This design comes from an exercise in tuning for a short achievable clock period and few clock cycles on the open sky130 flow, not from production work.
Where RTL was checked, it was by simulation tests only, not by an equivalence proof against the original.
The series may have gaps, and a smaller design here may also do less where the tests do not look.
Only the layout flow was run in run 2; the RTL was not checked for function there.
No activity file was given, so power comes from the tool's default toggle rates.

$ cat flow/config.mk
export PLATFORM = sky130hd
export DESIGN_NAME = CPU
export DESIGN_NICKNAME = CPU
export VERILOG_FILES = /design/flow/design.v
export SDC_FILE = /design/flow/constraint.sdc
export NUM_CORES = 4
export LEC_CHECK = 0
export CAP_MARGIN = 20
export CORE_MARGIN = 2
export CORE_UTILIZATION = 40
export PLACE_DENSITY = 0.6
export SLEW_MARGIN = 20
$ cat flow/constraint.sdc
create_clock -name core_clock -period 5.0 [get_ports {i_clk}]
set_input_delay 1.0000 -clock core_clock [delete_from_list [all_inputs] [get_ports {i_clk}]]
set_output_delay 1.0000 -clock core_clock [all_outputs]
set_load 0.01 [all_outputs]
$ cat flow/design.v
module ALU(
    /*verilator lint_off UNUSED*/
    input i_clk,
    input i_reset_n,
    /*verilator lint_on UNUSED*/
    input [3:0] i_op,
    input [31:0] i_d1,
    input [31:0] i_d2,
    output [31:0] o_result
);
reg [31:0] r_result;
localparam [3:0] OP_PASSTHROUGH = 0;
localparam [3:0] OP_ADD = 1;
localparam [3:0] OP_SUB = 2;
always @(*)
begin
    case (i_op)
        OP_PASSTHROUGH: r_result = i_d1;
        OP_ADD: r_result = i_d1 + i_d2;
        OP_SUB: r_result = i_d1 - i_d2;
        default: r_result = 0;
    endcase
end
assign o_result = r_result;
endmodule
module Decoder(
    /*verilator lint_off UNUSED*/
    input i_clk,
    input i_reset_n,
    /*verilator lint_on UNUSED*/
    input [31:0] i_ir,                   
    output [7:0] o_opcode,               
    output o_re1,                        
    output [3:0] o_rs1,                  
    output o_re2,                        
    output [3:0] o_rs2,                  
    output [3:0] o_ws,                   
    output o_we,                         
    output o_ie,                         
    output [15:0] o_id                   
);
localparam [7:0]  
                 LW = 1,
                 SW = 2,
                 ADD = 3,
                 SUB = 4;
reg [7:0] r_opcode;
reg r_re1;
reg [3:0] r_rs1;
reg r_re2;
reg [3:0] r_rs2;
reg [3:0] r_ws;
reg r_we;
reg r_ie;
reg [15:0] r_id;
always @(*)
begin
    r_re1 = 0;
    r_rs1 = 0;
    r_re2 = 0;
    r_rs2 = 0;
    r_ws = 0;
    r_we = 0;
    r_id = 0;
    r_ie = 0;
    r_opcode = i_ir[31:24];
    case (r_opcode)
        LW: begin
            r_ws = i_ir[23:20];
            r_ie = 1;
            r_id = i_ir[19:4];
            r_re1 = 1;
            r_rs1 = i_ir[3:0];
        end
        SW: begin
            r_ie = 1;
            r_id = i_ir[23:8];
            r_re1 = 1;
            r_rs1 = i_ir[7:4];
            r_re2 = 1;
            r_rs2 = i_ir[3:0];
        end
        ADD, SUB: begin
            r_re1 = 1;
            r_rs1 = i_ir[7:4];
            r_re2 = 1;
            r_rs2 = i_ir[3:0];
            r_ws = i_ir[23:20];
        end
        default: begin
        end
    endcase
    case (r_opcode)
        ADD, SUB, LW: r_we = 1;
        default: begin
        end
    endcase
end
assign o_opcode = r_opcode;
assign o_re1 = r_re1;
assign o_rs1 = r_rs1;
assign o_re2 = r_re2;
assign o_rs2 = r_rs2;
assign o_ws = r_ws;
assign o_we = r_we;
assign o_ie = r_ie;
assign o_id = r_id;
endmodule
module RegisterFile(
    input i_clk,
    input i_reset_n,
    input i_we,                      
    input [3:0] i_ws,                
    input [31:0] i_wd,               
    input [3:0] i_rs1,               
    input [3:0] i_rs2,               
    output [31:0] o_rd1,             
    output [31:0] o_rd2              
);
reg [31:0] r_registers [15:0];
reg [31:0] r_rd1;
reg [31:0] r_rd2;
always @(*)
begin
    r_rd1 = r_registers[i_rs1];
    r_rd2 = r_registers[i_rs2]; 
    if (i_we)
    begin
        if (i_ws == i_rs1)
            r_rd1 = i_wd;
        if (i_ws == i_rs2)
            r_rd2 = i_wd;
    end
end
integer i;
always @(posedge i_clk or negedge i_reset_n)
begin
    if (!i_reset_n)
    begin
        begin
            for (i=0; i<16; i=i+1)
                r_registers[i] <= 0;
        end
    end
    else if (i_we)
    begin
        r_registers[i_ws] <= i_wd;
    end
end
assign o_rd1 = r_rd1;
assign o_rd2 = r_rd2;
endmodule
module StallControl(
    /*verilator lint_off UNUSED*/
    input i_clk,
    input i_reset_n,
    /*verilator lint_on UNUSED*/
    input i_decoder_re1,             
    input [3:0] i_decoder_rs1,       
    input i_decoder_re2,             
    input [3:0] i_decoder_rs2,       
    input [3:0] i_execute_ws,        
    input [7:0] i_execute_opcode,
    output o_stall
);
localparam [7:0]  
                 LW = 1;
reg r_stall;
always @(*)
begin
    r_stall = (
                (i_decoder_rs1 == i_execute_ws)
                && (i_execute_opcode == LW)
                && i_decoder_re1
              ) || 
              (
                (i_decoder_rs2 == i_execute_ws)
                && (i_execute_opcode == LW)
                && i_decoder_re2
              );
end
assign o_stall = r_stall;
endmodule
module DecoderReadRegisterMux(
    input [3:0] i_rs,
    input [31:0] i_rd,
    input [7:0] i_memory_opcode,
    input [3:0] i_memory_ws,
    input [31:0] i_memory_data,
    input [31:0] i_memory_alu_data,
    input [7:0] i_execute_opcode,
    input [3:0] i_execute_ws,
    input [31:0] i_execute_data,
    output [31:0] o_rd
);
localparam [7:0]  
                 LW = 1,
                ADD = 3,
                SUB = 4;
reg [31:0] r_rd;
always @(*)
begin
    r_rd = i_rd;
    if (((i_execute_opcode == ADD) || (i_execute_opcode == SUB)) && (i_rs == i_execute_ws))
        r_rd = i_execute_data;
    else if ((i_memory_opcode == LW) && (i_rs == i_memory_ws))
        r_rd = i_memory_data;
    else if (((i_memory_opcode == ADD) || (i_memory_opcode == SUB)) && (i_rs == i_memory_ws))
        r_rd = i_memory_alu_data;
end
assign o_rd = r_rd;
endmodule
module CPU(
    input i_clk,
    input i_reset_n,
    output [15:0] o_pc,
    input [31:0] i_instruction,
    output [15:0] o_address,
    output o_rw,
    output [31:0] o_data,
    input [31:0] i_data
);
localparam RW_READ = 0;
localparam RW_WRITE = 1;
localparam [7:0]  
                 LW = 1,
                 SW = 2,
                 ADD = 3,
                 SUB = 4;
wire w_stall;
reg [7:0] r_execute_opcode;
reg [3:0] r_execute_ws;
reg r_execute_we;
reg [31:0] r_execute_rd1;
reg [31:0] r_execute_rd2;
reg [31:0] r_execute_write_data;
reg [7:0] r_memory_opcode;
reg [3:0] r_memory_ws;
reg r_memory_we;
reg [31:0] r_memory_alu_y;
reg [31:0] r_memory_write_data;
reg [7:0] r_writeback_opcode;
reg [3:0] r_writeback_ws;
reg r_writeback_we;
reg [31:0] r_writeback_alu_y;
reg [31:0] r_writeback_data;
reg [15:0] r_pc;             
reg [31:0] r_ir;             
always @(posedge i_clk or negedge i_reset_n)
begin
    if (!i_reset_n) begin
        r_pc <= 0;
        r_ir <= 0;
    end
    else if (!w_stall) begin
        r_pc <= r_pc + 4;
        r_ir <= i_instruction;
    end
end
assign o_pc = r_pc;
wire [7:0] w_decoder_opcode;
wire w_decoder_re1;
wire [3:0] w_decoder_rs1;
wire w_decoder_re2;
wire [3:0] w_decoder_rs2;
wire [3:0] w_decoder_ws;
wire w_decoder_we;
wire w_decoder_ie;
wire [15:0] w_decoder_id;
reg w_registerfile_we;              
reg [3:0] w_registerfile_ws;        
reg [31:0] w_registerfile_wd;       
wire [31:0] w_registerfile_rd1;
wire [31:0] w_registerfile_rd2;
Decoder decoder(
    .i_clk(i_clk),
    .i_reset_n(i_reset_n),
    .i_ir(r_ir),
    .o_opcode(w_decoder_opcode),
    .o_re1(w_decoder_re1),
    .o_rs1(w_decoder_rs1),
    .o_re2(w_decoder_re2),
    .o_rs2(w_decoder_rs2),
    .o_ws(w_decoder_ws),
    .o_we(w_decoder_we),
    .o_ie(w_decoder_ie),
    .o_id(w_decoder_id)
);
RegisterFile registerFile(
    .i_clk(i_clk),
    .i_reset_n(i_reset_n),
    .i_we(w_registerfile_we),
    .i_ws(w_registerfile_ws),
    .i_wd(w_registerfile_wd),
    .i_rs1(w_decoder_rs1),
    .i_rs2(w_decoder_rs2),
    .o_rd1(w_registerfile_rd1),
    .o_rd2(w_registerfile_rd2)
);
StallControl stallControl(
    .i_clk(i_clk),
    .i_reset_n(i_reset_n),
    .i_decoder_re1(w_decoder_re1),
    .i_decoder_rs1(w_decoder_rs1),
    .i_decoder_re2(w_decoder_re2),
    .i_decoder_rs2(w_decoder_rs2),
    .i_execute_ws(r_execute_ws),
    .i_execute_opcode(r_execute_opcode),
    .o_stall(w_stall)
);
reg [31:0] r_muxed_decoder_rd1;
reg [31:0] r_muxed_decoder_rd2;
DecoderReadRegisterMux decoderReadRegisterMuxRD1(
    .i_rs(w_decoder_rs1),
    .i_rd(w_registerfile_rd1),
    .i_memory_opcode(r_memory_opcode),
    .i_memory_ws(r_memory_ws),
    .i_memory_data(i_data),
    .i_memory_alu_data(r_memory_alu_y),
    .i_execute_opcode(r_execute_opcode),
    .i_execute_ws(r_execute_ws),
    .i_execute_data(w_alu_y),
    .o_rd(r_muxed_decoder_rd1)
);
DecoderReadRegisterMux decoderReadRegisterMuxRD2(
    .i_rs(w_decoder_rs2),
    .i_rd(w_registerfile_rd2),
    .i_memory_opcode(r_memory_opcode),
    .i_memory_ws(r_memory_ws),
    .i_memory_data(i_data),
    .i_memory_alu_data(r_memory_alu_y),
    .i_execute_opcode(r_execute_opcode),
    .i_execute_ws(r_execute_ws),
    .i_execute_data(w_alu_y),
    .o_rd(r_muxed_decoder_rd2)
);
always @(posedge i_clk or negedge i_reset_n)
begin
    if (!i_reset_n)
    begin
        r_execute_opcode <= 0;
        r_execute_ws <= 0;
        r_execute_we <= 0;
    end
    else if (!w_stall) 
    begin
        r_execute_opcode <= w_decoder_opcode;
        r_execute_ws <= w_decoder_ws;
        r_execute_we <= w_decoder_we;
    end
    else
    begin
        r_execute_opcode <= 0;
        r_execute_ws <= 0;
        r_execute_we <= 0;
    end
end
always @(posedge i_clk)
begin
    if (!w_stall) 
    begin
        r_execute_rd1 <= r_muxed_decoder_rd1;
        if (w_decoder_ie)
            r_execute_rd2 <= { 16'b0, w_decoder_id };
        else
            r_execute_rd2 <= r_muxed_decoder_rd2;
        r_execute_write_data <= r_muxed_decoder_rd2;
    end
    else
    begin
        r_execute_rd1 <= 0;
        r_execute_rd2 <= 0;
        r_execute_write_data <= 0;
    end
end
reg [3:0] r_alu_op;
reg [31:0] r_alu_a;
reg [31:0] r_alu_b;
wire [31:0] w_alu_y;
ALU alu(
    .i_clk(i_clk),
    .i_reset_n(i_reset_n),
    .i_op(r_alu_op),
    .i_d1(r_alu_a),
    .i_d2(r_alu_b),
    .o_result(w_alu_y)
);
localparam [3:0] OP_PASSTHROUGH = 0;
localparam [3:0] OP_ADD = 1;
localparam [3:0] OP_SUB = 2;
always @(*)
begin
    case (r_execute_opcode)
        ADD, LW, SW: r_alu_op = OP_ADD;
        SUB: r_alu_op = OP_SUB;
        default: r_alu_op = OP_PASSTHROUGH;
    endcase
    r_alu_a = r_execute_rd1;
    r_alu_b = r_execute_rd2;
end
always @(posedge i_clk or negedge i_reset_n)
begin
    if (!i_reset_n)
    begin
        r_memory_opcode <= 0;
        r_memory_ws <= 0;
        r_memory_we <= 0;
    end
    else
    begin
        r_memory_opcode <= r_execute_opcode;
        r_memory_ws <= r_execute_ws;
        r_memory_we <= r_execute_we;
    end
end
always @(posedge i_clk)
begin
    r_memory_write_data <= r_execute_write_data;
    r_memory_alu_y <= w_alu_y;
end
reg r_rw;
reg [31:0] r_data;
reg [15:0] r_address;
always @(*)
begin
    case (r_memory_opcode)
        SW: begin
            r_rw = RW_WRITE;
            r_data = r_memory_write_data;
        end
        default: begin
            r_rw = RW_READ;
            r_data = 0;
        end
    endcase
    r_address = r_memory_alu_y[15:0];
end
always @(posedge i_clk or negedge i_reset_n)
begin
    if (!i_reset_n)
    begin
        r_writeback_opcode <= 0;
        r_writeback_ws <= 0;
        r_writeback_we <= 0;
    end
    else
    begin
        r_writeback_opcode <= r_memory_opcode;
        r_writeback_ws <= r_memory_ws;
        r_writeback_we <= r_memory_we;
    end
end
always @(posedge i_clk)
begin
    r_writeback_alu_y <= r_memory_alu_y;
    r_writeback_data <= i_data;
end
always @(*)
begin
    w_registerfile_we = r_writeback_we;
    w_registerfile_ws = r_writeback_ws;
    case (r_writeback_opcode)
        ADD, SUB: w_registerfile_wd = r_writeback_alu_y;
        LW: w_registerfile_wd = r_writeback_data;
        default: w_registerfile_wd = 0;
    endcase
end
assign o_address = r_address;
assign o_data = r_data;
assign o_rw = r_rw;
endmodule
$ cat flow/run.sh
#!/bin/bash
# synth_recipe.tcl (not shown) runs the flow's synth.tcl, then flattens the netlist and writes it again
# the make line also repeats each setting of config.mk as NAME=value (left out here)
make -C /OpenROAD-flow-scripts/flow DESIGN_CONFIG=/design/flow/config.mk WORK_HOME=/design/flow/orfs CLKGATE_MAP_FILE= SYNTH_SCRIPT=/design/flow/synth_recipe.tcl finish
==> summary.log, run 1 <==
INFO  run_status     run_status=no timing/DRC/antenna violations
INFO  synthesis      async_s_r_ff_share_synth=72.72%
INFO  placement      placed_cells_incl_taps=5926
INFO  synthesis      synth_area_leader_cell=sky130_fd_sc_hd__dfrtp_1
INFO  power_and_ir_drop peakVddDrop=210.0uV
INFO  route          drt_iter0_drc=6895
INFO  global_routing grt.busiest_layer=met2
INFO  worst_setup_path critPathTopFamily=compound AO/OA/AOI/OAI gates
INFO  power_and_ir_drop power.group.top=the clock network
INFO  power_and_ir_drop switchingPower=4175uW
INFO  sta            final.hold.worst_slack=325.6ps
INFO  floorplanning  dieArea=104400um2
INFO  worst_setup_path worst-endpoint-arrival=5310ps
INFO  power_and_ir_drop p_int=11420uW
INFO  placement      numPortBuffers=128
INFO  worst_setup_path crit_path_start=r_ir[26]
INFO  synthesis      dominant_combinational_cell_family_by_area_after_synthesis=compound AO/OA/AOI/OAI gates
INFO  clock_network  cts_tree=built
INFO  power_and_ir_drop power_density=323.0nW/um2
INFO  worst_setup_path critical_path.n_buffers_inverters=1
INFO  worst_setup_path critPathCaptureType=flip-flop
INFO  clock_network  numCtsBuffers=92
INFO  sta            achievable-frequency=213.4MHz
INFO  synthesis      netlist_top_cells_area=sky130_fd_sc_hd__dfrtp_1, sky130_fd_sc_hd__dfxtp_1, sky130_fd_sc_hd__a21oi_1, sky130_fd_sc_hd__nand2_1, sky130_fd_sc_hd__o21ai_0
INFO  power_and_ir_drop power.clock.fraction=46.5%
INFO  finish         synthToLayoutAreaGrowth=18.51%
INFO  route          route.detailed.vias_per_inst=6.584
INFO  clock_network  post_cts_buffers=0
INFO  worst_setup_path reg2reg_setup_slack=310ps
INFO  power_and_ir_drop clock_power=7260uW
INFO  finish         layout_common_cells=sky130_fd_sc_hd__dfrtp_1, sky130_fd_sc_hd__nand2_1, sky130_fd_sc_hd__nor2_1
INFO  worst_setup_path depth_of_the_most_critical_reg_to_reg_path=10
INFO  worst_setup_path crit_path_max_incr_delay=1220ps
INFO  floorplanning  count_of_standard_cell_rows=117
INFO  min_path       hold_class=reg -> reg
INFO  synthesis      synthAdderAreaFrac=1.155%
INFO  clock_network  max-clock-path-buffers=3
INFO  finish         final_core_utilization=47.60%
INFO  floorplanning  die_w=323.2um
INFO  finish         numSequentialCells=821
INFO  global_routing met3_global_route_usage=13.80%
INFO  route          detail_route.first_pass.iterations=10
INFO  route          met3_wirelength=27200um
INFO  route          routed-wl-met2=83100um
INFO  global_routing antenna_found_initial=15
INFO  clock_network  cts_root_buffer=sky130_fd_sc_hd__clkbuf_16
INFO  sta            post-route-min-period=4685ps
INFO  finish         number_of_nets_in_the_final_layout=4757
INFO  sta            worst_slew_margin_rel=10.14%
INFO  finish         seq-cell-share=40.24%
INFO  min_path       worst_hold_startpoint=r_execute_write_data[24]
INFO  route          drcViolationCount=0
INFO  placement      dpl_cell_area=44950um2
INFO  finish         largest_reg_flops=512
INFO  route          drt-met1-wl=75680um
INFO  sta            finalHoldViolations=0
INFO  sta            finClkSkew=35.36ps
INFO  worst_setup_path critPathSlowestCell=sky130_fd_sc_hd__o41ai_4
INFO  floorplanning  die_height=323.2um
INFO  route          maxUsedRoutingLayer=met5
INFO  finish         clock_buffer_count=119
INFO  finish         layout.filler_cells=9669
INFO  synthesis      post_synth.cell_area_avg=9.043um2
INFO  synthesis      synth_cell_type_count=110
INFO  sta            setup_violators_final=0
INFO  power_and_ir_drop combinationalPower=1520uW
INFO  power_and_ir_drop pwr-share-seq=43.7%
INFO  flow_run       max-cap-violations=0
INFO  worst_setup_path worstSetupEndpoint=r_execute_rd1[25]
INFO  floorplanning  io_pins=131
INFO  worst_setup_path ordered_list_of_cells_on_the_worst_path=and4bb_1, or3_2, o41ai_4, buf_4, a31oi_1, and3_1, nand3_1, o21ai_0, o22ai_1, a21o_1
INFO  global_routing grt.met2_usage=54.55%
INFO  power_and_ir_drop pg_seq=6820uW
INFO  power_and_ir_drop portion_of_total_power_attributed_to_combinational_logic=9.8%
INFO  synthesis      synth.yosys.warnings=7
INFO  min_path       worst_hold_path.endpoint=r_memory_write_data[24]
INFO  power_and_ir_drop switching_share=26.76%
INFO  synthesis      synth_common_cells=sky130_fd_sc_hd__dfrtp_1, sky130_fd_sc_hd__nand2_1, sky130_fd_sc_hd__nor2_1, sky130_fd_sc_hd__a21oi_1, sky130_fd_sc_hd__o21ai_0
INFO  power_and_ir_drop finalPower=15600uW
INFO  min_path       hold_path_depth=0
INFO  finish         register_area=19430um2
INFO  worst_setup_path worst-path-stages=10
INFO  finish         drive_gt1_share=13.50%
INFO  synthesis      post-synth-top-count-cell=sky130_fd_sc_hd__dfrtp_1
INFO  placement      hpwlAfterDp=140000um
INFO  sta            tcrit_tclk_final=93.70%
INFO  clock_network  post_cts_hold_buffer_count=0
INFO  synthesis      synth_enable_flop_cells=0
INFO  clock_network  cts_resized=0
INFO  worst_setup_path crit-reg2reg-capture=r_execute_rd1[25]
INFO  synthesis      netlist.area_leader.share=36.66%
INFO  synthesis      synth-main-ff-cell=sky130_fd_sc_hd__dfrtp_1
INFO  synthesis      synth_seq_cells=821
INFO  clock_network  number_of_clock_sinks=821
INFO  route          detail-route-antenna-nets=0
INFO  synthesis      synth-xor-area-share=1.655%
INFO  floorplanning  core_area=101400um2
INFO  sta            setup_slack=314.9ps
INFO  global_routing grt_pass1_wl=283300um
INFO  sta            tns=0ps
INFO  synthesis      muxShareOfSynthArea=2.346%
INFO  floorplanning  taps=1368
INFO  global_routing via_count_of_the_first_global_routing_pass=37930
INFO  synthesis      synthCells=4506
INFO  finish         max_flop_register=registerFile.r_registers
INFO  finish         post-route-cell-area=48290um2
INFO  clock_network  path_clk_slew=60ps
INFO  synthesis      synth_simple_gate_area_share=16.76%
INFO  floorplanning  initial_core_util=40.17%
INFO  finish         signal_buffers=443
Testbench counts for the RTL of run 1, summed over its fixed seeds: cycles 34,558.
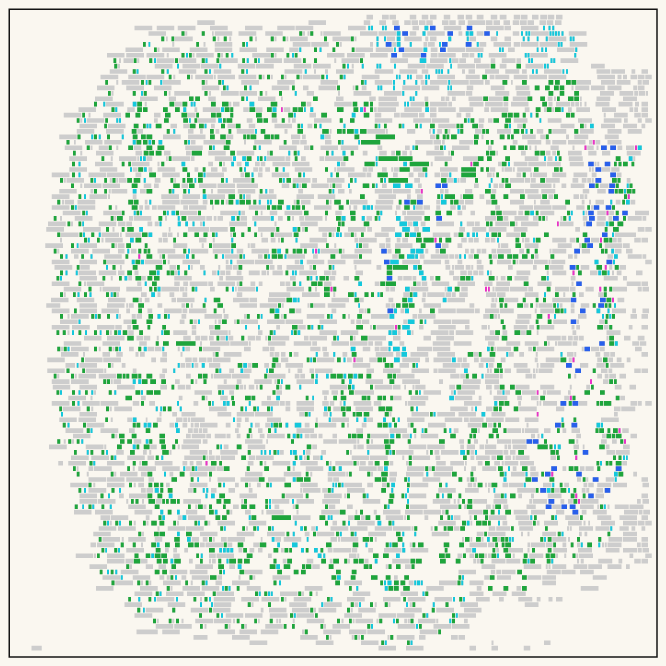
run_1/gates.png
Drawn at 2 px/um.
| color | family | cells |
|---|---|---|
| magenta | inv cells | 36 |
| cyan | nand cells | 732 |
| green | aoi and oai cells | 1443 |
| blue | xor and xnor cells | 77 |
most common library cell in the layout ignoring fill and taps: sky130_fd_sc_hd__dfrtp_1
Final Non-Filler Cells: 6117
multi-input combinational area share: 41.11%

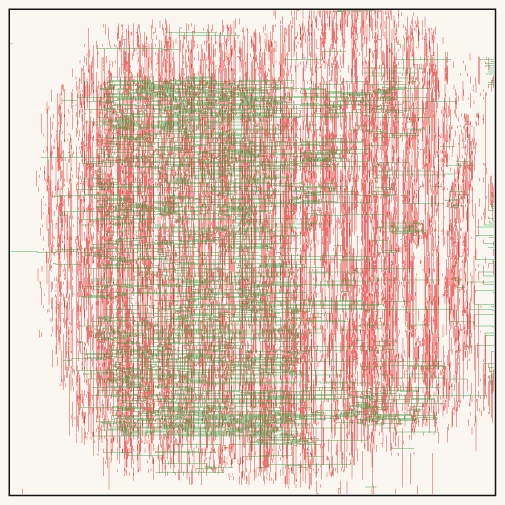
run_1/layers.png
Drawn at 1.5 px/um. Two of the layers only.
| color | layer | wire length |
|---|---|---|
| red | M2 | 83.1 mm |
| green | M3 | 27.2 mm |
Tot GR Track Use: 37.84%
routed length per instance: 32.79 um
total detailed-routing wirelength: 200600 um
vias after detailed routing: 40270

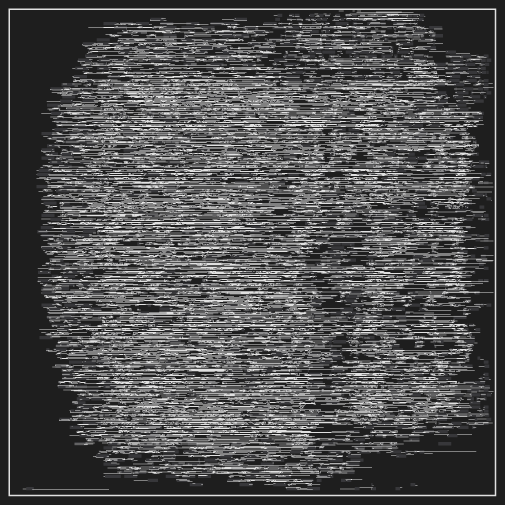
run_1/m1.png
Drawn at 1.5 px/um. Cells faint in the background.
longest straight run: 79.3 um
wire length on this layer: 75.7 mm
nets with wire on the layer: 4486
share of all routed wire: 38%
main direction: horizontal
global-route met1 utilization: 48.29%

## Run 2: files that changed since run 1, shown whole
==> flow/design.v <==
module ALU(
    input i_sub,
    input [31:0] i_d1,
    input [31:0] i_d2,
    output [31:0] o_result
);
wire [31:0] w_sum  = i_d1 + i_d2;
wire [31:0] w_diff = i_d1 - i_d2;
assign o_result = i_sub ? w_diff : w_sum;
endmodule
module Decoder(
    input [31:0] i_ir,
    output o_lw,             
    output o_sw,             
    output o_alu,            
    output o_sub,            
    output o_we,             
    output o_e1,             
    output o_e2,             
    output [3:0] o_rd,
    output [3:0] o_rs1,
    output [3:0] o_rs2,
    output [15:0] o_imm
);
wire [7:0] w_op = i_ir[31:24];
assign o_lw  = (w_op == 8'd1);
assign o_sw  = (w_op == 8'd2);
assign o_alu = (w_op == 8'd3) || (w_op == 8'd4);
assign o_sub = (w_op == 8'd4);
assign o_we  = o_lw || o_alu;
assign o_e1  = o_lw || o_sw || o_alu;
assign o_e2  = o_alu;
assign o_rd  = i_ir[23:20];
assign o_rs1 = o_lw ? i_ir[3:0] : i_ir[7:4];
assign o_rs2 = i_ir[3:0];
assign o_imm = o_lw ? i_ir[19:4] : i_ir[23:8];
endmodule
module RegisterFile(
    input i_clk,
    input i_reset_n,
    input i_we,                      
    input [3:0] i_ws,                
    input [31:0] i_wd,               
    input [3:0] i_rs1,               
    input [3:0] i_rs2,               
    output [31:0] o_rd1,             
    output [31:0] o_rd2              
);
reg [31:0] r_registers [15:0];
assign o_rd1 = (i_we && i_ws == i_rs1) ? i_wd : r_registers[i_rs1];
assign o_rd2 = (i_we && i_ws == i_rs2) ? i_wd : r_registers[i_rs2];
integer i;
always @(posedge i_clk or negedge i_reset_n)
begin
    if (!i_reset_n) begin
        for (i = 0; i < 16; i = i + 1)
            r_registers[i] <= 0;
    end
    else if (i_we) begin
        r_registers[i_ws] <= i_wd;
    end
end
endmodule
module StallControl(
    input i_stall,
    input i_d_lw,
    input [3:0] i_d_rd,
    input i_f_e1,
    input [3:0] i_f_rs1,
    input i_f_e2,
    input [3:0] i_f_rs2,
    output o_stall_next
);
assign o_stall_next = !i_stall && i_d_lw &&
                      ((i_f_e1 && (i_f_rs1 == i_d_rd)) ||
                       (i_f_e2 && (i_f_rs2 == i_d_rd)));
endmodule
module DecoderReadRegisterMux(
    input [31:0] i_rd,
    input i_sel1,
    input [31:0] i_d1,
    input i_sel2,
    input [31:0] i_d2,
    output [31:0] o_rd
);
wire w_sel0 = !(i_sel1 || i_sel2);
assign o_rd = ({32{i_sel1}} & i_d1) | ({32{i_sel2}} & i_d2) | ({32{w_sel0}} & i_rd);
endmodule
module CPU(
    input i_clk,
    input i_reset_n,
    output [15:0] o_pc,
    input [31:0] i_instruction,
    output [15:0] o_address,
    output o_rw,
    output [31:0] o_data,
    input [31:0] i_data
);
wire        f_lw, f_sw, f_alu, f_sub, f_we, f_e1, f_e2;
wire [3:0]  f_rd, f_rs1, f_rs2;
wire [15:0] f_imm;
Decoder decoder(
    .i_ir(i_instruction),
    .o_lw(f_lw), .o_sw(f_sw), .o_alu(f_alu), .o_sub(f_sub), .o_we(f_we),
    .o_e1(f_e1), .o_e2(f_e2),
    .o_rd(f_rd), .o_rs1(f_rs1), .o_rs2(f_rs2), .o_imm(f_imm)
);
reg         r_stall;
reg [13:0]  r_pc;
reg         d_lw, d_sw, d_alu, d_sub, d_we;
reg [3:0]   d_rd, d_rs1, d_rs2;
reg [15:0]  d_imm;
reg         e_lw, e_sw, e_sub, e_we;
reg [3:0]   e_rd;
reg [31:0]  e_a, e_b, e_s;
reg         e_a1, e_a2, e_b1, e_b2, e_s1, e_s2, e_sl;
reg         m_lw, m_we;
reg [3:0]   m_rd;
reg [31:0]  m_res;
reg [15:0]  m_addr;
reg         m_rw;
reg [31:0]  m_data;
reg         w_we;
reg [3:0]   w_rd;
reg [31:0]  w_val;
wire w_stall_next;
StallControl stallControl(
    .i_stall(r_stall),
    .i_d_lw(d_lw),
    .i_d_rd(d_rd),
    .i_f_e1(f_e1),
    .i_f_rs1(f_rs1),
    .i_f_e2(f_e2),
    .i_f_rs2(f_rs2),
    .o_stall_next(w_stall_next)
);
always @(posedge i_clk or negedge i_reset_n)
begin
    if (!i_reset_n) begin
        r_stall <= 0;
        r_pc <= 0;
        d_lw <= 0;
        d_sw <= 0;
        d_alu <= 0;
        d_sub <= 0;
        d_we <= 0;
    end
    else begin
        r_stall <= w_stall_next;
        if (!r_stall) begin
            r_pc <= r_pc + 14'd1;
            d_lw <= f_lw;
            d_sw <= f_sw;
            d_alu <= f_alu;
            d_sub <= f_sub;
            d_we <= f_we;
        end
    end
end
always @(posedge i_clk)
begin
    if (!r_stall) begin
        d_rd <= f_rd;
        d_rs1 <= f_rs1;
        d_rs2 <= f_rs2;
        d_imm <= f_imm;
    end
end
assign o_pc = {r_pc, 2'b00};
wire [31:0] w_rf1, w_rf2;
RegisterFile registerFile(
    .i_clk(i_clk),
    .i_reset_n(i_reset_n),
    .i_we(w_we),
    .i_ws(w_rd),
    .i_wd(w_val),
    .i_rs1(d_rs1),
    .i_rs2(d_rs2),
    .o_rd1(w_rf1),
    .o_rd2(w_rf2)
);
wire d_m1 = e_we && (e_rd == d_rs1);
wire d_m2 = e_we && (e_rd == d_rs2);
wire d_n1 = m_we && (m_rd == d_rs1);
wire d_n2 = m_we && (m_rd == d_rs2);
always @(posedge i_clk or negedge i_reset_n)
begin
    if (!i_reset_n) begin
        e_lw <= 0;
        e_sw <= 0;
        e_sub <= 0;
        e_we <= 0;
    end
    else if (r_stall) begin
        e_lw <= 0;
        e_sw <= 0;
        e_sub <= 0;
        e_we <= 0;
    end
    else begin
        e_lw <= d_lw;
        e_sw <= d_sw;
        e_sub <= d_sub;
        e_we <= d_we;
    end
end
always @(posedge i_clk)
begin
    e_rd <= d_rd;
    e_a <= w_rf1;
    e_b <= d_alu ? w_rf2 : {16'b0, d_imm};
    e_s <= w_rf2;
    e_a1 <= d_m1;
    e_a2 <= d_n1 && !d_m1;
    e_b1 <= d_alu && d_m2;
    e_b2 <= d_alu && d_n2 && !d_m2;
    e_s1 <= d_m2 && !e_lw;
    e_sl <= d_m2 && e_lw;
    e_s2 <= d_n2 && !d_m2;
end
wire [31:0] w_a, w_b, w_s, w_y;
DecoderReadRegisterMux muxA(
    .i_rd(e_a), .i_sel1(e_a1), .i_d1(m_res), .i_sel2(e_a2), .i_d2(w_val),
    .o_rd(w_a)
);
DecoderReadRegisterMux muxB(
    .i_rd(e_b), .i_sel1(e_b1), .i_d1(m_res), .i_sel2(e_b2), .i_d2(w_val),
    .o_rd(w_b)
);
DecoderReadRegisterMux muxS(
    .i_rd(e_s), .i_sel1(e_s1), .i_d1(m_res), .i_sel2(e_s2), .i_d2(w_val),
    .o_rd(w_s)
);
ALU alu(
    .i_sub(e_sub),
    .i_d1(w_a),
    .i_d2(w_b),
    .o_result(w_y)
);
always @(posedge i_clk or negedge i_reset_n)
begin
    if (!i_reset_n) begin
        m_lw <= 0;
        m_we <= 0;
        m_rw <= 0;
    end
    else begin
        m_lw <= e_lw;
        m_we <= e_we;
        m_rw <= e_sw;
    end
end
always @(posedge i_clk)
begin
    m_rd <= e_rd;
    m_res <= w_y;
    m_addr <= w_y[15:0];
    m_data <= e_sl ? i_data : w_s;
end
assign o_address = m_addr;
assign o_rw = m_rw;
assign o_data = m_data;
always @(posedge i_clk or negedge i_reset_n)
begin
    if (!i_reset_n)
        w_we <= 0;
    else
        w_we <= m_we;
end
always @(posedge i_clk)
begin
    w_rd <= m_rd;
    w_val <= m_lw ? i_data : m_res;
end
endmodule
==> flow/config.mk <==
export PLATFORM = sky130hd
export DESIGN_NAME = CPU
export DESIGN_NICKNAME = CPU
export VERILOG_FILES = /design/flow/design.v
export SDC_FILE = /design/flow/constraint.sdc
export NUM_CORES = 4
export LEC_CHECK = 0
export ABC_CLOCK_PERIOD_IN_PS = 1500
export CAP_MARGIN = 20
export CORE_MARGIN = 2
export CORE_UTILIZATION = 40
export PLACE_DENSITY = 0.6
export SETUP_SLACK_MARGIN = 3.2
export SLEW_MARGIN = 20
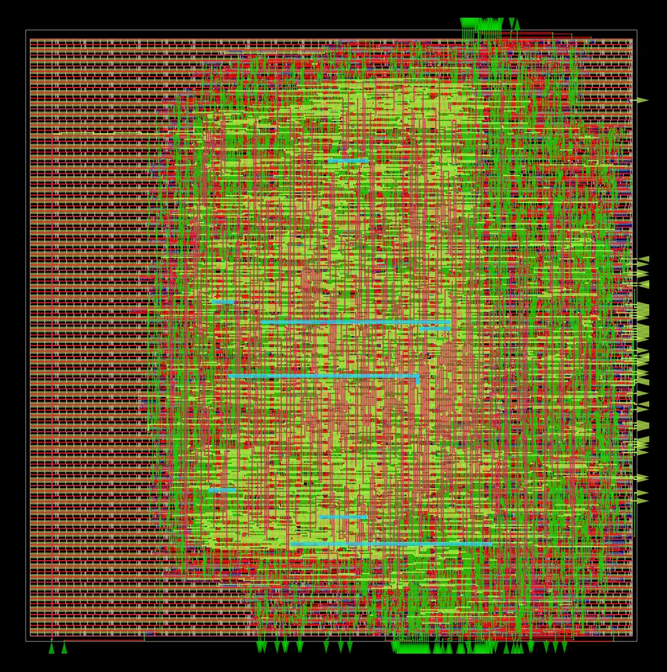
run_2/routed.png
routed length per instance: 34.50 um
met1 wire length: 62090 um
total detailed-routing wirelength: 179300 um
highest routed metal layer: met5

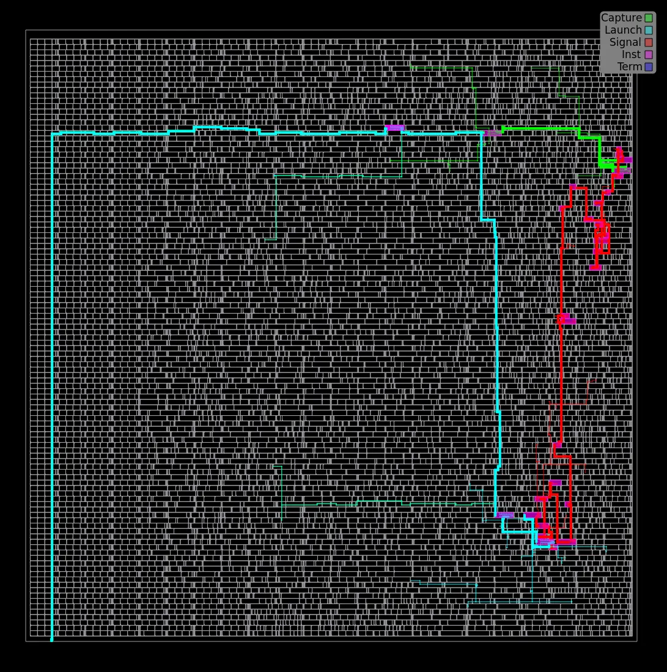
run_2/critical_path.png
final cell utilization of the core: 57.75%
crit path time final: 4403 ps
Final Non-Filler Cells: 5198
fin worst setup slack: 597.1 ps

==> run 2 against run 1 <==
Cell area up 10%. Clock power down 7.4%. Clock skew up 10 ps. Largest power group unchanged. Flip-flop and latch count down 42. Non-clock buffer count up 319. Synthesized area down 8.6%. Die area down 8.4%. First-iteration DRC count down 22%.
==> summary.log, run 2 <==
INFO  clock_network  clock_tree.htree_level_count=3 [unchanged]
INFO  power_and_ir_drop combinationalPower=1530uW [was 1520 uW]
INFO  worst_setup_path worstSetupEndpoint=m_res[29] [was r_execute_rd1[25]]
INFO  finish         signal_buffers=762 [was 443]
INFO  global_routing pin_count_of_the_biggest_net_entering_global_routing=107 [was 112]
INFO  finish         largest_reg_flops=512 [unchanged]
INFO  min_path       hold_class=in -> async [was reg -> reg]
INFO  finish         post-route-cell-area=53100um2 [was 48290 um2]
INFO  route          detail_route.first_pass.iterations=8 [was 10]
INFO  synthesis      netlist_top_cells_area=sky130_fd_sc_hd__dfrtp_1, sky130_fd_sc_hd__mux2_2, sky130_fd_sc_hd__dfxtp_1, sky130_fd_sc_hd__a22oi_1, sky130_fd_sc_hd__a22o_1 [was sky130_fd_sc_hd__dfrtp_1, sky130_fd_sc_hd__dfxtp_1, sky130_fd_sc_hd__a21oi_1, sky130_fd_sc_hd__nand2_1, sky130_fd_sc_hd__o21ai_0]
INFO  global_routing grt.busiest_layer=met2 [unchanged]
INFO  synthesis      synth_enable_flop_cells=28 [was 0]
INFO  global_routing via_count_of_the_first_global_routing_pass=33420 [was 37930]
INFO  finish         layout.filler_cells=7058 [was 9669]
INFO  placement      numPortBuffers=128 [unchanged]
INFO  synthesis      synth_simple_gate_area_share=6.977% [was 16.76%]
INFO  synthesis      synth-main-ff-cell=sky130_fd_sc_hd__dfrtp_1 [unchanged]
INFO  finish         biggestCellCategory=multi-input combinational cells [unchanged]
INFO  finish         synthToLayoutAreaGrowth=42.49% [was 18.51%]
INFO  route          drcViolationCount=0 [unchanged]
INFO  finish         register_area=18690um2 [was 19430 um2]
INFO  power_and_ir_drop peakVddDrop=252.8uV [was 210.0 uV]
INFO  synthesis      synth_sequential_area_ratio=49.85% [was 47.67%]
INFO  worst_setup_path crit-reg2reg-capture=m_res[29] [was r_execute_rd1[25]]
INFO  worst_setup_path critical-path-top-cell-by-count=sky130_fd_sc_hd__buf_6
INFO  finish         clock_cell_area_share=5.462% [was 6.656%]
INFO  global_routing met3_global_route_usage=14.57% [was 13.80%]
INFO  floorplanning  io_pins=131 [unchanged]
INFO  placement      hpwlAfterDp=85360um [was 140000 um]
INFO  worst_setup_path critical_path_required=5540ps [was 5620 ps]
INFO  synthesis      synth.cell_area=37260um2 [was 40750 um2]
INFO  worst_setup_path timing.critical_path.from_type=flip-flop [unchanged]
INFO  power_and_ir_drop clock_power=6720uW [was 7260 uW]
INFO  synthesis      async_s_r_ff_share_synth=69.32% [was 72.72%]
INFO  power_and_ir_drop switching_share=26.10% [was 26.76%]
INFO  power_and_ir_drop portion_of_total_power_attributed_to_combinational_logic=10.3% [was 9.8%]
INFO  power_and_ir_drop pwr-share-seq=44.8% [was 43.7%]
INFO  floorplanning  count_of_standard_cell_rows=111 [was 117]
INFO  sta            setup_violators_final=0 [unchanged]
INFO  power_and_ir_drop pg_seq=6690uW [was 6820 uW]
INFO  clock_network  clkLatencyLatePin=680ps [was 700 ps]
INFO  clock_network  numCtsBuffers=82 [was 92]
INFO  synthesis      post-synth-top-count-cell=sky130_fd_sc_hd__mux2_2 [was sky130_fd_sc_hd__dfrtp_1]
INFO  worst_setup_path reg2reg_setup_slack=600ps [was 310 ps]
INFO  worst_setup_path r2r-start=e_b2 [was r_ir[26]]
INFO  synthesis      synth_area_leader_cell=sky130_fd_sc_hd__dfrtp_1 [unchanged]
INFO  sta            finClkSkew=45.34ps [was 35.36 ps]
INFO  worst_setup_path worst-path-max-fanout=6 [was 25]
INFO  worst_setup_path critPathTopFamily=compound AO/OA/AOI/OAI gates [unchanged]
INFO  route          detail-route-antenna-nets=0 [unchanged]
INFO  synthesis      synth_cell_type_count=65 [was 110]
INFO  synthesis      post_synth.cell_area_avg=11.14um2 [was 9.043 um2]
INFO  power_and_ir_drop finalPower=14940uW [was 15600 uW]
INFO  worst_setup_path timing.setup.critical_path_class=reg -> reg [unchanged]
INFO  sta            tns=0ps [unchanged]
INFO  worst_setup_path crit_path_start=e_b2 [was r_ir[26]]
INFO  synthesis      synthCells=3345 [was 4506]
INFO  finish         number_of_nets_in_the_final_layout=3989 [was 4757]
INFO  worst_setup_path worst-endpoint-arrival=4950ps [was 5310 ps]
INFO  sta            tightestPinTransition=1159ps [was 1348 ps]
INFO  power_and_ir_drop power_density=281.3nW/um2 [was 323.0 nW/um2]
INFO  worst_setup_path worst-path-stages=23 [was 10]
INFO  finish         multiInputGateArea=20690um2 [was 19850 um2]
INFO  finish         multiInputCombCellCount=2209 [was 3260]
INFO  synthesis      synth-xor-area-share=2.303% [was 1.655%]
INFO  sta            tcrit_tclk_final=88.06% [was 93.70%]
INFO  worst_setup_path ordered_list_of_cells_on_the_worst_path=buf_8, buf_6, buf_6, a22o_4, a21oi_4, ha_4, nand4_1, buf_6, buf_6, nor4_4, a31oi_1, xnor2_1, ha_1, nand2_2, nor3_4, buf_6, nand2_4, a211oi_4, o31ai_2, buf_4, o21ai_4, nand4_1, o311ai_1 [was and4bb_1, or3_2, o41ai_4, buf_4, a31oi_1, and3_1, nand3_1, o21ai_0, o22ai_1, a21o_1]
INFO  worst_setup_path critical_path.n_buffers_inverters=7 [was 1]
INFO  synthesis      muxShareOfSynthArea=17.62% [was 2.346%]
INFO  route          routed-wl-met2=72960um [was 83100 um]
INFO  finish         layout.buffer.nonclock.area_share=17.06% [was 8.091%]
INFO  worst_setup_path critPathSlowestCell=sky130_fd_sc_hd__nor4_4 [was sky130_fd_sc_hd__o41ai_4]
INFO  synthesis      synth.yosys.warnings=3 [was 7]
INFO  worst_setup_path depth_of_the_most_critical_reg_to_reg_path=23 [was 10]
INFO  global_routing grt.met2_usage=50.14% [was 54.55%]
INFO  synthesis      synthAdderAreaFrac=1.397% [was 1.155%]
INFO  floorplanning  taps=1243 [was 1368]
INFO  finish         seq-cell-share=35.20% [was 40.24%]
INFO  floorplanning  dieArea=95620um2 [was 104400 um2]
INFO  run_status     run_status=no timing/DRC/antenna violations [unchanged]
INFO  global_routing antenna_found_initial=7 [was 15]
INFO  global_routing met1_usage=42.42% [was 48.29%]
INFO  clock_network  post_cts_hold_buffer_count=0 [unchanged]
INFO  worst_setup_path crit_path_max_incr_delay=400ps [was 1220 ps]
INFO  sta            final.hold.worst_slack=328.6ps [was 325.6 ps]
INFO  power_and_ir_drop power.clock.fraction=45.0% [was 46.5%]
INFO  finish         layout_common_cells=sky130_fd_sc_hd__dfrtp_1, sky130_fd_sc_hd__mux2_2, sky130_fd_sc_hd__a22oi_1 [was sky130_fd_sc_hd__dfrtp_1, sky130_fd_sc_hd__nand2_1, sky130_fd_sc_hd__nor2_1]
INFO  sta            unrepaired_setup_endpoints_after_global_routing=yes [was no]
INFO  finish         drive_gt1_share=48.87% [was 13.50%]
INFO  power_and_ir_drop p_int=11040uW [was 11420 uW]
INFO  synthesis      synth_compound_gate_area_share=17.94% [was 25.92%]
INFO  finish         antennaDiodeCount=6 [was 16]
INFO  worst_setup_path critPathCaptureType=flip-flop [unchanged]
INFO  floorplanning  die_w=309.2um [was 323.2 um]
INFO  global_routing gr-usage-all-layers=34.73% [was 37.84%]
INFO  placement      gp_congestion=0.9488 [was 1.014]
INFO  placement      dpl_worst_slack=386.5ps [was 92.36 ps]
INFO  power_and_ir_drop switchingPower=3899uW [was 4175 uW]
INFO  flow_run       max-cap-violations=0 [unchanged]
INFO  synthesis      dominant_combinational_cell_family_by_area_after_synthesis=compound AO/OA/AOI/OAI gates [unchanged]
INFO  finish         clock_buffer_count=111 [was 119]
INFO  sta            final-max-slew-violation-count=0 [unchanged]
INFO  finish         layout_commonest_cell=sky130_fd_sc_hd__dfrtp_1 [unchanged]
INFO  sta            finalHoldViolations=0 [unchanged]
INFO  finish         inverters=48 [was 36]
INFO  synthesis      synth_common_cells=sky130_fd_sc_hd__mux2_2, sky130_fd_sc_hd__dfrtp_1, sky130_fd_sc_hd__a22oi_1, sky130_fd_sc_hd__clkbuf_1, sky130_fd_sc_hd__dfxtp_1 [was sky130_fd_sc_hd__dfrtp_1, sky130_fd_sc_hd__nand2_1, sky130_fd_sc_hd__nor2_1, sky130_fd_sc_hd__a21oi_1, sky130_fd_sc_hd__o21ai_0]
INFO  synthesis      synth_seq_cells=779 [was 821]
INFO  power_and_ir_drop p_leak=0.02389uW [was 0.01972 uW]
INFO  floorplanning  core_area=91940um2 [was 101400 um2]
INFO  clock_network  cts_root_buffer=sky130_fd_sc_hd__clkbuf_16 [unchanged]
INFO  power_and_ir_drop power.group.top=the clock network [unchanged]
INFO  floorplanning  initial_core_util=40.53% [was 40.17%]
INFO  clock_network  cts_tree=built [unchanged]
INFO  finish         numSequentialCells=779 [was 821]
INFO  global_routing gr-total-overflow=0 [unchanged]
INFO  placement      placed_cells_incl_taps=4514 [was 5926]
INFO  route          drt_iter0_drc=5408 [was 6895]
INFO  route          route.detailed.vias_per_inst=6.778 [was 6.584]
INFO  synthesis      netlist.area_leader.share=36.26% [was 36.66%]
INFO  finish         multi_input_area_share=38.97% [was 41.11%]
INFO  clock_network  max-clock-path-buffers=3 [unchanged]
INFO  finish         max_flop_register=registerFile.r_registers [unchanged]
INFO  floorplanning  die_height=309.2um [was 323.2 um]
INFO  placement      dpl_cell_area=40600um2 [was 44950 um2]
INFO  clock_network  path_clk_slew=60ps [about the same]
INFO  route          met3_wirelength=27360um [was 27200 um]
INFO  route          vias=35230 [was 40270]
INFO  clock_network  cts_resized=971 [was 0]
INFO  clock_network  number_of_clock_sinks=779 [was 821]
INFO  sta            achievable-frequency=227.1MHz [was 213.4 MHz]
INFO  global_routing grt_pass1_wl=239900um [was 283300 um]
INFO  sta            worst_slew_margin_rel=22.63% [was 10.14%]
INFO  clock_network  post_cts_buffers=367 [was 0]
--- run 3 (changed files replaced; the others as in run 2) ---
==> flow/design.v <==
module ALU(
    input i_c,
    input [15:0] i_d1,
    input [15:0] i_d2,
    output [15:0] o_result,
    output o_c
);
wire [15:0] w_p = i_d1 | i_d2;
wire [15:0] w_g = i_d1 & i_d2;
wire [15:0] g1, p1, g2, p2, g3, p3, g4, p4;
genvar i;
generate
    for (i = 0; i < 16; i = i + 1) begin : lv
        if (i >= 1) begin : l1
            assign g1[i] = w_g[i] | (w_p[i] & w_g[i-1]);
            assign p1[i] = w_p[i] & w_p[i-1];
        end else begin : l1n
            assign g1[i] = w_g[i];
            assign p1[i] = w_p[i];
        end
        if (i >= 2) begin : l2
            assign g2[i] = g1[i] | (p1[i] & g1[i-2]);
            assign p2[i] = p1[i] & p1[i-2];
        end else begin : l2n
            assign g2[i] = g1[i];
            assign p2[i] = p1[i];
        end
        if (i >= 4) begin : l3
            assign g3[i] = g2[i] | (p2[i] & g2[i-4]);
            assign p3[i] = p2[i] & p2[i-4];
        end else begin : l3n
            assign g3[i] = g2[i];
            assign p3[i] = p2[i];
        end
        if (i >= 8) begin : l4
            assign g4[i] = g3[i] | (p3[i] & g3[i-8]);
            assign p4[i] = p3[i] & p3[i-8];
        end else begin : l4n
            assign g4[i] = g3[i];
            assign p4[i] = p3[i];
        end
    end
endgenerate
wire [15:0] w_c = g4 | (p4 & {16{i_c}});
assign o_result = (i_d1 ^ {w_c[14:0], i_c}) ^ i_d2;
assign o_c = w_c[15];
endmodule
module Decoder(
    input [31:0] i_ir,
    output o_lw,             
    output o_sw,             
    output o_alu,            
    output o_sub,            
    output o_we,             
    output [3:0] o_rd,
    output [3:0] o_rs1,      
    output [3:0] o_rs2,      
    output [15:0] o_rs1_oh,  
    output [15:0] o_rs2_oh,  
    output [15:0] o_imm_lw,  
    output [15:0] o_imm_sw   
);
wire [7:0] w_op = i_ir[31:24];
assign o_lw  = (w_op == 8'd1);
assign o_sw  = (w_op == 8'd2);
assign o_alu = (w_op == 8'd3) || (w_op == 8'd4);
assign o_sub = (w_op == 8'd4);
assign o_we  = o_lw || o_alu;
assign o_rd  = i_ir[23:20];
assign o_rs1 = (w_op[2:0] == 3'b001) ? i_ir[3:0] : i_ir[7:4];
assign o_rs2 = i_ir[3:0];
genvar i;
generate
    for (i = 0; i < 16; i = i + 1) begin : oh
        assign o_rs1_oh[i] = (o_rs1 == i);
        assign o_rs2_oh[i] = (o_rs2 == i);
    end
endgenerate
assign o_imm_lw = i_ir[19:4];
assign o_imm_sw = i_ir[23:8];
endmodule
module RegisterFile(
    input i_clk,
    input i_reset_n,
    input i_we,                      
    input [3:0] i_ws,                
    input [31:0] i_wd,               
    input [15:0] i_rs1,              
    input [15:0] i_rs2,              
    output [31:0] o_rd1,
    output [31:0] o_rd2
);
reg [31:0] r_registers [15:0];
reg [31:0] w_part1 [3:0];
reg [31:0] w_part2 [3:0];
reg [31:0] r_part1 [3:0];
reg [31:0] r_part2 [3:0];
integer g, j;
always @(*)
begin
    for (g = 0; g < 4; g = g + 1) begin
        w_part1[g] = 0;
        w_part2[g] = 0;
        for (j = 0; j < 4; j = j + 1) begin
            w_part1[g] = w_part1[g] | ({32{i_rs1[4*g+j]}} & r_registers[4*g+j]);
            w_part2[g] = w_part2[g] | ({32{i_rs2[4*g+j]}} & r_registers[4*g+j]);
        end
    end
end
always @(posedge i_clk)
begin
    for (g = 0; g < 4; g = g + 1) begin
        r_part1[g] <= w_part1[g];
        r_part2[g] <= w_part2[g];
    end
end
assign o_rd1 = r_part1[0] | r_part1[1] | r_part1[2] | r_part1[3];
assign o_rd2 = r_part2[0] | r_part2[1] | r_part2[2] | r_part2[3];
integer i;
always @(posedge i_clk or negedge i_reset_n)
begin
    if (!i_reset_n) begin
        for (i = 0; i < 16; i = i + 1)
            r_registers[i] <= 0;
    end
    else if (i_we) begin
        r_registers[i_ws] <= i_wd;
    end
end
endmodule
module StallControl(
    input [3:0] i_rs,
    input i_e_we,            
    input i_e_lw,
    input [3:0] i_e_rd,
    input i_x_we,            
    input [3:0] i_x_rd,
    output o_f1,             
    output o_fl,             
    output o_f2              
);
wire w_m1 = i_e_we && (i_e_rd == i_rs);
wire w_m2 = i_x_we && (i_x_rd == i_rs);
assign o_f1 = w_m1 && !i_e_lw;
assign o_fl = w_m1 && i_e_lw;
assign o_f2 = w_m2 && !w_m1;
endmodule
module DecoderReadRegisterMux(
    input i_s0,
    input [15:0] i_d0,
    input i_s1,
    input [15:0] i_d1,
    input i_s2,
    input [15:0] i_d2,
    input i_s3,
    input [15:0] i_d3,
    output [15:0] o_d
);
assign o_d = ({16{i_s0}} & i_d0) | ({16{i_s1}} & i_d1)
           | ({16{i_s2}} & i_d2) | ({16{i_s3}} & i_d3);
endmodule
module CPU(
    input i_clk,
    input i_reset_n,
    output [15:0] o_pc,
    input [31:0] i_instruction,
    output [15:0] o_address,
    output o_rw,
    output [31:0] o_data,
    input [31:0] i_data
);
wire        f_lw, f_sw, f_alu, f_sub, f_we;
wire [3:0]  f_rd, f_rs1, f_rs2;
wire [15:0] f_rs1_oh, f_rs2_oh;
wire [15:0] f_imm_lw, f_imm_sw;
Decoder decoder(
    .i_ir(i_instruction),
    .o_lw(f_lw), .o_sw(f_sw), .o_alu(f_alu), .o_sub(f_sub), .o_we(f_we),
    .o_rd(f_rd), .o_rs1(f_rs1), .o_rs2(f_rs2),
    .o_rs1_oh(f_rs1_oh), .o_rs2_oh(f_rs2_oh), .o_imm_lw(f_imm_lw), .o_imm_sw(f_imm_sw)
);
reg [13:0]  r_pc;
reg         d_lw, d_sw, d_alu, d_sub, d_we;
reg [3:0]   d_rd, d_rs1, d_rs2;
reg         d_w1, d_w2;              
reg         d_v1, d_v2;              
reg [15:0]  d_imm_lw, d_imm_sw;
always @(posedge i_clk or negedge i_reset_n)
begin
    if (!i_reset_n) begin
        r_pc <= 0;
        d_lw <= 0;
        d_sw <= 0;
        d_alu <= 0;
        d_sub <= 0;
        d_we <= 0;
    end
    else begin
        r_pc <= r_pc + 14'd1;
        d_lw <= f_lw;
        d_sw <= f_sw;
        d_alu <= f_alu;
        d_sub <= f_sub;
        d_we <= f_we;
    end
end
always @(posedge i_clk)
begin
    d_rd <= f_rd;
    d_rs1 <= f_rs1;
    d_rs2 <= f_rs2;
    d_imm_lw <= f_imm_lw;
    d_imm_sw <= f_imm_sw;
end
assign o_pc = {r_pc, 2'b00};
reg         e_lw, e_sw, e_sub, e_we;
reg [3:0]   e_rd;
reg [31:0]  e_a, e_b, e_s;           
reg         e_a0, e_a1, e_al, e_a2;
reg         e_s0, e_s1, e_sl, e_s2;
reg         e_b0, e_b1, e_bl, e_b2, e_b1n, e_bln, e_b2n;
reg         x_lw, x_we;
reg [3:0]   x_rd;
reg [15:0]  x_lo;                    
reg [15:0]  x_lo_n;                  
reg         x_c;                     
reg [15:0]  x_a, x_b;                
reg         x_a0, x_a1, x_b0, x_b1, x_b1n;   
reg [15:0]  r_address;
reg         r_rw;
reg [31:0]  r_data;
reg         w_we;
reg [3:0]   w_rd;
reg [31:0]  w_val;
reg [31:0]  w2_val;
reg [31:0]  w_val_n;                 
wire [31:0] w_rfr1, w_rfr2;
wire [31:0] w_rf1 = d_w1 ? w_val : d_v1 ? w2_val : w_rfr1;
wire [31:0] w_rf2 = d_w2 ? w_val : d_v2 ? w2_val : w_rfr2;
wire [31:0] w_result;            
RegisterFile registerFile(
    .i_clk(i_clk),
    .i_reset_n(i_reset_n),
    .i_we(w_we),
    .i_ws(w_rd),
    .i_wd(w_val),
    .i_rs1(f_rs1_oh),
    .i_rs2(f_rs2_oh),
    .o_rd1(w_rfr1),
    .o_rd2(w_rfr2)
);
wire w_a1, w_al, w_a2, w_b1, w_bl, w_b2;
StallControl hazard1(
    .i_rs(d_rs1),
    .i_e_we(e_we), .i_e_lw(e_lw), .i_e_rd(e_rd),
    .i_x_we(x_we), .i_x_rd(x_rd),
    .o_f1(w_a1), .o_fl(w_al), .o_f2(w_a2)
);
StallControl hazard2(
    .i_rs(d_rs2),
    .i_e_we(e_we), .i_e_lw(e_lw), .i_e_rd(e_rd),
    .i_x_we(x_we), .i_x_rd(x_rd),
    .o_f1(w_b1), .o_fl(w_bl), .o_f2(w_b2)
);
wire d_add = d_alu && !d_sub;
always @(posedge i_clk)
begin
    d_w1 <= x_we && (x_rd == f_rs1);
    d_w2 <= x_we && (x_rd == f_rs2);
    d_v1 <= w_we && (w_rd == f_rs1);
    d_v2 <= w_we && (w_rd == f_rs2);
end
always @(posedge i_clk or negedge i_reset_n)
begin
    if (!i_reset_n) begin
        e_lw <= 0;
        e_sw <= 0;
        e_sub <= 0;
        e_we <= 0;
    end
    else begin
        e_lw <= d_lw;
        e_sw <= d_sw;
        e_sub <= d_sub;
        e_we <= d_we;
    end
end
always @(posedge i_clk)
begin
    e_rd <= d_rd;
    e_a <= w_rf1;
    e_b <= d_alu ? (w_rf2 ^ {32{d_sub}}) : {16'b0, d_lw ? d_imm_lw : d_imm_sw};
    e_s <= w_rf2;
    e_a0 <= !(w_a1 || w_al || w_a2);
    e_a1 <= w_a1;
    e_al <= w_al;
    e_a2 <= w_a2;
    e_b0 <= !(d_alu && (w_b1 || w_bl || w_b2));
    e_b1 <= d_add && w_b1;
    e_bl <= d_add && w_bl;
    e_b2 <= d_add && w_b2;
    e_b1n <= d_sub && w_b1;
    e_bln <= d_sub && w_bl;
    e_b2n <= d_sub && w_b2;
    e_s0 <= !(w_b1 || w_bl || w_b2);
    e_s1 <= w_b1;
    e_sl <= w_bl;
    e_s2 <= w_b2;
end
wire [15:0] w_a_lo, w_b_lo, w_bn_lo, w_s_lo;
DecoderReadRegisterMux muxA(
    .i_s0(e_a0), .i_d0(e_a[15:0]),
    .i_s1(e_a1), .i_d1(x_lo),
    .i_s2(e_al), .i_d2(i_data[15:0]),
    .i_s3(e_a2), .i_d3(w_val[15:0]),
    .o_d(w_a_lo)
);
DecoderReadRegisterMux muxB(
    .i_s0(e_b0), .i_d0(e_b[15:0]),
    .i_s1(e_b1), .i_d1(x_lo),
    .i_s2(e_bl), .i_d2(i_data[15:0]),
    .i_s3(e_b2), .i_d3(w_val[15:0]),
    .o_d(w_b_lo)
);
DecoderReadRegisterMux muxBn(
    .i_s0(1'b0), .i_d0(16'b0),
    .i_s1(e_b1n), .i_d1(x_lo_n),
    .i_s2(e_bln), .i_d2(~i_data[15:0]),
    .i_s3(e_b2n), .i_d3(w_val_n[15:0]),
    .o_d(w_bn_lo)
);
DecoderReadRegisterMux muxS(
    .i_s0(e_s0), .i_d0(e_s[15:0]),
    .i_s1(e_s1), .i_d1(x_lo),
    .i_s2(e_sl), .i_d2(i_data[15:0]),
    .i_s3(e_s2), .i_d3(w_val[15:0]),
    .o_d(w_s_lo)
);
wire [15:0] w_y_lo;
wire        w_c_lo;
ALU alu_lo(
    .i_c(e_sub),
    .i_d1(w_a_lo),
    .i_d2(w_b_lo | w_bn_lo),
    .o_result(w_y_lo),
    .o_c(w_c_lo)
);
wire [15:0] w_a_hi = ({16{x_a0}} & x_a) | ({16{x_a1}} & w_val[31:16]);
wire [15:0] w_b_hi = ({16{x_b0}} & x_b) | ({16{x_b1}} & w_val[31:16])
                   | ({16{x_b1n}} & w_val_n[31:16]);
wire [15:0] w_y_hi;
/*verilator lint_off UNUSED*/
wire        w_c_hi;
/*verilator lint_on UNUSED*/
ALU alu_hi(
    .i_c(x_c),
    .i_d1(w_a_hi),
    .i_d2(w_b_hi),
    .o_result(w_y_hi),
    .o_c(w_c_hi)
);
wire [15:0] w_s_hi;
DecoderReadRegisterMux muxShi(
    .i_s0(e_s0), .i_d0(e_s[31:16]),
    .i_s1(e_s1), .i_d1(w_y_hi),
    .i_s2(e_sl), .i_d2(i_data[31:16]),
    .i_s3(e_s2), .i_d3(w_val[31:16]),
    .o_d(w_s_hi)
);
always @(posedge i_clk or negedge i_reset_n)
begin
    if (!i_reset_n) begin
        x_lw <= 0;
        x_we <= 0;
        r_rw <= 0;
    end
    else begin
        x_lw <= e_lw;
        x_we <= e_we;
        r_rw <= e_sw;
    end
end
always @(posedge i_clk)
begin
    x_rd <= e_rd;
    x_lo <= w_y_lo;
    x_lo_n <= ~w_y_lo;
    x_c <= w_c_lo;
    r_address <= w_y_lo;
    x_a <= e_a2 ? w_val[31:16] : e_a[31:16];
    x_b <= (e_b2 ? w_val[31:16] : 16'b0) | (e_b2n ? w_val_n[31:16] : 16'b0)
         | (e_b2 || e_b2n ? 16'b0 : e_b[31:16]);
    x_a0 <= !(e_a1 || e_al);
    x_a1 <= e_a1 || e_al;
    x_b0 <= !(e_b1 || e_bl || e_b1n || e_bln);
    x_b1 <= e_b1 || e_bl;
    x_b1n <= e_b1n || e_bln;
    r_data <= {w_s_hi, w_s_lo};
end
assign o_address = r_address;
assign o_rw = r_rw;
assign o_data = r_data;
assign w_result = x_lw ? i_data : {w_y_hi, x_lo};
always @(posedge i_clk or negedge i_reset_n)
begin
    if (!i_reset_n)
        w_we <= 0;
    else
        w_we <= x_we;
end
always @(posedge i_clk)
begin
    w_rd <= x_rd;
    w2_val <= w_val;
    w_val <= w_result;
    w_val_n <= ~w_result;
end
endmodule
==> flow/config.mk <==
export PLATFORM = sky130hd
export DESIGN_NAME = CPU
export DESIGN_NICKNAME = CPU
export VERILOG_FILES = /design/flow/design.v
export SDC_FILE = /design/flow/constraint.sdc
export NUM_CORES = 4
export LEC_CHECK = 0
export ABC_AREA = 1
export CAP_MARGIN = 20
export CORE_MARGIN = 2
export CORE_UTILIZATION = 60
export PLACE_DENSITY = 0.75
export SETUP_SLACK_MARGIN = 3.2
export SLEW_MARGIN = 20
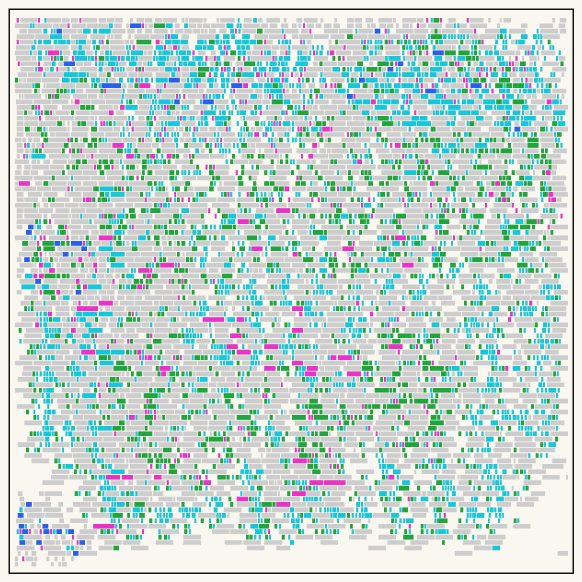
run_3/gates.png
Drawn at 2 px/um.
| color | family | cells | where |
|---|---|---|---|
| cyan | nand cells | 2171 | spread over the die |
| blue | xor and xnor cells | 38 | spread over the die |
| magenta | inv cells | 455 | spread over the die |
| green | aoi and oai cells | 1221 | spread over the die |

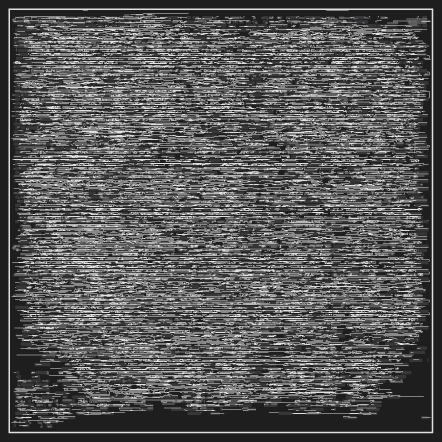
run_3/m1.png
Drawn at 1.5 px/um. Cells faint in the background.
share of all routed wire: 33%
main direction: horizontal
longest straight run: 73.1 um
vias after detailed routing: 46610
total detailed-routing wirelength: 189600 um
global-route met1 utilization: 53.44%

==> run 3 against run 2 <==
Register-to-register slack improved by 2300 ps. Still clean on timing, DRC and antenna. Combinational power fell by 18%. Hold slack got worse by 9.0 ps. Cell area rose by 15%. Die area fell by 17%. Clock skew fell by 23 ps. First-iteration DRC count rose by 24%. Largest cell class is now flip-flops and latches. Synthesized area rose by 24%. Cell count rose by 37%. Count of clock-buffer cells in the layout rose by 61. Total power rose by 32%. Largest power group is now sequential cells.
==> summary.log, run 3 <==
INFO  run_status     run_status=no timing/DRC/antenna violations [unchanged]
INFO  finish         numSequentialCells=1148 [was 779]
INFO  worst_setup_path worst-path-max-fanout=6 [unchanged]
INFO  sta            tcrit_tclk_final=47.82% [was 88.06%]
INFO  synthesis      synth_compound_gate_area_share=15.16% [was 17.94%]
INFO  finish         layout_common_cells=sky130_fd_sc_hd__nand2_1, sky130_fd_sc_hd__o21ai_0, sky130_fd_sc_hd__dfxtp_1 [was sky130_fd_sc_hd__dfrtp_1, sky130_fd_sc_hd__mux2_2, sky130_fd_sc_hd__a22oi_1]
INFO  finish         number_of_nets_in_the_final_layout=6037 [was 3989]
INFO  finish         max_flop_register=registerFile.r_registers [unchanged]
INFO  worst_setup_path r2r-start=registerFile.r_part2[1][0] [was e_b2]
INFO  clock_network  post_cts_hold_buffer_count=0 [unchanged]
INFO  synthesis      synth.yosys.warnings=7 [was 3]
INFO  finish         clock_buffer_count=172 [was 111]
INFO  finish         multiInputGateArea=22470um2 [was 20690 um2]
INFO  finish         biggestCellCategory=flip-flops and latches [was multi-input combinational cells]
INFO  power_and_ir_drop power.group.top=sequential cells [was the clock network]
INFO  finish         post-route-cell-area=60890um2 [was 53100 um2]
INFO  global_routing pin_count_of_the_biggest_net_entering_global_routing=115 [was 107]
INFO  floorplanning  core_area=76080um2 [was 91940 um2]
INFO  power_and_ir_drop switchingPower=4742uW [was 3899 uW]
INFO  floorplanning  dieArea=79080um2 [was 95620 um2]
INFO  sta            unrepaired_setup_endpoints_after_global_routing=yes [unchanged]
INFO  placement      gp_congestion=0.9477 [was 0.9488]
INFO  clock_network  numCtsBuffers=113 [was 82]
INFO  placement      dpl_worst_slack=1263ps [was 386.5 ps]
INFO  power_and_ir_drop pwr-share-seq=48.1% [was 44.8%]
INFO  global_routing gr-usage-all-layers=42.85% [was 34.73%]
INFO  sta            finalHoldViolations=0 [unchanged]
INFO  synthesis      synth_sequential_area_ratio=55.69% [was 49.85%]
INFO  route          drcViolationCount=0 [unchanged]
INFO  placement      hpwlAfterDp=96060um [was 85360 um]
INFO  worst_setup_path critical_path.n_buffers_inverters=7 [unchanged]
INFO  synthesis      async_s_r_ff_share_synth=46.95% [was 69.32%]
INFO  sta            worst_slew_margin_rel=31.58% [was 22.63%]
INFO  placement      numPortBuffers=128 [unchanged]
INFO  synthesis      synthCells=5686 [was 3345]
INFO  finish         drive_gt1_share=26.89% [was 48.87%]
INFO  worst_setup_path crit_path_max_incr_delay=310ps [was 400 ps]
INFO  min_path       hold_class=in -> async [unchanged]
INFO  route          met3_wirelength=26030um [was 27360 um]
INFO  placement      dpl_cell_area=48520um2 [was 40600 um2]
INFO  power_and_ir_drop power.clock.fraction=45.6% [was 45.0%]
INFO  power_and_ir_drop power_density=324.2nW/um2 [was 281.3 nW/um2]
INFO  route          drt_iter0_drc=6691 [was 5408]
INFO  flow_run       max-cap-violations=0 [unchanged]
INFO  synthesis      muxShareOfSynthArea=0% [was 17.62%]
INFO  sta            post-route-min-period=2391ps [was 4403 ps]
INFO  clock_network  cts_tree=built [unchanged]
INFO  finish         layout.buffer.nonclock.area_share=7.882% [was 17.06%]
INFO  power_and_ir_drop switching_share=24.02% [was 26.10%]
INFO  clock_network  post_cts_buffers=163 [was 367]
INFO  worst_setup_path crit-reg2reg-capture=e_b[0] [was m_res[29]]
INFO  finish         multi_input_area_share=36.90% [was 38.97%]
INFO  worst_setup_path worst-path-stages=14 [was 23]
INFO  clock_network  clkLatencyLatePin=690ps [was 680 ps]
INFO  route          detail_route.first_pass.iterations=8 [unchanged]
INFO  clock_network  number_of_clock_sinks=1148 [was 779]
INFO  clock_network  path_clk_slew=60ps [about the same]
INFO  finish         antennaDiodeCount=3 [was 6]
INFO  finish         seq-cell-share=42.49% [was 35.20%]
INFO  route          routed_wire_length_per_instance=26.70um [was 34.50 um]
INFO  global_routing grt.busiest_layer=met2 [unchanged]
INFO  finish         synthToLayoutAreaGrowth=32.06% [was 42.49%]
INFO  global_routing gr-total-overflow=0 [unchanged]
INFO  synthesis      netlist.area_leader.share=29.25% [was 36.26%]
INFO  worst_setup_path worstSetupEndpoint=registerFile.r_part1[0][30] [was m_res[29]]
INFO  worst_setup_path critical-path-top-cell-by-count=sky130_fd_sc_hd__buf_12 [was sky130_fd_sc_hd__buf_6]
INFO  power_and_ir_drop pg_seq=9490uW [was 6690 uW]
INFO  global_routing antenna_found_initial=8 [was 7]
INFO  route          route.detailed.vias_per_inst=6.565 [was 6.778]
INFO  floorplanning  die_w=281.2um [was 309.2 um]
INFO  route          detail-route-antenna-nets=0 [unchanged]
INFO  worst_setup_path critical_path_required=5550ps [was 5540 ps]
INFO  synthesis      synth-main-ff-cell=sky130_fd_sc_hd__dfxtp_1 [was sky130_fd_sc_hd__dfrtp_1]
INFO  worst_setup_path crit_path_start=i_instruction[25] [was e_b2]
INFO  global_routing met3_global_route_usage=10.45% [was 14.57%]
INFO  synthesis      synth_cell_type_count=52 [was 65]
INFO  sta            final.hold.worst_slack=319.6ps [was 328.6 ps]
INFO  worst_setup_path critPathCaptureType=flip-flop [unchanged]
INFO  synthesis      synth_seq_cells=1148 [was 779]
INFO  worst_setup_path reg2reg_setup_slack=2880ps [was 600 ps]
INFO  power_and_ir_drop peakVddDrop=370.0uV [was 252.8 uV]
INFO  worst_setup_path ordered_list_of_cells_on_the_worst_path=buf_12, inv_12, nand2_8, nor2_4, clkinv_4, o21ai_4, buf_12, nor2_4, buf_12, nand2_8, clkinvlp_4, buf_12, nand2_4, o2111ai_4 [was buf_8, buf_6, buf_6, a22o_4, a21oi_4, ha_4, nand4_1, buf_6, buf_6, nor4_4, a31oi_1, xnor2_1, ha_1, nand2_2, nor3_4, buf_6, nand2_4, a211oi_4, o31ai_2, buf_4, o21ai_4, nand4_1, o311ai_1]
INFO  worst_setup_path critPathSlowestCell=sky130_fd_sc_hd__o21ai_4 [was sky130_fd_sc_hd__nor4_4]
INFO  floorplanning  initial_core_util=60.61% [was 40.53%]
INFO  finish         largest_reg_flops=512 [unchanged]
INFO  power_and_ir_drop combinationalPower=1250uW [was 1530 uW]
INFO  finish         register_area=25870um2 [was 18690 um2]
INFO  synthesis      post_synth.cell_area_avg=8.109um2 [was 11.14 um2]
INFO  clock_network  cts_resized=1148 [was 971]
INFO  sta            final-max-slew-violation-count=0 [unchanged]
INFO  synthesis      netlist_top_cells_area=sky130_fd_sc_hd__dfrtp_1, sky130_fd_sc_hd__dfxtp_1, sky130_fd_sc_hd__nand2_1, sky130_fd_sc_hd__o21ai_0, sky130_fd_sc_hd__inv_1 [was sky130_fd_sc_hd__dfrtp_1, sky130_fd_sc_hd__mux2_2, sky130_fd_sc_hd__dfxtp_1, sky130_fd_sc_hd__a22oi_1, sky130_fd_sc_hd__a22o_1]
INFO  route          drt-met1-wl=63130um [was 62090 um]
INFO  finish         inverters=455 [was 48]
INFO  finish         signal_buffers=448 [was 762]
INFO  finish         layout_commonest_cell=sky130_fd_sc_hd__nand2_1 [was sky130_fd_sc_hd__dfrtp_1]
INFO  global_routing via_count_of_the_first_global_routing_pass=42180 [was 33420]
INFO  worst_setup_path critPathTopFamily=buffers and inverters [was compound AO/OA/AOI/OAI gates]
INFO  power_and_ir_drop p_leak=0.02752uW [was 0.02389 uW]
INFO  worst_setup_path worst-endpoint-arrival=2940ps [was 4950 ps]
Testbench counts for the RTL of run 3, summed over its fixed seeds: cycles 32,608.
==> inputs of run 4 (changes only) <==
--- a/flow/config.mk
+++ b/flow/config.mk
@@ -9,6 +9,6 @@
 export CAP_MARGIN = 20
 export CORE_MARGIN = 2
-export CORE_UTILIZATION = 60
-export PLACE_DENSITY = 0.75
+export CORE_UTILIZATION = 40
+export PLACE_DENSITY = 0.6
 export SETUP_SLACK_MARGIN = 3.2
 export SLEW_MARGIN = 20
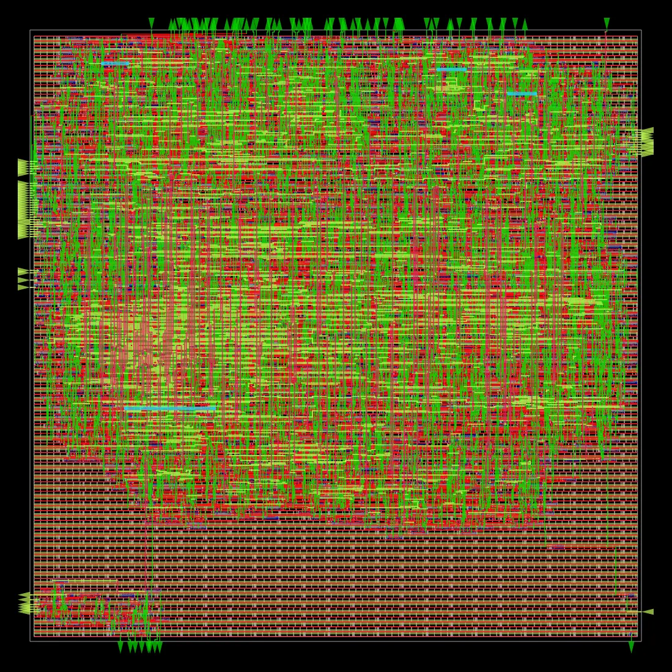
run_4/routed.png
vias after detailed routing: 43330
met1 wire length: 71390 um
met2 layer wire length in the routed design: 80570 um

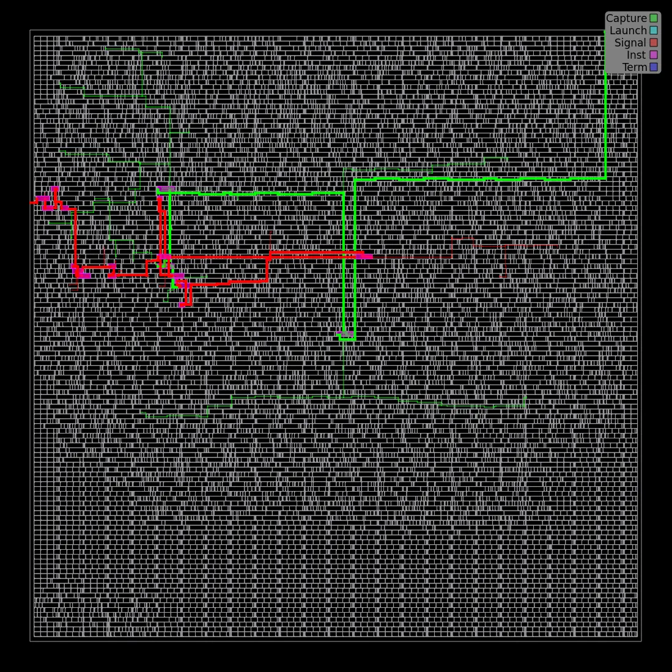
run_4/critical_path.png
fin worst setup slack: 2694 ps
final cell utilization of the core: 54.02%
crit path time final: 2306 ps
setup_tns: 0 ps

==> run 4 against run 3 <==
Count of clock-buffer cells in the layout up 13. Non-clock buffer count is 51 higher. Setup slack improved by 85 ps. Critical path depth grew 1. Total power rose by 0.51%. Synthesized cell count did not move. First-iteration DRC count fell by 33%. Largest cell class unchanged.
==> summary.log, run 4 <==
INFO  route          detail_route.first_pass.iterations=7 [was 8]
INFO  placement      placed_cells_incl_taps=7065 [was 6571]
INFO  clock_network  clkLatencyLatePin=720ps [was 690 ps]
INFO  synthesis      synth.cell_area=46110um2 [unchanged]
INFO  worst_setup_path critPathTopFamily=buffers and inverters [unchanged]
INFO  route          met3_wirelength=19080um [was 26030 um]
INFO  global_routing met3_global_route_usage=6.001% [was 10.45%]
INFO  worst_setup_path ordered_list_of_cells_on_the_worst_path=buf_12, inv_12, nand2_4, nor2_4, inv_4, buf_12, o21ai_4, buf_6, nor2_4, buf_12, nand2_8, clkinvlp_4, buf_16, a21oi_2, o21ai_1 [was buf_12, inv_12, nand2_8, nor2_4, clkinv_4, o21ai_4, buf_12, nor2_4, buf_12, nand2_8, clkinvlp_4, buf_12, nand2_4, o2111ai_4]
INFO  clock_network  numCtsBuffers=118 [was 113]
INFO  floorplanning  initial_core_util=40.33% [was 60.61%]
INFO  floorplanning  die_height=343.5um [was 281.2 um]
INFO  finish         synthToLayoutAreaGrowth=33.97% [was 32.06%]
INFO  sta            achievable-frequency=433.6MHz [was 418.3 MHz]
INFO  worst_setup_path crit-reg2reg-capture=x_lo_n[15] [was e_b[0]]
INFO  finish         multi_input_area_share=35.78% [was 36.90%]
INFO  finish         layout.filler_cells=9915 [was 4495]
INFO  finish         clock_buffer_count=185 [was 172]
INFO  power_and_ir_drop clock_power=9100uW [was 9000 uW]
INFO  power_and_ir_drop pg_seq=9480uW [was 9490 uW]
INFO  synthesis      synthCells=5686 [unchanged]
INFO  worst_setup_path timing.setup.critical_path_class=in -> reg [unchanged]
INFO  power_and_ir_drop combinationalPower=1270uW [was 1250 uW]
INFO  floorplanning  count_of_standard_cell_rows=124 [was 101]
INFO  synthesis      netlist_top_cells_area=sky130_fd_sc_hd__dfrtp_1, sky130_fd_sc_hd__dfxtp_1, sky130_fd_sc_hd__nand2_1, sky130_fd_sc_hd__o21ai_0, sky130_fd_sc_hd__inv_1 [unchanged]
INFO  worst_setup_path critPathSlowestCell=sky130_fd_sc_hd__clkinvlp_4 [was sky130_fd_sc_hd__o21ai_4]
INFO  synthesis      synth_enable_flop_cells=0 [unchanged]
INFO  finish         layout.buffer.nonclock.area_share=8.797% [was 7.882%]
INFO  finish         signal_buffers=499 [was 448]
INFO  placement      hpwlAfterDp=103400um [was 96060 um]
INFO  synthesis      synth.yosys.warnings=7 [unchanged]
INFO  synthesis      synth_sequential_area_ratio=55.69% [unchanged]
INFO  power_and_ir_drop power.clock.fraction=45.9% [was 45.6%]
INFO  finish         multiInputGateArea=22100um2 [was 22470 um2]
INFO  route          drt-total-wl=182600um [was 189600 um]
INFO  clock_network  post_cts_buffers=188 [was 163]
INFO  synthesis      post_synth.cell_area_avg=8.109um2 [unchanged]
INFO  worst_setup_path critical_path_required=5610ps [was 5550 ps]
INFO  power_and_ir_drop power.group.top=sequential cells [unchanged]
INFO  finish         layout_commonest_cell=sky130_fd_sc_hd__nand2_1 [unchanged]
INFO  route          drcViolationCount=0 [unchanged]
INFO  synthesis      post-synth-top-count-cell=sky130_fd_sc_hd__nand2_1 [unchanged]
INFO  global_routing antenna_found_initial=7 [was 8]
INFO  placement      numPortBuffers=128 [unchanged]
INFO  synthesis      synth_seq_cells=1148 [unchanged]
INFO  finish         post-route-cell-area=61770um2 [was 60890 um2]
INFO  sta            setup_violators_final=0 [unchanged]
INFO  floorplanning  dieArea=118000um2 [was 79080 um2]
INFO  power_and_ir_drop peakVddDrop=293.3uV [was 370.0 uV]
INFO  placement      gp_congestion=0.9249 [was 0.9477]
INFO  finish         seq-cell-share=41.87% [was 42.49%]
INFO  floorplanning  taps=1512 [was 1030]
INFO  route          route.detailed.vias_per_inst=5.666 [was 6.565]
INFO  clock_network  max-clock-path-buffers=3 [unchanged]
INFO  worst_setup_path depth_of_the_most_critical_reg_to_reg_path=18 [was 7]
INFO  route          drt_iter0_drc=4513 [was 6691]
INFO  worst_setup_path critical-path-top-cell-by-count=sky130_fd_sc_hd__buf_12 [unchanged]
INFO  sta            finalHoldViolations=0 [unchanged]
INFO  clock_network  cts_tree=built [unchanged]
INFO  finish         final_cells=7647 [was 7099]
INFO  power_and_ir_drop pwr-share-seq=47.8% [was 48.1%]
INFO  global_routing pin_count_of_the_biggest_net_entering_global_routing=95 [was 115]
INFO  sta            tcrit_tclk_final=46.12% [was 47.82%]
INFO  sta            unrepaired_setup_endpoints_after_global_routing=yes [unchanged]
INFO  synthesis      muxShareOfSynthArea=0% [unchanged]
INFO  global_routing met1_usage=39.00% [was 53.44%]
INFO  sta            tightestPinTransition=1006ps [was 1026 ps]
INFO  synthesis      synthAdderAreaFrac=0.1140% [unchanged]
INFO  finish         numSequentialCells=1148 [unchanged]
INFO  route          detail-route-antenna-nets=0 [unchanged]
INFO  floorplanning  core_area=114300um2 [was 76080 um2]
INFO  synthesis      synth_common_cells=sky130_fd_sc_hd__nand2_1, sky130_fd_sc_hd__o21ai_0, sky130_fd_sc_hd__dfxtp_1, sky130_fd_sc_hd__dfrtp_1, sky130_fd_sc_hd__inv_1 [unchanged]
INFO  finish         inverters=457 [was 455]
INFO  power_and_ir_drop portion_of_total_power_attributed_to_combinational_logic=6.4% [was 6.3%]
INFO  flow_run       max-cap-violations=0 [unchanged]
INFO  run_status     run_status=no timing/DRC/antenna violations [unchanged]
INFO  worst_setup_path worst-endpoint-arrival=2910ps [was 2940 ps]
INFO  finish         biggestCellCategory=flip-flops and latches [unchanged]
INFO  finish         drive_gt1_share=26.58% [was 26.89%]
INFO  global_routing grt.busiest_layer=met2 [unchanged]
INFO  finish         clock_cell_area_share=6.467% [was 6.425%]
INFO  clock_network  cts_root_buffer=sky130_fd_sc_hd__clkbuf_16 [unchanged]
INFO  worst_setup_path r2r-start=e_bln [was registerFile.r_part2[1][0]]
INFO  worst_setup_path crit_path_start=i_instruction[25] [unchanged]
INFO  worst_setup_path critPathCaptureType=flip-flop [unchanged]
INFO  synthesis      synth_area_leader_cell=sky130_fd_sc_hd__dfrtp_1 [unchanged]
INFO  synthesis      synth-main-ff-cell=sky130_fd_sc_hd__dfxtp_1 [unchanged]
INFO  synthesis      synth_simple_gate_area_share=22.01% [unchanged]
INFO  global_routing gr-total-overflow=0 [unchanged]
INFO  global_routing grt.met2_usage=44.37% [was 64.76%]
INFO  worst_setup_path timing.critical_path.from_type=input pin [unchanged]
INFO  power_and_ir_drop p_int=15060uW [was 15000 uW]
INFO  sta            worst_slew_margin_rel=32.90% [was 31.58%]
INFO  worst_setup_path worst-path-stages=15 [was 14]
INFO  route          maxUsedRoutingLayer=met5 [unchanged]
INFO  synthesis      async_s_r_ff_share_synth=46.95% [unchanged]
INFO  clock_network  number_of_clock_sinks=1148 [unchanged]
INFO  synthesis      dominant_combinational_cell_family_by_area_after_synthesis=simple AND/OR/NAND/NOR gates [unchanged]
INFO  clock_network  clock_tree.htree_level_count=3 [unchanged]
INFO  min_path       hold_class=in -> async [unchanged]
INFO  power_and_ir_drop switching_share=24.09% [was 24.02%]
INFO  route          routed_wire_length_per_instance=23.88um [was 26.70 um]
INFO  placement      dpl_worst_slack=1172ps [was 1263 ps]
INFO  global_routing gr-usage-all-layers=29.09% [was 42.85%]
INFO  worst_setup_path crit_path_max_incr_delay=260ps [was 310 ps]
INFO  sta            final-max-slew-violation-count=0 [unchanged]
INFO  synthesis      synth-xor-area-share=0.7218% [unchanged]
INFO  worst_setup_path reg2reg_setup_slack=2850ps [was 2880 ps]
INFO  power_and_ir_drop switchingPower=4780uW [was 4742 uW]
INFO  power_and_ir_drop power_density=321.3nW/um2 [was 324.2 nW/um2]
INFO  synthesis      netlist.area_leader.share=29.25% [unchanged]
INFO  worst_setup_path worst-path-max-fanout=5 [was 6]
INFO  finish         max_flop_register=registerFile.r_registers [unchanged]
INFO  finish         number_of_nets_in_the_final_layout=6099 [was 6037]
INFO  clock_network  post_cts_hold_buffer_count=0 [unchanged]
==> inputs of run 5 (changes only) <==
--- a/flow/design.v
+++ b/flow/design.v
@@ -56,6 +56,4 @@
     output [3:0] o_rs1,      
     output [3:0] o_rs2,      
-    output [15:0] o_rs1_oh,  
-    output [15:0] o_rs2_oh,  
     output [15:0] o_imm_lw,  
     output [15:0] o_imm_sw   
@@ -70,11 +68,4 @@
 assign o_rs1 = (w_op[2:0] == 3'b001) ? i_ir[3:0] : i_ir[7:4];
 assign o_rs2 = i_ir[3:0];
-genvar i;
-generate
-    for (i = 0; i < 16; i = i + 1) begin : oh
-        assign o_rs1_oh[i] = (o_rs1 == i);
-        assign o_rs2_oh[i] = (o_rs2 == i);
-    end
-endgenerate
 assign o_imm_lw = i_ir[19:4];
 assign o_imm_sw = i_ir[23:8];
@@ -86,35 +77,25 @@
     input [3:0] i_ws,                
     input [31:0] i_wd,               
-    input [15:0] i_rs1,              
-    input [15:0] i_rs2,              
+    input [3:0] i_rs1,               
+    input [3:0] i_rs2,               
     output [31:0] o_rd1,
     output [31:0] o_rd2
 );
 reg [31:0] r_registers [15:0];
-reg [31:0] w_part1 [3:0];
-reg [31:0] w_part2 [3:0];
 reg [31:0] r_part1 [3:0];
 reg [31:0] r_part2 [3:0];
-integer g, j;
-always @(*)
-begin
-    for (g = 0; g < 4; g = g + 1) begin
-        w_part1[g] = 0;
-        w_part2[g] = 0;
-        for (j = 0; j < 4; j = j + 1) begin
-            w_part1[g] = w_part1[g] | ({32{i_rs1[4*g+j]}} & r_registers[4*g+j]);
-            w_part2[g] = w_part2[g] | ({32{i_rs2[4*g+j]}} & r_registers[4*g+j]);
-        end
-    end
-end
+reg [1:0]  r_grp1, r_grp2;
+integer g;
 always @(posedge i_clk)
 begin
     for (g = 0; g < 4; g = g + 1) begin
-        r_part1[g] <= w_part1[g];
-        r_part2[g] <= w_part2[g];
+        r_part1[g] <= r_registers[{g[1:0], i_rs1[1:0]}];
+        r_part2[g] <= r_registers[{g[1:0], i_rs2[1:0]}];
     end
+    r_grp1 <= i_rs1[3:2];
+    r_grp2 <= i_rs2[3:2];
 end
-assign o_rd1 = r_part1[0] | r_part1[1] | r_part1[2] | r_part1[3];
-assign o_rd2 = r_part2[0] | r_part2[1] | r_part2[2] | r_part2[3];
+assign o_rd1 = r_part1[r_grp1];
+assign o_rd2 = r_part2[r_grp2];
 integer i;
 always @(posedge i_clk or negedge i_reset_n)
@@ -172,17 +153,15 @@
 wire        f_lw, f_sw, f_alu, f_sub, f_we;
 wire [3:0]  f_rd, f_rs1, f_rs2;
-wire [15:0] f_rs1_oh, f_rs2_oh;
 wire [15:0] f_imm_lw, f_imm_sw;
 Decoder decoder(
     .i_ir(i_instruction),
     .o_lw(f_lw), .o_sw(f_sw), .o_alu(f_alu), .o_sub(f_sub), .o_we(f_we),
-    .o_rd(f_rd), .o_rs1(f_rs1), .o_rs2(f_rs2),
-    .o_rs1_oh(f_rs1_oh), .o_rs2_oh(f_rs2_oh), .o_imm_lw(f_imm_lw), .o_imm_sw(f_imm_sw)
+    .o_rd(f_rd), .o_rs1(f_rs1), .o_rs2(f_rs2), .o_imm_lw(f_imm_lw), .o_imm_sw(f_imm_sw)
 );
 reg [13:0]  r_pc;
 reg         d_lw, d_sw, d_alu, d_sub, d_we;
 reg [3:0]   d_rd, d_rs1, d_rs2;
-reg         d_w1, d_w2;              
-reg         d_v1, d_v2;              
+reg         d_w1, d_w2;
+reg         d_v1, d_v2;
 reg [15:0]  d_imm_lw, d_imm_sw;
 always @(posedge i_clk or negedge i_reset_n)
@@ -236,6 +215,7 @@
 reg [31:0]  w_val_n;                 
 wire [31:0] w_rfr1, w_rfr2;
-wire [31:0] w_rf1 = d_w1 ? w_val : d_v1 ? w2_val : w_rfr1;
-wire [31:0] w_rf2 = d_w2 ? w_val : d_v2 ? w2_val : w_rfr2;
+wire [31:0] w_rfa = d_w1 ? w_val : d_v1 ? w2_val : w_rfr1;    
+wire [31:0] w_rf2 = d_w2 ? w_val : d_v2 ? w2_val : w_rfr2;    
+wire [31:0] w_rf1 = d_lw ? w_rf2 : w_rfa;                     
 wire [31:0] w_result;            
 RegisterFile registerFile(
@@ -245,6 +225,6 @@
     .i_ws(w_rd),
     .i_wd(w_val),
-    .i_rs1(f_rs1_oh),
-    .i_rs2(f_rs2_oh),
+    .i_rs1(i_instruction[7:4]),
+    .i_rs2(i_instruction[3:0]),
     .o_rd1(w_rfr1),
     .o_rd2(w_rfr2)
@@ -266,8 +246,8 @@
 always @(posedge i_clk)
 begin
-    d_w1 <= x_we && (x_rd == f_rs1);
-    d_w2 <= x_we && (x_rd == f_rs2);
-    d_v1 <= w_we && (w_rd == f_rs1);
-    d_v2 <= w_we && (w_rd == f_rs2);
+    d_w1 <= x_we && (x_rd == i_instruction[7:4]);
+    d_w2 <= x_we && (x_rd == i_instruction[3:0]);
+    d_v1 <= w_we && (w_rd == i_instruction[7:4]);
+    d_v2 <= w_we && (w_rd == i_instruction[3:0]);
 end
 always @(posedge i_clk or negedge i_reset_n)
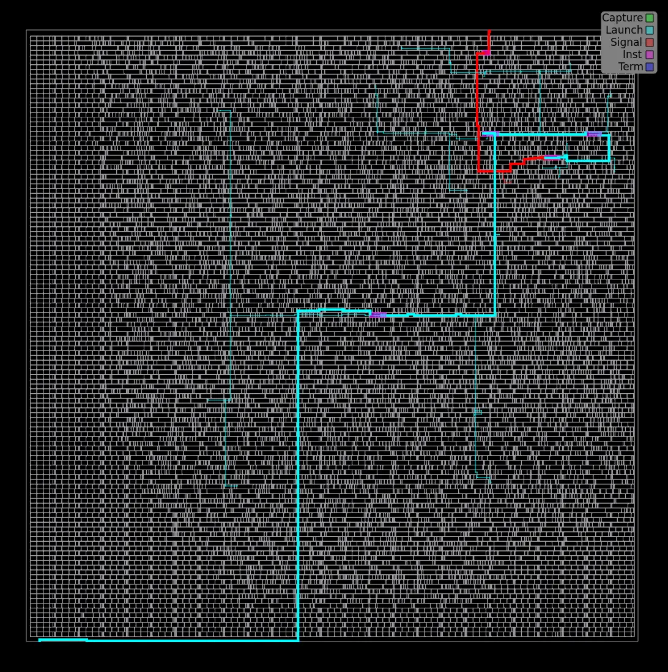
run_5/critical_path.png
fin worst setup slack: 2728 ps
crit path time final: 2272 ps

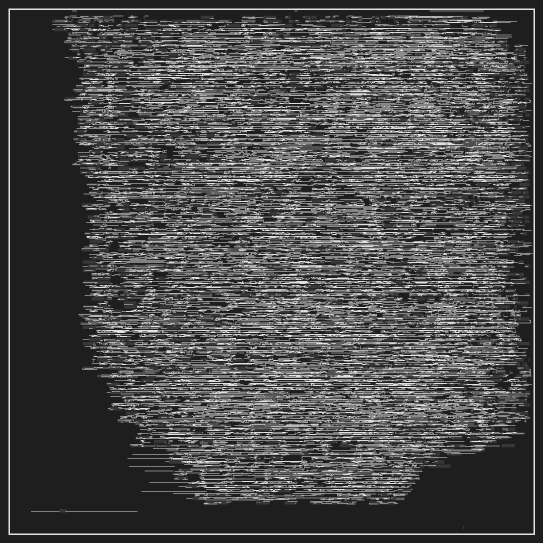
run_5/m1.png
Drawn at 1.5 px/um. Cells faint in the background.
longest straight run: 112 um
nets with wire on the layer: 5952
main direction: horizontal
wire length on this layer: 77.2 mm
share of all routed wire: 40%

==> run 5 against run 4 <==
Wire length increased by 6.7%. Count of clock-buffer cells in the layout is 5 higher. Highest routed layer unchanged. Critical path type is now reg -> out. Synthesized cell count is 5.1% higher. Largest power group unchanged. Combinational power increased by 43%. Non-clock buffer count rose by 8.
==> summary.log, run 5 <==
INFO  run_status     run_status=no timing/DRC/antenna violations [unchanged]
INFO  worst_setup_path critPathSlowestCell=sky130_fd_sc_hd__dfxtp_4 [was sky130_fd_sc_hd__clkinvlp_4]
INFO  synthesis      synthCells=5978 [was 5686]
INFO  power_and_ir_drop switching_share=25.98% [was 24.09%]
INFO  placement      dpl_cell_area=50440um2 [was 49220 um2]
INFO  route          detail-route-antenna-nets=0 [unchanged]
INFO  finish         drive_gt1_share=23.90% [was 26.58%]
INFO  route          drt_iter0_drc=5272 [was 4513]
INFO  floorplanning  initial_core_util=40.30% [was 40.33%]
INFO  route          route.detailed.vias_per_inst=5.717 [was 5.666]
INFO  min_path       hold_class=in -> async [unchanged]
INFO  worst_setup_path worst-path-stages=1 [was 15]
INFO  route          maxUsedRoutingLayer=met5 [unchanged]
INFO  finish         largest_reg_flops=512 [unchanged]
INFO  sta            final-max-slew-violation-count=0 [unchanged]
INFO  power_and_ir_drop power.clock.fraction=43.4% [was 45.9%]
INFO  synthesis      synth_compound_gate_area_share=15.08% [was 15.16%]
INFO  synthesis      synth-main-ff-cell=sky130_fd_sc_hd__dfxtp_1 [unchanged]
INFO  power_and_ir_drop switchingPower=5317uW [was 4780 uW]
INFO  global_routing gr-total-overflow=0 [unchanged]
INFO  sta            tcrit_tclk_final=45.43% [was 46.12%]
INFO  global_routing grt_pass1_wl=280400um [was 258300 um]
INFO  power_and_ir_drop combinationalPower=1810uW [was 1270 uW]
INFO  finish         layout.buffer.nonclock.area_share=8.905% [was 8.797%]
INFO  synthesis      netlist.area_leader.share=28.34% [was 29.25%]
INFO  sta            tightestPinTransition=1004ps [was 1006 ps]
INFO  sta            setup_violators_final=0 [unchanged]
INFO  power_and_ir_drop clock_power=8880uW [was 9100 uW]
INFO  worst_setup_path r2r-start=registerFile.r_grp2[1] [was e_bln]
INFO  power_and_ir_drop power_density=332.6nW/um2 [was 321.3 nW/um2]
INFO  clock_network  cts_resized=1232 [was 1218]
INFO  route          vias=45070 [was 43330]
INFO  worst_setup_path timing.critical_path.from_type=flip-flop [was input pin]
INFO  synthesis      synth_enable_flop_cells=0 [unchanged]
INFO  synthesis      synth_common_cells=sky130_fd_sc_hd__nand2_1, sky130_fd_sc_hd__o21ai_0, sky130_fd_sc_hd__dfxtp_1, sky130_fd_sc_hd__dfrtp_1, sky130_fd_sc_hd__inv_1 [unchanged]
INFO  synthesis      muxShareOfSynthArea=0% [unchanged]
INFO  clock_network  clkLatencyLatePin=740ps [was 720 ps]
INFO  finish         antennaDiodeCount=7 [was 3]
INFO  floorplanning  count_of_standard_cell_rows=126 [was 124]
INFO  floorplanning  core_area=118100um2 [was 114300 um2]
INFO  finish         layout_common_cells=sky130_fd_sc_hd__nand2_1, sky130_fd_sc_hd__o21ai_0, sky130_fd_sc_hd__dfrtp_1 [was sky130_fd_sc_hd__nand2_1, sky130_fd_sc_hd__o21ai_0, sky130_fd_sc_hd__dfxtp_1]
INFO  synthesis      synth.cell_area=47590um2 [was 46110 um2]
INFO  finish         biggestCellCategory=flip-flops and latches [unchanged]
INFO  route          routed_wire_length_per_instance=24.73um [was 23.88 um]
INFO  clock_network  cts_root_buffer=sky130_fd_sc_hd__clkbuf_16 [unchanged]
INFO  finish         post-route-cell-area=61540um2 [was 61770 um2]
INFO  synthesis      dominant_combinational_cell_family_by_area_after_synthesis=simple AND/OR/NAND/NOR gates [unchanged]
INFO  synthesis      synth_cell_type_count=52 [unchanged]
INFO  floorplanning  dieArea=121800um2 [was 118000 um2]
INFO  synthesis      synth_sequential_area_ratio=53.96% [was 55.69%]
INFO  global_routing gr-usage-all-layers=30.89% [was 29.09%]
INFO  finish         multiInputGateArea=22860um2 [was 22100 um2]
INFO  clock_network  max-clock-path-buffers=3 [unchanged]
INFO  worst_setup_path depth_of_the_most_critical_reg_to_reg_path=14 [was 18]
INFO  power_and_ir_drop pg_seq=9790uW [was 9480 uW]
INFO  worst_setup_path critical_path.n_buffers_inverters=1 [was 8]
INFO  finish         layout_commonest_cell=sky130_fd_sc_hd__nand2_1 [unchanged]
INFO  power_and_ir_drop power.group.top=sequential cells [unchanged]
INFO  placement      gp_congestion=0.9639 [was 0.9249]
INFO  clock_network  path_clk_slew=60ps [was 70 ps]
INFO  floorplanning  io_pins=131 [unchanged]
INFO  synthesis      async_s_r_ff_share_synth=46.95% [unchanged]
INFO  placement      placed_cells_incl_taps=7357 [was 7065]
INFO  finish         seq-cell-share=42.12% [was 41.87%]
INFO  finish         numSequentialCells=1148 [unchanged]
INFO  synthesis      post-synth-top-count-cell=sky130_fd_sc_hd__nand2_1 [unchanged]
INFO  finish         clock_cell_area_share=6.349% [was 6.467%]
INFO  route          drcViolationCount=0 [unchanged]
INFO  floorplanning  die_height=348.9um [was 343.5 um]
INFO  clock_network  post_cts_hold_buffer_count=0 [unchanged]
INFO  clock_network  cts_tree=built [unchanged]
INFO  finish         number_of_nets_in_the_final_layout=6306 [was 6099]
INFO  power_and_ir_drop finalPower=20470uW [was 19840 uW]
INFO  synthesis      synth_area_leader_cell=sky130_fd_sc_hd__dfrtp_1 [unchanged]
INFO  power_and_ir_drop pwr-share-seq=47.8% [about the same]
INFO  worst_setup_path crit_path_start=r_address[5] [was i_instruction[25]]
INFO  sta            unrepaired_setup_endpoints_after_global_routing=yes [unchanged]
INFO  synthesis      synth_seq_cells=1148 [unchanged]
Testbench counts for the RTL of run 5, summed over its fixed seeds: cycles 32,608.
==> inputs of run 6 (changes only) <==
--- a/flow/design.v
+++ b/flow/design.v
@@ -77,25 +77,39 @@
     input [3:0] i_ws,                
     input [31:0] i_wd,               
-    input [3:0] i_rs1,               
-    input [3:0] i_rs2,               
+    input [3:0] i_ra,                
+    input [3:0] i_rb,                
+    input [7:0] i_sel1,              
+    input [3:0] i_sel2,              
     output [31:0] o_rd1,
     output [31:0] o_rd2
 );
 reg [31:0] r_registers [15:0];
-reg [31:0] r_part1 [3:0];
-reg [31:0] r_part2 [3:0];
-reg [1:0]  r_grp1, r_grp2;
+reg [31:0] r_parta [3:0];
+reg [31:0] r_partb [3:0];
+reg [7:0]  r_sel1;
+reg [3:0]  r_sel2;
 integer g;
 always @(posedge i_clk)
 begin
     for (g = 0; g < 4; g = g + 1) begin
-        r_part1[g] <= r_registers[{g[1:0], i_rs1[1:0]}];
-        r_part2[g] <= r_registers[{g[1:0], i_rs2[1:0]}];
+        r_parta[g] <= r_registers[{g[1:0], i_ra[1:0]}];
+        r_partb[g] <= r_registers[{g[1:0], i_rb[1:0]}];
     end
-    r_grp1 <= i_rs1[3:2];
-    r_grp2 <= i_rs2[3:2];
+    r_sel1 <= i_sel1;
+    r_sel2 <= i_sel2;
 end
-assign o_rd1 = r_part1[r_grp1];
-assign o_rd2 = r_part2[r_grp2];
+reg [31:0] r_rd1;
+reg [31:0] r_rd2;
+always @(*)
+begin
+    r_rd1 = 0;
+    r_rd2 = 0;
+    for (g = 0; g < 4; g = g + 1) begin
+        r_rd1 = r_rd1 | ({32{r_sel1[g]}} & r_parta[g]) | ({32{r_sel1[4+g]}} & r_partb[g]);
+        r_rd2 = r_rd2 | ({32{r_sel2[g]}} & r_partb[g]);
+    end
+end
+assign o_rd1 = r_rd1;
+assign o_rd2 = r_rd2;
 integer i;
 always @(posedge i_clk or negedge i_reset_n)
@@ -159,5 +173,6 @@
     .o_rd(f_rd), .o_rs1(f_rs1), .o_rs2(f_rs2), .o_imm_lw(f_imm_lw), .o_imm_sw(f_imm_sw)
 );
-reg [13:0]  r_pc;
+reg [13:0]  r_pc;                    
+reg [13:0]  r_pc_next;               
 reg         d_lw, d_sw, d_alu, d_sub, d_we;
 reg [3:0]   d_rd, d_rs1, d_rs2;
@@ -169,4 +184,5 @@
     if (!i_reset_n) begin
         r_pc <= 0;
+        r_pc_next <= 1;
         d_lw <= 0;
         d_sw <= 0;
@@ -176,5 +192,6 @@
     end
     else begin
-        r_pc <= r_pc + 14'd1;
+        r_pc <= r_pc_next;
+        r_pc_next <= r_pc_next + 14'd1;
         d_lw <= f_lw;
         d_sw <= f_sw;
@@ -215,7 +232,15 @@
 reg [31:0]  w_val_n;                 
 wire [31:0] w_rfr1, w_rfr2;
-wire [31:0] w_rfa = d_w1 ? w_val : d_v1 ? w2_val : w_rfr1;    
-wire [31:0] w_rf2 = d_w2 ? w_val : d_v2 ? w2_val : w_rfr2;    
-wire [31:0] w_rf1 = d_lw ? w_rf2 : w_rfa;                     
+wire [31:0] w_rf1 = w_rfr1 | ({32{d_w1}} & w_val) | ({32{d_v1}} & w2_val);
+wire [31:0] w_rf2 = w_rfr2 | ({32{d_w2}} & w_val) | ({32{d_v2}} & w2_val);
+wire        f_rs1_b = (i_instruction[26:24] == 3'b001);    
+wire        f_w1 = x_we && (x_rd == f_rs1);
+wire        f_w2 = x_we && (x_rd == f_rs2);
+wire        f_v1 = w_we && (w_rd == f_rs1) && !f_w1;
+wire        f_v2 = w_we && (w_rd == f_rs2) && !f_w2;
+wire [3:0]  f_grp_a = 4'b0001 << i_instruction[7:6];
+wire [3:0]  f_grp_b = 4'b0001 << i_instruction[3:2];
+wire [7:0]  f_sel1 = {8{!(f_w1 || f_v1)}} & (f_rs1_b ? {f_grp_b, 4'b0} : {4'b0, f_grp_a});
+wire [3:0]  f_sel2 = {4{!(f_w2 || f_v2)}} & f_grp_b;
 wire [31:0] w_result;            
 RegisterFile registerFile(
@@ -225,6 +250,8 @@
     .i_ws(w_rd),
     .i_wd(w_val),
-    .i_rs1(i_instruction[7:4]),
-    .i_rs2(i_instruction[3:0]),
+    .i_ra(i_instruction[7:4]),
+    .i_rb(i_instruction[3:0]),
+    .i_sel1(f_sel1),
+    .i_sel2(f_sel2),
     .o_rd1(w_rfr1),
     .o_rd2(w_rfr2)
@@ -246,8 +273,8 @@
 always @(posedge i_clk)
 begin
-    d_w1 <= x_we && (x_rd == i_instruction[7:4]);
-    d_w2 <= x_we && (x_rd == i_instruction[3:0]);
-    d_v1 <= w_we && (w_rd == i_instruction[7:4]);
-    d_v2 <= w_we && (w_rd == i_instruction[3:0]);
+    d_w1 <= f_w1;
+    d_w2 <= f_w2;
+    d_v1 <= f_v1;
+    d_v2 <= f_v2;
 end
 always @(posedge i_clk or negedge i_reset_n)
@@ -367,5 +394,6 @@
     x_lo_n <= ~w_y_lo;
     x_c <= w_c_lo;
-    r_address <= w_y_lo;
+    if (e_lw || e_sw)
+        r_address <= w_y_lo;
     x_a <= e_a2 ? w_val[31:16] : e_a[31:16];
     x_b <= (e_b2 ? w_val[31:16] : 16'b0) | (e_b2n ? w_val_n[31:16] : 16'b0)
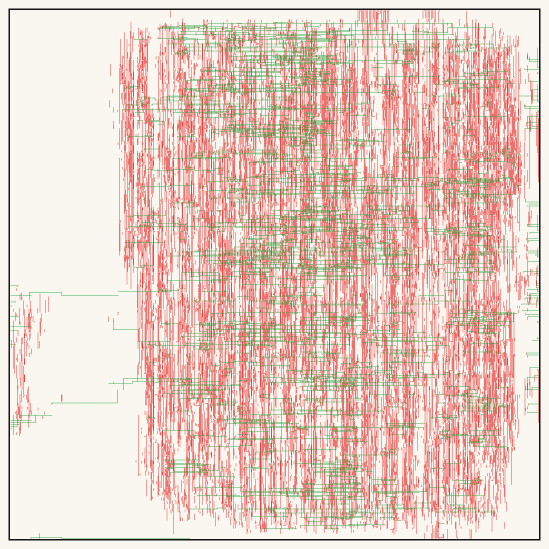
run_6/layers.png
Drawn at 1.5 px/um. Two of the layers only.
| color | layer | wire length |
|---|---|---|
| red | M2 | 87.5 mm |
| green | M3 | 19400 um |
routed length per instance: 24.29 um
Tot GR Track Use: 28.52%

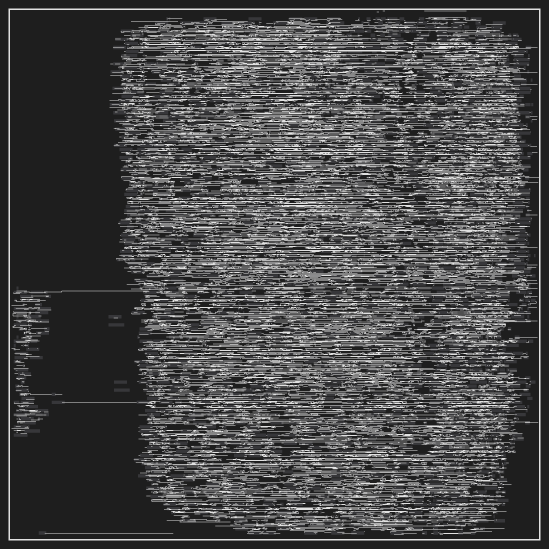
run_6/m1.png
Drawn at 1.5 px/um. Cells faint in the background.
main direction: horizontal
nets with wire on the layer: 5899
share of all routed wire: 39%

==> run 6 against run 5 <==
Global-route usage shrank 2.4 points. Non-clock buffer count shrank 53. Wire length down 1.3%. Sequential power grew 1%. Flip-flop and latch count rose by 42. Die area increased by 2.2%. Hold slack got worse by 70 ps.
==> summary.log, run 6 <==
INFO  clock_network  post_cts_hold_buffer_count=0 [unchanged]
INFO  placement      gp_congestion=0.9113 [was 0.9639]
INFO  sta            worst_slew_margin_rel=38.15% [was 33.09%]
INFO  worst_setup_path critical_path_required=4000ps [about the same]
INFO  power_and_ir_drop power_density=345.5nW/um2 [was 332.6 nW/um2]
INFO  power_and_ir_drop power.group.top=the clock network [was sequential cells]
INFO  route          routed-wl-met2=87510um [was 85410 um]
INFO  synthesis      synth_cell_type_count=57 [was 52]
INFO  worst_setup_path timing.critical_path.from_type=flip-flop [unchanged]
INFO  clock_network  cts_tree=built [unchanged]
INFO  route          maxUsedRoutingLayer=met5 [unchanged]
INFO  synthesis      synth_common_cells=sky130_fd_sc_hd__nand2_1, sky130_fd_sc_hd__dfxtp_1, sky130_fd_sc_hd__o21ai_0, sky130_fd_sc_hd__dfrtp_1, sky130_fd_sc_hd__inv_1 [was sky130_fd_sc_hd__nand2_1, sky130_fd_sc_hd__o21ai_0, sky130_fd_sc_hd__dfxtp_1, sky130_fd_sc_hd__dfrtp_1, sky130_fd_sc_hd__inv_1]
INFO  finish         synthToLayoutAreaGrowth=28.10% [was 29.31%]
INFO  power_and_ir_drop clock_power=10400uW [was 8880 uW]
INFO  clock_network  cts_root_buffer=sky130_fd_sc_hd__clkbuf_16 [unchanged]
INFO  sta            tcrit_tclk_final=47.04% [was 45.43%]
INFO  route          drt-met1-wl=74200um [was 77220 um]
INFO  worst_setup_path worstSetupEndpoint=o_address[1] [was o_address[5]]
INFO  global_routing grt_pass1_wl=268100um [was 280400 um]
INFO  finish         max_flop_register=registerFile.r_registers [unchanged]
INFO  finish         numSequentialCells=1190 [was 1148]
INFO  sta            post-route-min-period=2352ps [was 2272 ps]
INFO  synthesis      synth_sequential_area_ratio=54.99% [was 53.96%]
INFO  worst_setup_path critPathSlowestCell=sky130_fd_sc_hd__edfxtp_1 [was sky130_fd_sc_hd__dfxtp_4]
INFO  clock_network  post_cts_buffers=146 [was 217]
INFO  synthesis      synth_area_leader_cell=sky130_fd_sc_hd__dfrtp_1 [unchanged]
INFO  route          met3_wirelength=19380um [was 20990 um]
INFO  floorplanning  dieArea=124400um2 [was 121800 um2]
INFO  synthesis      synthAdderAreaFrac=0.1080% [was 0.1104%]
INFO  route          drt_iter0_drc=5528 [was 5272]
INFO  finish         number_of_nets_in_the_final_layout=6264 [was 6306]
INFO  floorplanning  die_w=352.8um [was 348.9 um]
INFO  global_routing grt.busiest_layer=met2 [unchanged]
INFO  route          vias=44890 [was 45070]
INFO  worst_setup_path critPathCaptureType=output pin [unchanged]
INFO  power_and_ir_drop combinationalPower=1190uW [was 1810 uW]
INFO  worst_setup_path worst-path-max-fanout=1 [was 4]
INFO  finish         biggestCellCategory=flip-flops and latches [unchanged]
INFO  global_routing via_count_of_the_first_global_routing_pass=41520 [was 42020]
INFO  finish         multiInputGateArea=22120um2 [was 22860 um2]
INFO  floorplanning  count_of_standard_cell_rows=127 [was 126]
INFO  clock_network  clock_tree.htree_level_count=4 [was 3]
INFO  worst_setup_path depth_of_the_most_critical_reg_to_reg_path=13 [was 14]
INFO  run_status     run_status=no timing/DRC/antenna violations [unchanged]
INFO  power_and_ir_drop pg_seq=9910uW [was 9790 uW]
INFO  power_and_ir_drop pwr-share-seq=46.0% [was 47.8%]
INFO  placement      numPortBuffers=128 [unchanged]
INFO  sta            finClkSkew=27.63ps [was 30.63 ps]
INFO  global_routing met3_global_route_usage=6.233% [was 6.696%]
INFO  finish         signal_buffers=454 [was 507]
INFO  finish         multiInputCombCellCount=4050 [was 4125]
INFO  finish         final_core_utilization=51.81% [was 52.12%]
INFO  finish         inverters=366 [was 336]
INFO  synthesis      synth_seq_cells=1190 [was 1148]
INFO  finish         register_area=26940um2 [was 25920 um2]
INFO  finish         final_cells=7923 [was 7883]
INFO  finish         seq-cell-share=43.23% [was 42.12%]
INFO  floorplanning  taps=1612 [was 1536]
INFO  synthesis      async_s_r_ff_share_synth=46.47% [was 46.95%]
INFO  power_and_ir_drop finalPower=21530uW [was 20470 uW]
INFO  finish         drive_gt1_share=21.20% [was 23.90%]
INFO  clock_network  cts_resized=829 [was 1232]
INFO  power_and_ir_drop switchingPower=5199uW [was 5317 uW]
INFO  synthesis      synthCells=5956 [was 5978]
INFO  floorplanning  core_area=120300um2 [was 118100 um2]
INFO  worst_setup_path worst-endpoint-arrival=1350ps [was 1270 ps]
INFO  sta            setup_slack=2648ps [was 2728 ps]
INFO  sta            setup_violators_final=0 [unchanged]
INFO  sta            final.hold.worst_slack=273.2ps [was 343.6 ps]
INFO  power_and_ir_drop portion_of_total_power_attributed_to_combinational_logic=5.5% [was 8.8%]
INFO  clock_network  max-clock-path-buffers=3 [unchanged]
INFO  floorplanning  initial_core_util=40.44% [was 40.30%]
INFO  sta            unrepaired_setup_endpoints_after_global_routing=yes [unchanged]
INFO  clock_network  number_of_clock_sinks=1190 [was 1148]
INFO  clock_network  numCtsBuffers=133 [was 119]
INFO  finish         multi_input_area_share=35.49% [was 37.14%]
INFO  synthesis      post-synth-top-count-cell=sky130_fd_sc_hd__nand2_1 [unchanged]
INFO  synthesis      post_synth.cell_area_avg=8.168um2 [was 7.961 um2]
INFO  power_and_ir_drop power.clock.fraction=48.5% [was 43.4%]
INFO  global_routing antenna_found_initial=9 [unchanged]
INFO  global_routing grt.met2_usage=45.45% [was 47.74%]
INFO  power_and_ir_drop p_int=16330uW [was 15150 uW]
INFO  placement      dpl_cell_area=51460um2 [was 50440 um2]
INFO  sta            final-max-slew-violation-count=0 [unchanged]
INFO  global_routing gr-total-overflow=0 [unchanged]
INFO  route          route.detailed.vias_per_inst=5.666 [was 5.717]
INFO  floorplanning  die_height=352.8um [was 348.9 um]
INFO  route          detail-route-antenna-nets=0 [unchanged]
INFO  worst_setup_path r2r-start=e_b2n [was registerFile.r_grp2[1]]
INFO  worst_setup_path critical_path.n_buffers_inverters=1 [unchanged]
INFO  synthesis      dominant_combinational_cell_family_by_area_after_synthesis=simple AND/OR/NAND/NOR gates [unchanged]
INFO  synthesis      muxShareOfSynthArea=0% [unchanged]
INFO  power_and_ir_drop peakVddDrop=391.0uV [was 292.8 uV]
INFO  clock_network  clkLatencyLatePin=790ps [was 740 ps]
INFO  worst_setup_path crit-reg2reg-capture=r_address[14] [was e_b[4]]
INFO  placement      dpl_worst_slack=1342ps [was 1634 ps]
INFO  synthesis      synth-xor-area-share=0.6995% [was 0.6204%]
INFO  finish         layout_common_cells=sky130_fd_sc_hd__nand2_1, sky130_fd_sc_hd__o21ai_0, sky130_fd_sc_hd__dfrtp_1 [unchanged]
INFO  flow_run       max-cap-violations=0 [unchanged]
INFO  clock_network  path_clk_slew=60ps [about the same]
INFO  finish         clock_buffer_count=205 [was 190]
Testbench counts for the RTL of run 6, summed over its fixed seeds: cycles 32,608.
==> inputs of run 7 (changes only) <==
--- a/flow/design.v
+++ b/flow/design.v
@@ -353,4 +353,15 @@
     .o_c(w_c_lo)
 );
+wire [15:0] w_addr;
+/*verilator lint_off UNUSED*/
+wire        w_c_addr;
+/*verilator lint_on UNUSED*/
+ALU agu(
+    .i_c(e_sub),
+    .i_d1(w_a_lo),
+    .i_d2(e_b[15:0]),
+    .o_result(w_addr),
+    .o_c(w_c_addr)
+);
 wire [15:0] w_a_hi = ({16{x_a0}} & x_a) | ({16{x_a1}} & w_val[31:16]);
 wire [15:0] w_b_hi = ({16{x_b0}} & x_b) | ({16{x_b1}} & w_val[31:16])
@@ -394,6 +405,5 @@
     x_lo_n <= ~w_y_lo;
     x_c <= w_c_lo;
-    if (e_lw || e_sw)
-        r_address <= w_y_lo;
+    r_address <= w_addr;
     x_a <= e_a2 ? w_val[31:16] : e_a[31:16];
     x_b <= (e_b2 ? w_val[31:16] : 16'b0) | (e_b2n ? w_val_n[31:16] : 16'b0)
--- a/flow/config.mk
+++ b/flow/config.mk
@@ -10,4 +10,6 @@
 export CORE_MARGIN = 2
 export CORE_UTILIZATION = 40
+export CTS_CLUSTER_DIAMETER = 60
+export CTS_CLUSTER_SIZE = 20
 export PLACE_DENSITY = 0.6
 export SETUP_SLACK_MARGIN = 3.2
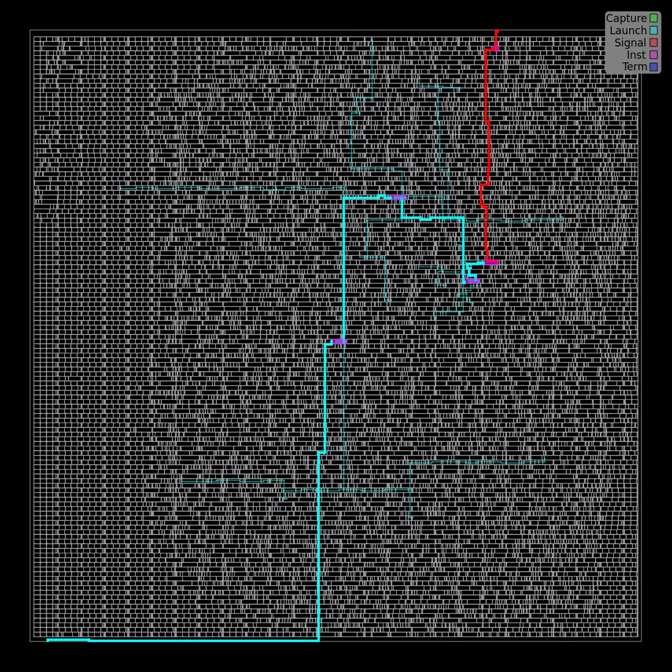
run_7/critical_path.png
fin worst setup slack: 2730 ps
final cell utilization of the core: 50.44%
crit path time final: 2270 ps
Final Non-Filler Cells: 8170

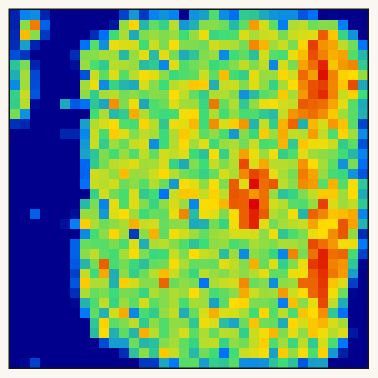
run_7/util_map.png
Drawn at 1 px/um. 36 x 36 tiles, from dark blue (low) to red (high), 0 to 100% covered.
fullest tile: 100%
nearly empty tiles: 19%
emptiest ninth of the die: lower left

==> run 7 against run 6 <==
Synthesized cell count up 5.3%. First-iteration DRC count decreased by 2.9%. Still clean on timing, DRC and antenna. Non-clock buffer count decreased by 34. Critical path type unchanged. Combinational power hardly changed.
==> summary.log, run 7 <==
INFO  global_routing grt.busiest_layer=met2 [unchanged]
INFO  synthesis      synth.cell_area=50020um2 [was 48650 um2]
INFO  worst_setup_path worst-path-max-fanout=1 [unchanged]
INFO  placement      numPortBuffers=128 [unchanged]
INFO  finish         clock_cell_area_share=5.880% [was 7.549%]
INFO  sta            final.hold.worst_slack=297.2ps [was 273.2 ps]
INFO  clock_network  cts_root_buffer=sky130_fd_sc_hd__clkbuf_16 [unchanged]
INFO  synthesis      synth_cell_type_count=53 [was 57]
INFO  worst_setup_path timing.setup.critical_path_class=reg -> out [unchanged]
INFO  power_and_ir_drop pg_seq=9870uW [was 9910 uW]
INFO  worst_setup_path critPathSlowestCell=sky130_fd_sc_hd__dfxtp_4 [was sky130_fd_sc_hd__edfxtp_1]
INFO  clock_network  path_clk_slew=80ps [was 60 ps]
INFO  sta            final-max-slew-violation-count=0 [unchanged]
INFO  sta            finClkSkew=78.57ps [was 27.63 ps]
INFO  power_and_ir_drop power.group.top=sequential cells [was the clock network]
INFO  synthesis      synth_simple_gate_area_share=25.94% [was 24.27%]
INFO  worst_setup_path critPathCaptureType=output pin [unchanged]
INFO  clock_network  cts_resized=969 [was 829]
INFO  finish         drive_gt1_share=21.31% [was 21.20%]
INFO  synthesis      muxShareOfSynthArea=0% [unchanged]
INFO  placement      hpwlAfterDp=107800um [was 101200 um]
INFO  finish         biggestCellCategory=flip-flops and latches [unchanged]
INFO  clock_network  numCtsBuffers=102 [was 133]
INFO  power_and_ir_drop power.clock.fraction=44.0% [was 48.5%]
INFO  worst_setup_path critPathTopFamily=flip-flops [unchanged]
INFO  power_and_ir_drop switchingPower=5182uW [was 5199 uW]
INFO  clock_network  clkLatencyLatePin=770ps [was 790 ps]
INFO  synthesis      synth_enable_flop_cells=0 [was 16]
INFO  global_routing grt_pass1_wl=272200um [was 268100 um]
INFO  power_and_ir_drop power_density=316.0nW/um2 [was 345.5 nW/um2]
INFO  sta            finalHoldViolations=0 [unchanged]
INFO  global_routing met3_global_route_usage=5.842% [was 6.233%]
INFO  global_routing antenna_found_initial=6 [was 9]
INFO  worst_setup_path timing.critical_path.from_type=flip-flop [unchanged]
INFO  power_and_ir_drop switching_share=26.23% [was 24.15%]
INFO  worst_setup_path critical_path.n_buffers_inverters=1 [unchanged]
INFO  power_and_ir_drop p_leak=0.02787uW [was 0.02756 uW]
INFO  worst_setup_path worstSetupEndpoint=o_data[12] [was o_address[1]]
INFO  synthesis      synth_compound_gate_area_share=13.50% [was 13.88%]
INFO  finish         max_flop_register=registerFile.r_registers [unchanged]
INFO  worst_setup_path reg2reg_setup_slack=2890ps [was 2910 ps]
INFO  synthesis      async_s_r_ff_share_synth=46.47% [unchanged]
INFO  worst_setup_path critical_path_required=4000ps [about the same]
INFO  power_and_ir_drop clock_power=8700uW [was 10400 uW]
INFO  synthesis      synthCells=6274 [was 5956]
INFO  clock_network  clock_tree.htree_level_count=3 [was 4]
INFO  route          vias=45840 [was 44890]
INFO  global_routing gr-usage-all-layers=28.10% [was 28.52%]
INFO  global_routing grt.met2_usage=44.30% [was 45.45%]
INFO  synthesis      synth_seq_cells=1190 [unchanged]
INFO  flow_run       max-cap-violations=0 [unchanged]
INFO  floorplanning  dieArea=127900um2 [was 124400 um2]
INFO  sta            unrepaired_setup_endpoints_after_global_routing=yes [unchanged]
INFO  finish         numSequentialCells=1190 [unchanged]
INFO  synthesis      synth_area_leader_cell=sky130_fd_sc_hd__dfrtp_1 [unchanged]
INFO  synthesis      synth_common_cells=sky130_fd_sc_hd__nand2_1, sky130_fd_sc_hd__dfxtp_1, sky130_fd_sc_hd__o21ai_0, sky130_fd_sc_hd__dfrtp_1, sky130_fd_sc_hd__inv_1 [unchanged]
INFO  synthesis      synth_sequential_area_ratio=53.17% [was 54.99%]
INFO  clock_network  cts_tree=built [unchanged]
INFO  finish         seq-cell-share=42.84% [was 43.23%]
INFO  power_and_ir_drop peakVddDrop=342.7uV [was 391.0 uV]
INFO  synthesis      dominant_combinational_cell_family_by_area_after_synthesis=simple AND/OR/NAND/NOR gates [unchanged]
INFO  worst_setup_path ordered_list_of_cells_on_the_worst_path=buf_6 [unchanged]
INFO  min_path       hold_class=in -> async [unchanged]
INFO  clock_network  max-clock-path-buffers=3 [unchanged]
INFO  floorplanning  count_of_standard_cell_rows=129 [was 127]
INFO  sta            tns=0ps [unchanged]
INFO  finish         reg_top3=registerFile.r_registers (512), registerFile.r_parta (128), registerFile.r_partb (128) [unchanged]
INFO  finish         signal_buffers=420 [was 454]
INFO  worst_setup_path worst-path-stages=1 [unchanged]
INFO  route          routed-wl-met2=85540um [was 87510 um]
INFO  clock_network  post_cts_hold_buffer_count=0 [unchanged]
INFO  finish         multiInputGateArea=23780um2 [was 22120 um2]
INFO  synthesis      synth-main-ff-cell=sky130_fd_sc_hd__dfxtp_1 [unchanged]
INFO  floorplanning  die_w=357.6um [was 352.8 um]
INFO  finish         post-route-cell-area=62520um2 [was 62320 um2]
INFO  worst_setup_path worst-endpoint-arrival=1270ps [was 1350 ps]
INFO  synthesis      synth-xor-area-share=0.8380% [was 0.6995%]
INFO  route          drt-total-wl=189800um [was 192400 um]
INFO  finish         inverters=417 [was 366]
INFO  route          routed_wire_length_per_instance=23.23um [was 24.29 um]
INFO  sta            setup_violators_final=0 [unchanged]
INFO  synthesis      netlist_top_cells_area=sky130_fd_sc_hd__dfrtp_1, sky130_fd_sc_hd__dfxtp_1, sky130_fd_sc_hd__nand2_1, sky130_fd_sc_hd__o21ai_0, sky130_fd_sc_hd__inv_1 [was sky130_fd_sc_hd__dfrtp_1, sky130_fd_sc_hd__dfxtp_1, sky130_fd_sc_hd__nand2_1, sky130_fd_sc_hd__o21ai_0, sky130_fd_sc_hd__o2111ai_1]
INFO  finish         layout_common_cells=sky130_fd_sc_hd__nand2_1, sky130_fd_sc_hd__o21ai_0, sky130_fd_sc_hd__dfxtp_1 [was sky130_fd_sc_hd__nand2_1, sky130_fd_sc_hd__o21ai_0, sky130_fd_sc_hd__dfrtp_1]
INFO  route          drcViolationCount=0 [unchanged]
INFO  power_and_ir_drop portion_of_total_power_attributed_to_combinational_logic=6.0% [was 5.5%]
INFO  clock_network  number_of_clock_sinks=1190 [unchanged]
INFO  finish         antennaDiodeCount=0 [was 4]
INFO  finish         number_of_nets_in_the_final_layout=6513 [was 6264]
INFO  worst_setup_path depth_of_the_most_critical_reg_to_reg_path=15 [was 13]
INFO  placement      dpl_worst_slack=1383ps [was 1342 ps]
INFO  route          drt_iter0_drc=5370 [was 5528]
INFO  power_and_ir_drop combinationalPower=1180uW [was 1190 uW]
INFO  route          detail-route-antenna-nets=0 [unchanged]
INFO  worst_setup_path crit_path_max_incr_delay=390ps [was 420 ps]
INFO  global_routing pin_count_of_the_biggest_net_entering_global_routing=129 [unchanged]
INFO  synthesis      synth.yosys.warnings=5 [unchanged]
INFO  synthesis      netlist.area_leader.share=27.62% [was 28.39%]
INFO  route          met3_wirelength=18150um [was 19380 um]
INFO  finish         largest_reg_flops=512 [unchanged]
INFO  worst_setup_path crit_path_start=r_data[12] [was r_address[1]]
INFO  route          maxUsedRoutingLayer=met5 [unchanged]
INFO  global_routing gr-total-overflow=0 [unchanged]
INFO  global_routing via_count_of_the_first_global_routing_pass=43200 [was 41520]
INFO  finish         layout_commonest_cell=sky130_fd_sc_hd__nand2_1 [unchanged]
INFO  finish         multi_input_area_share=38.04% [was 35.49%]
INFO  power_and_ir_drop pwr-share-seq=50.0% [was 46.0%]
INFO  finish         layout.filler_cells=11360 [was 10830]
INFO  route          detail_route.first_pass.iterations=8 [was 6]
INFO  placement      placed_cells_incl_taps=7756 [was 7410]
INFO  placement      dpl_cell_area=53030um2 [was 51460 um2]
INFO  power_and_ir_drop finalPower=19750uW [was 21530 uW]
INFO  floorplanning  taps=1637 [was 1612]
INFO  global_routing met1_usage=37.34% [was 36.65%]
INFO  clock_network  post_cts_buffers=124 [was 146]
INFO  finish         register_area=26780um2 [was 26940 um2]
INFO  sta            tightestPinTransition=949.6ps [was 927.7 ps]
INFO  floorplanning  io_pins=131 [unchanged]
INFO  finish         clock_buffer_count=119 [was 205]
INFO  power_and_ir_drop p_int=14570uW [was 16330 uW]
INFO  floorplanning  initial_core_util=40.35% [was 40.44%]
INFO  finish         multiInputCombCellCount=4312 [was 4050]
INFO  route          drt-met1-wl=76100um [was 74200 um]
INFO  synthesis      synthAdderAreaFrac=0.1451% [was 0.1080%]
INFO  finish         synthToLayoutAreaGrowth=25.00% [was 28.10%]
INFO  finish         layout.buffer.nonclock.area_share=7.105% [was 7.962%]
INFO  floorplanning  die_height=357.6um [was 352.8 um]
INFO  synthesis      post_synth.cell_area_avg=7.972um2 [was 8.168 um2]
INFO  worst_setup_path r2r-start=e_al [was e_b2n]
INFO  synthesis      post-synth-top-count-cell=sky130_fd_sc_hd__nand2_1 [unchanged]
INFO  sta            tcrit_tclk_final=45.41% [was 47.04%]
INFO  sta            achievable-frequency=440.5MHz [was 425.2 MHz]
INFO  floorplanning  core_area=124000um2 [was 120300 um2]
INFO  sta            worst_slew_margin_rel=36.70% [was 38.15%]
INFO  route          route.detailed.vias_per_inst=5.611 [was 5.666]
INFO  placement      gp_congestion=0.9283 [was 0.9113]
INFO  run_status     run_status=no timing/DRC/antenna violations [unchanged]
INFO  worst_setup_path crit-reg2reg-capture=r_address[10] [was r_address[14]]
Testbench counts for the RTL of run 7, summed over its fixed seeds: cycles 32,608.
==> inputs of run 8 (changes only) <==
--- a/flow/config.mk
+++ b/flow/config.mk
@@ -10,6 +10,4 @@
 export CORE_MARGIN = 2
 export CORE_UTILIZATION = 40
-export CTS_CLUSTER_DIAMETER = 60
-export CTS_CLUSTER_SIZE = 20
 export PLACE_DENSITY = 0.6
 export SETUP_SLACK_MARGIN = 3.2
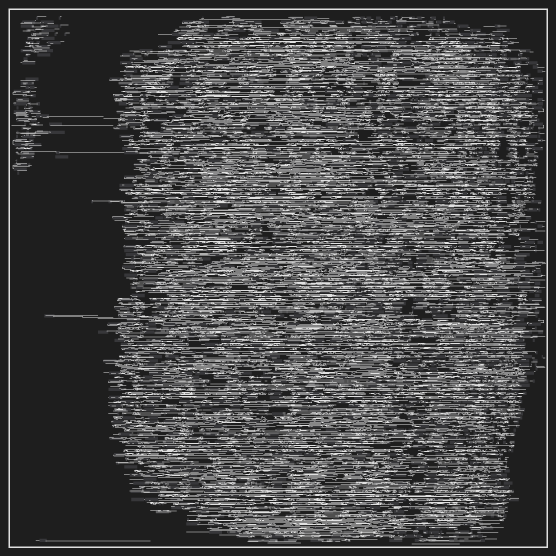
run_8/m1.png
Drawn at 1.5 px/um. Cells faint in the background.
share of all routed wire: 41%
wire length on this layer: 77.4 mm
longest straight run: 108 um
global-route met1 utilization: 37.59%
vias after detailed routing: 46110

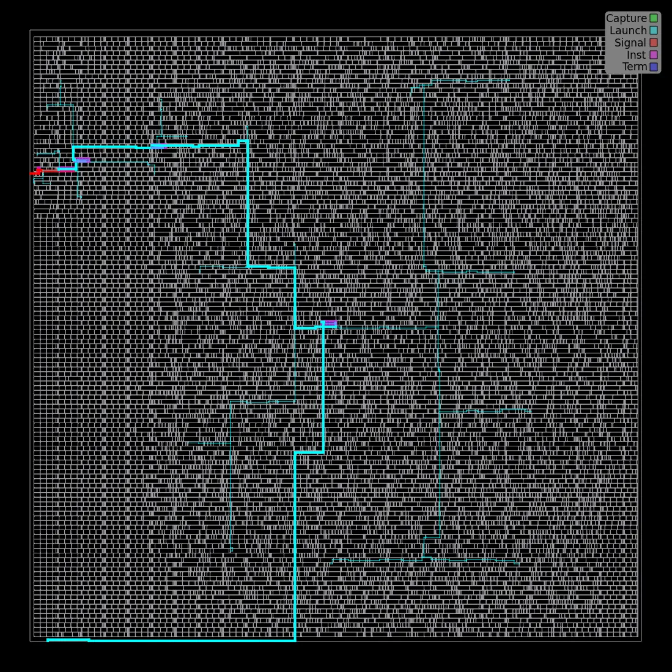
run_8/critical_path.png
crit path time final: 2283 ps
fin worst setup slack: 2717 ps
Final Non-Filler Cells: 8228

==> run 8 against run 7 <==
Critical path depth unchanged. Highest routed layer unchanged. Die area unchanged. Still clean. Critical endpoint is now o_pc[6]. Total power up 7.4%. Hold slack worse by 7.7 ps. Clock skew down 47 ps. Utilization up 0.49 points. Register-to-register slack better by 100 ps. Global-route usage up 0.14 points. Synthesized cell count unchanged. Maximum frequency down 0.54%.
==> summary.log, run 8 <==
INFO  run_status     run_status=no timing/DRC/antenna violations [unchanged]
INFO  placement      gp_congestion=0.9283 [unchanged]
INFO  route          drt_iter0_drc=5484 [was 5370]
INFO  worst_setup_path crit_path_start=r_pc[4] [was r_data[12]]
INFO  route          routed-wl-met2=85970um [was 85540 um]
INFO  floorplanning  core_area=124000um2 [unchanged]
INFO  clock_network  numCtsBuffers=131 [was 102]
INFO  placement      hpwlAfterDp=107800um [unchanged]
INFO  synthesis      dominant_combinational_cell_family_by_area_after_synthesis=simple AND/OR/NAND/NOR gates [unchanged]
INFO  sta            unrepaired_setup_endpoints_after_global_routing=yes [unchanged]
INFO  finish         largest_reg_flops=512 [unchanged]
INFO  global_routing grt.met2_usage=44.44% [was 44.30%]
INFO  worst_setup_path worst-endpoint-arrival=1280ps [was 1270 ps]
INFO  finish         final_core_utilization=50.92% [was 50.44%]
INFO  finish         max_flop_register=registerFile.r_registers [unchanged]
INFO  synthesis      synth_enable_flop_cells=0 [unchanged]
INFO  power_and_ir_drop power.clock.fraction=47.9% [was 44.0%]
INFO  finish         numSequentialCells=1190 [unchanged]
INFO  global_routing via_count_of_the_first_global_routing_pass=43420 [was 43200]
INFO  power_and_ir_drop combinationalPower=1170uW [was 1180 uW]
INFO  synthesis      async_s_r_ff_share_synth=46.47% [unchanged]
INFO  finish         biggestCellCategory=flip-flops and latches [unchanged]
INFO  worst_setup_path critPathCaptureType=output pin [unchanged]
INFO  synthesis      synth-xor-area-share=0.8380% [unchanged]
INFO  placement      dpl_cell_area=53030um2 [unchanged]
INFO  power_and_ir_drop portion_of_total_power_attributed_to_combinational_logic=5.5% [was 6.0%]
INFO  synthesis      synth.cell_area=50020um2 [unchanged]
INFO  min_path       hold_class=in -> async [unchanged]
INFO  power_and_ir_drop clock_power=10200uW [was 8700 uW]
INFO  global_routing met3_global_route_usage=5.669% [was 5.842%]
INFO  global_routing pin_count_of_the_biggest_net_entering_global_routing=129 [unchanged]
INFO  finish         clock_buffer_count=196 [was 119]
INFO  finish         signal_buffers=430 [was 420]
INFO  finish         reg_top3=registerFile.r_registers (512), registerFile.r_parta (128), registerFile.r_partb (128) [unchanged]
INFO  floorplanning  taps=1637 [unchanged]
INFO  synthesis      synthAdderAreaFrac=0.1451% [unchanged]
INFO  flow_run       max-cap-violations=0 [unchanged]
INFO  synthesis      post_synth.cell_area_avg=7.972um2 [unchanged]
INFO  synthesis      netlist.area_leader.share=27.62% [unchanged]
INFO  clock_network  post_cts_hold_buffer_count=0 [unchanged]
INFO  power_and_ir_drop finalPower=21210uW [was 19750 uW]
INFO  route          drt-met1-wl=77410um [was 76100 um]
INFO  worst_setup_path crit_path_max_incr_delay=380ps [was 390 ps]
INFO  sta            finClkSkew=31.64ps [was 78.57 ps]
INFO  global_routing grt_pass1_wl=272800um [was 272200 um]
INFO  finish         post-route-cell-area=63130um2 [was 62520 um2]
INFO  sta            achievable-frequency=438.1MHz [was 440.5 MHz]
INFO  power_and_ir_drop pg_seq=9890uW [was 9870 uW]
INFO  global_routing gr-total-overflow=0 [unchanged]
INFO  finish         layout_commonest_cell=sky130_fd_sc_hd__nand2_1 [unchanged]
INFO  finish         layout.filler_cells=11330 [was 11360]
INFO  route          drcViolationCount=0 [unchanged]
INFO  synthesis      synth_sequential_area_ratio=53.17% [unchanged]
INFO  floorplanning  die_w=357.6um [unchanged]
INFO  sta            tns=0ps [unchanged]
INFO  route          detail-route-antenna-nets=0 [unchanged]
INFO  power_and_ir_drop power.group.top=the clock network [was sequential cells]
INFO  synthesis      synth_compound_gate_area_share=13.50% [unchanged]
INFO  sta            worst_slew_margin_rel=34.86% [was 36.70%]
INFO  synthesis      muxShareOfSynthArea=0% [unchanged]
INFO  synthesis      synth_common_cells=sky130_fd_sc_hd__nand2_1, sky130_fd_sc_hd__dfxtp_1, sky130_fd_sc_hd__o21ai_0, sky130_fd_sc_hd__dfrtp_1, sky130_fd_sc_hd__inv_1 [unchanged]
INFO  worst_setup_path reg2reg_setup_slack=2990ps [was 2890 ps]

[static timing again, ports no longer ideal]
No port has a modelled driver above. Below, the same layouts with a new extraction and two added sets of constraints. Step 1: set_driving_cell puts a clkbuf_16 on i_clk and a buf_2 on each other input, an assumption about the parent block. Step 2, shift: input delay + t, output delay - t, t = (earliest + latest rising clock arrival at the registers) / 2. This alone moves slack from input paths to output paths. a / b / c = ideal ports / drivers / drivers and shift; a / b = the first two.
run	t (ns)	slack for setup (ns)	worst setup path at the end
run 1	0.750	0.315 / 0.315 / 0.315	register to register
run 2	0.740	0.597 / 0.597 / 0.597	register to register
run 3	0.758	2.609 / 2.637 / 1.878	input to register
run 4	0.792	2.694 / 2.660 / 1.937	input to register
run 5	0.804	2.728 / 2.650 / 2.323	input to register
run 6	0.850	2.648 / 2.573 / 2.115	input to register
run 7	0.803	2.730 / 2.658 / 2.245	input to register
run 8	0.847	2.717 / 2.641 / 2.292	input to register
After both steps setup and hold are still met in every run listed. For run 4, which loses most, drivers alone change the setup slack by -0.034 ns; drivers and shift together by -0.757 ns.
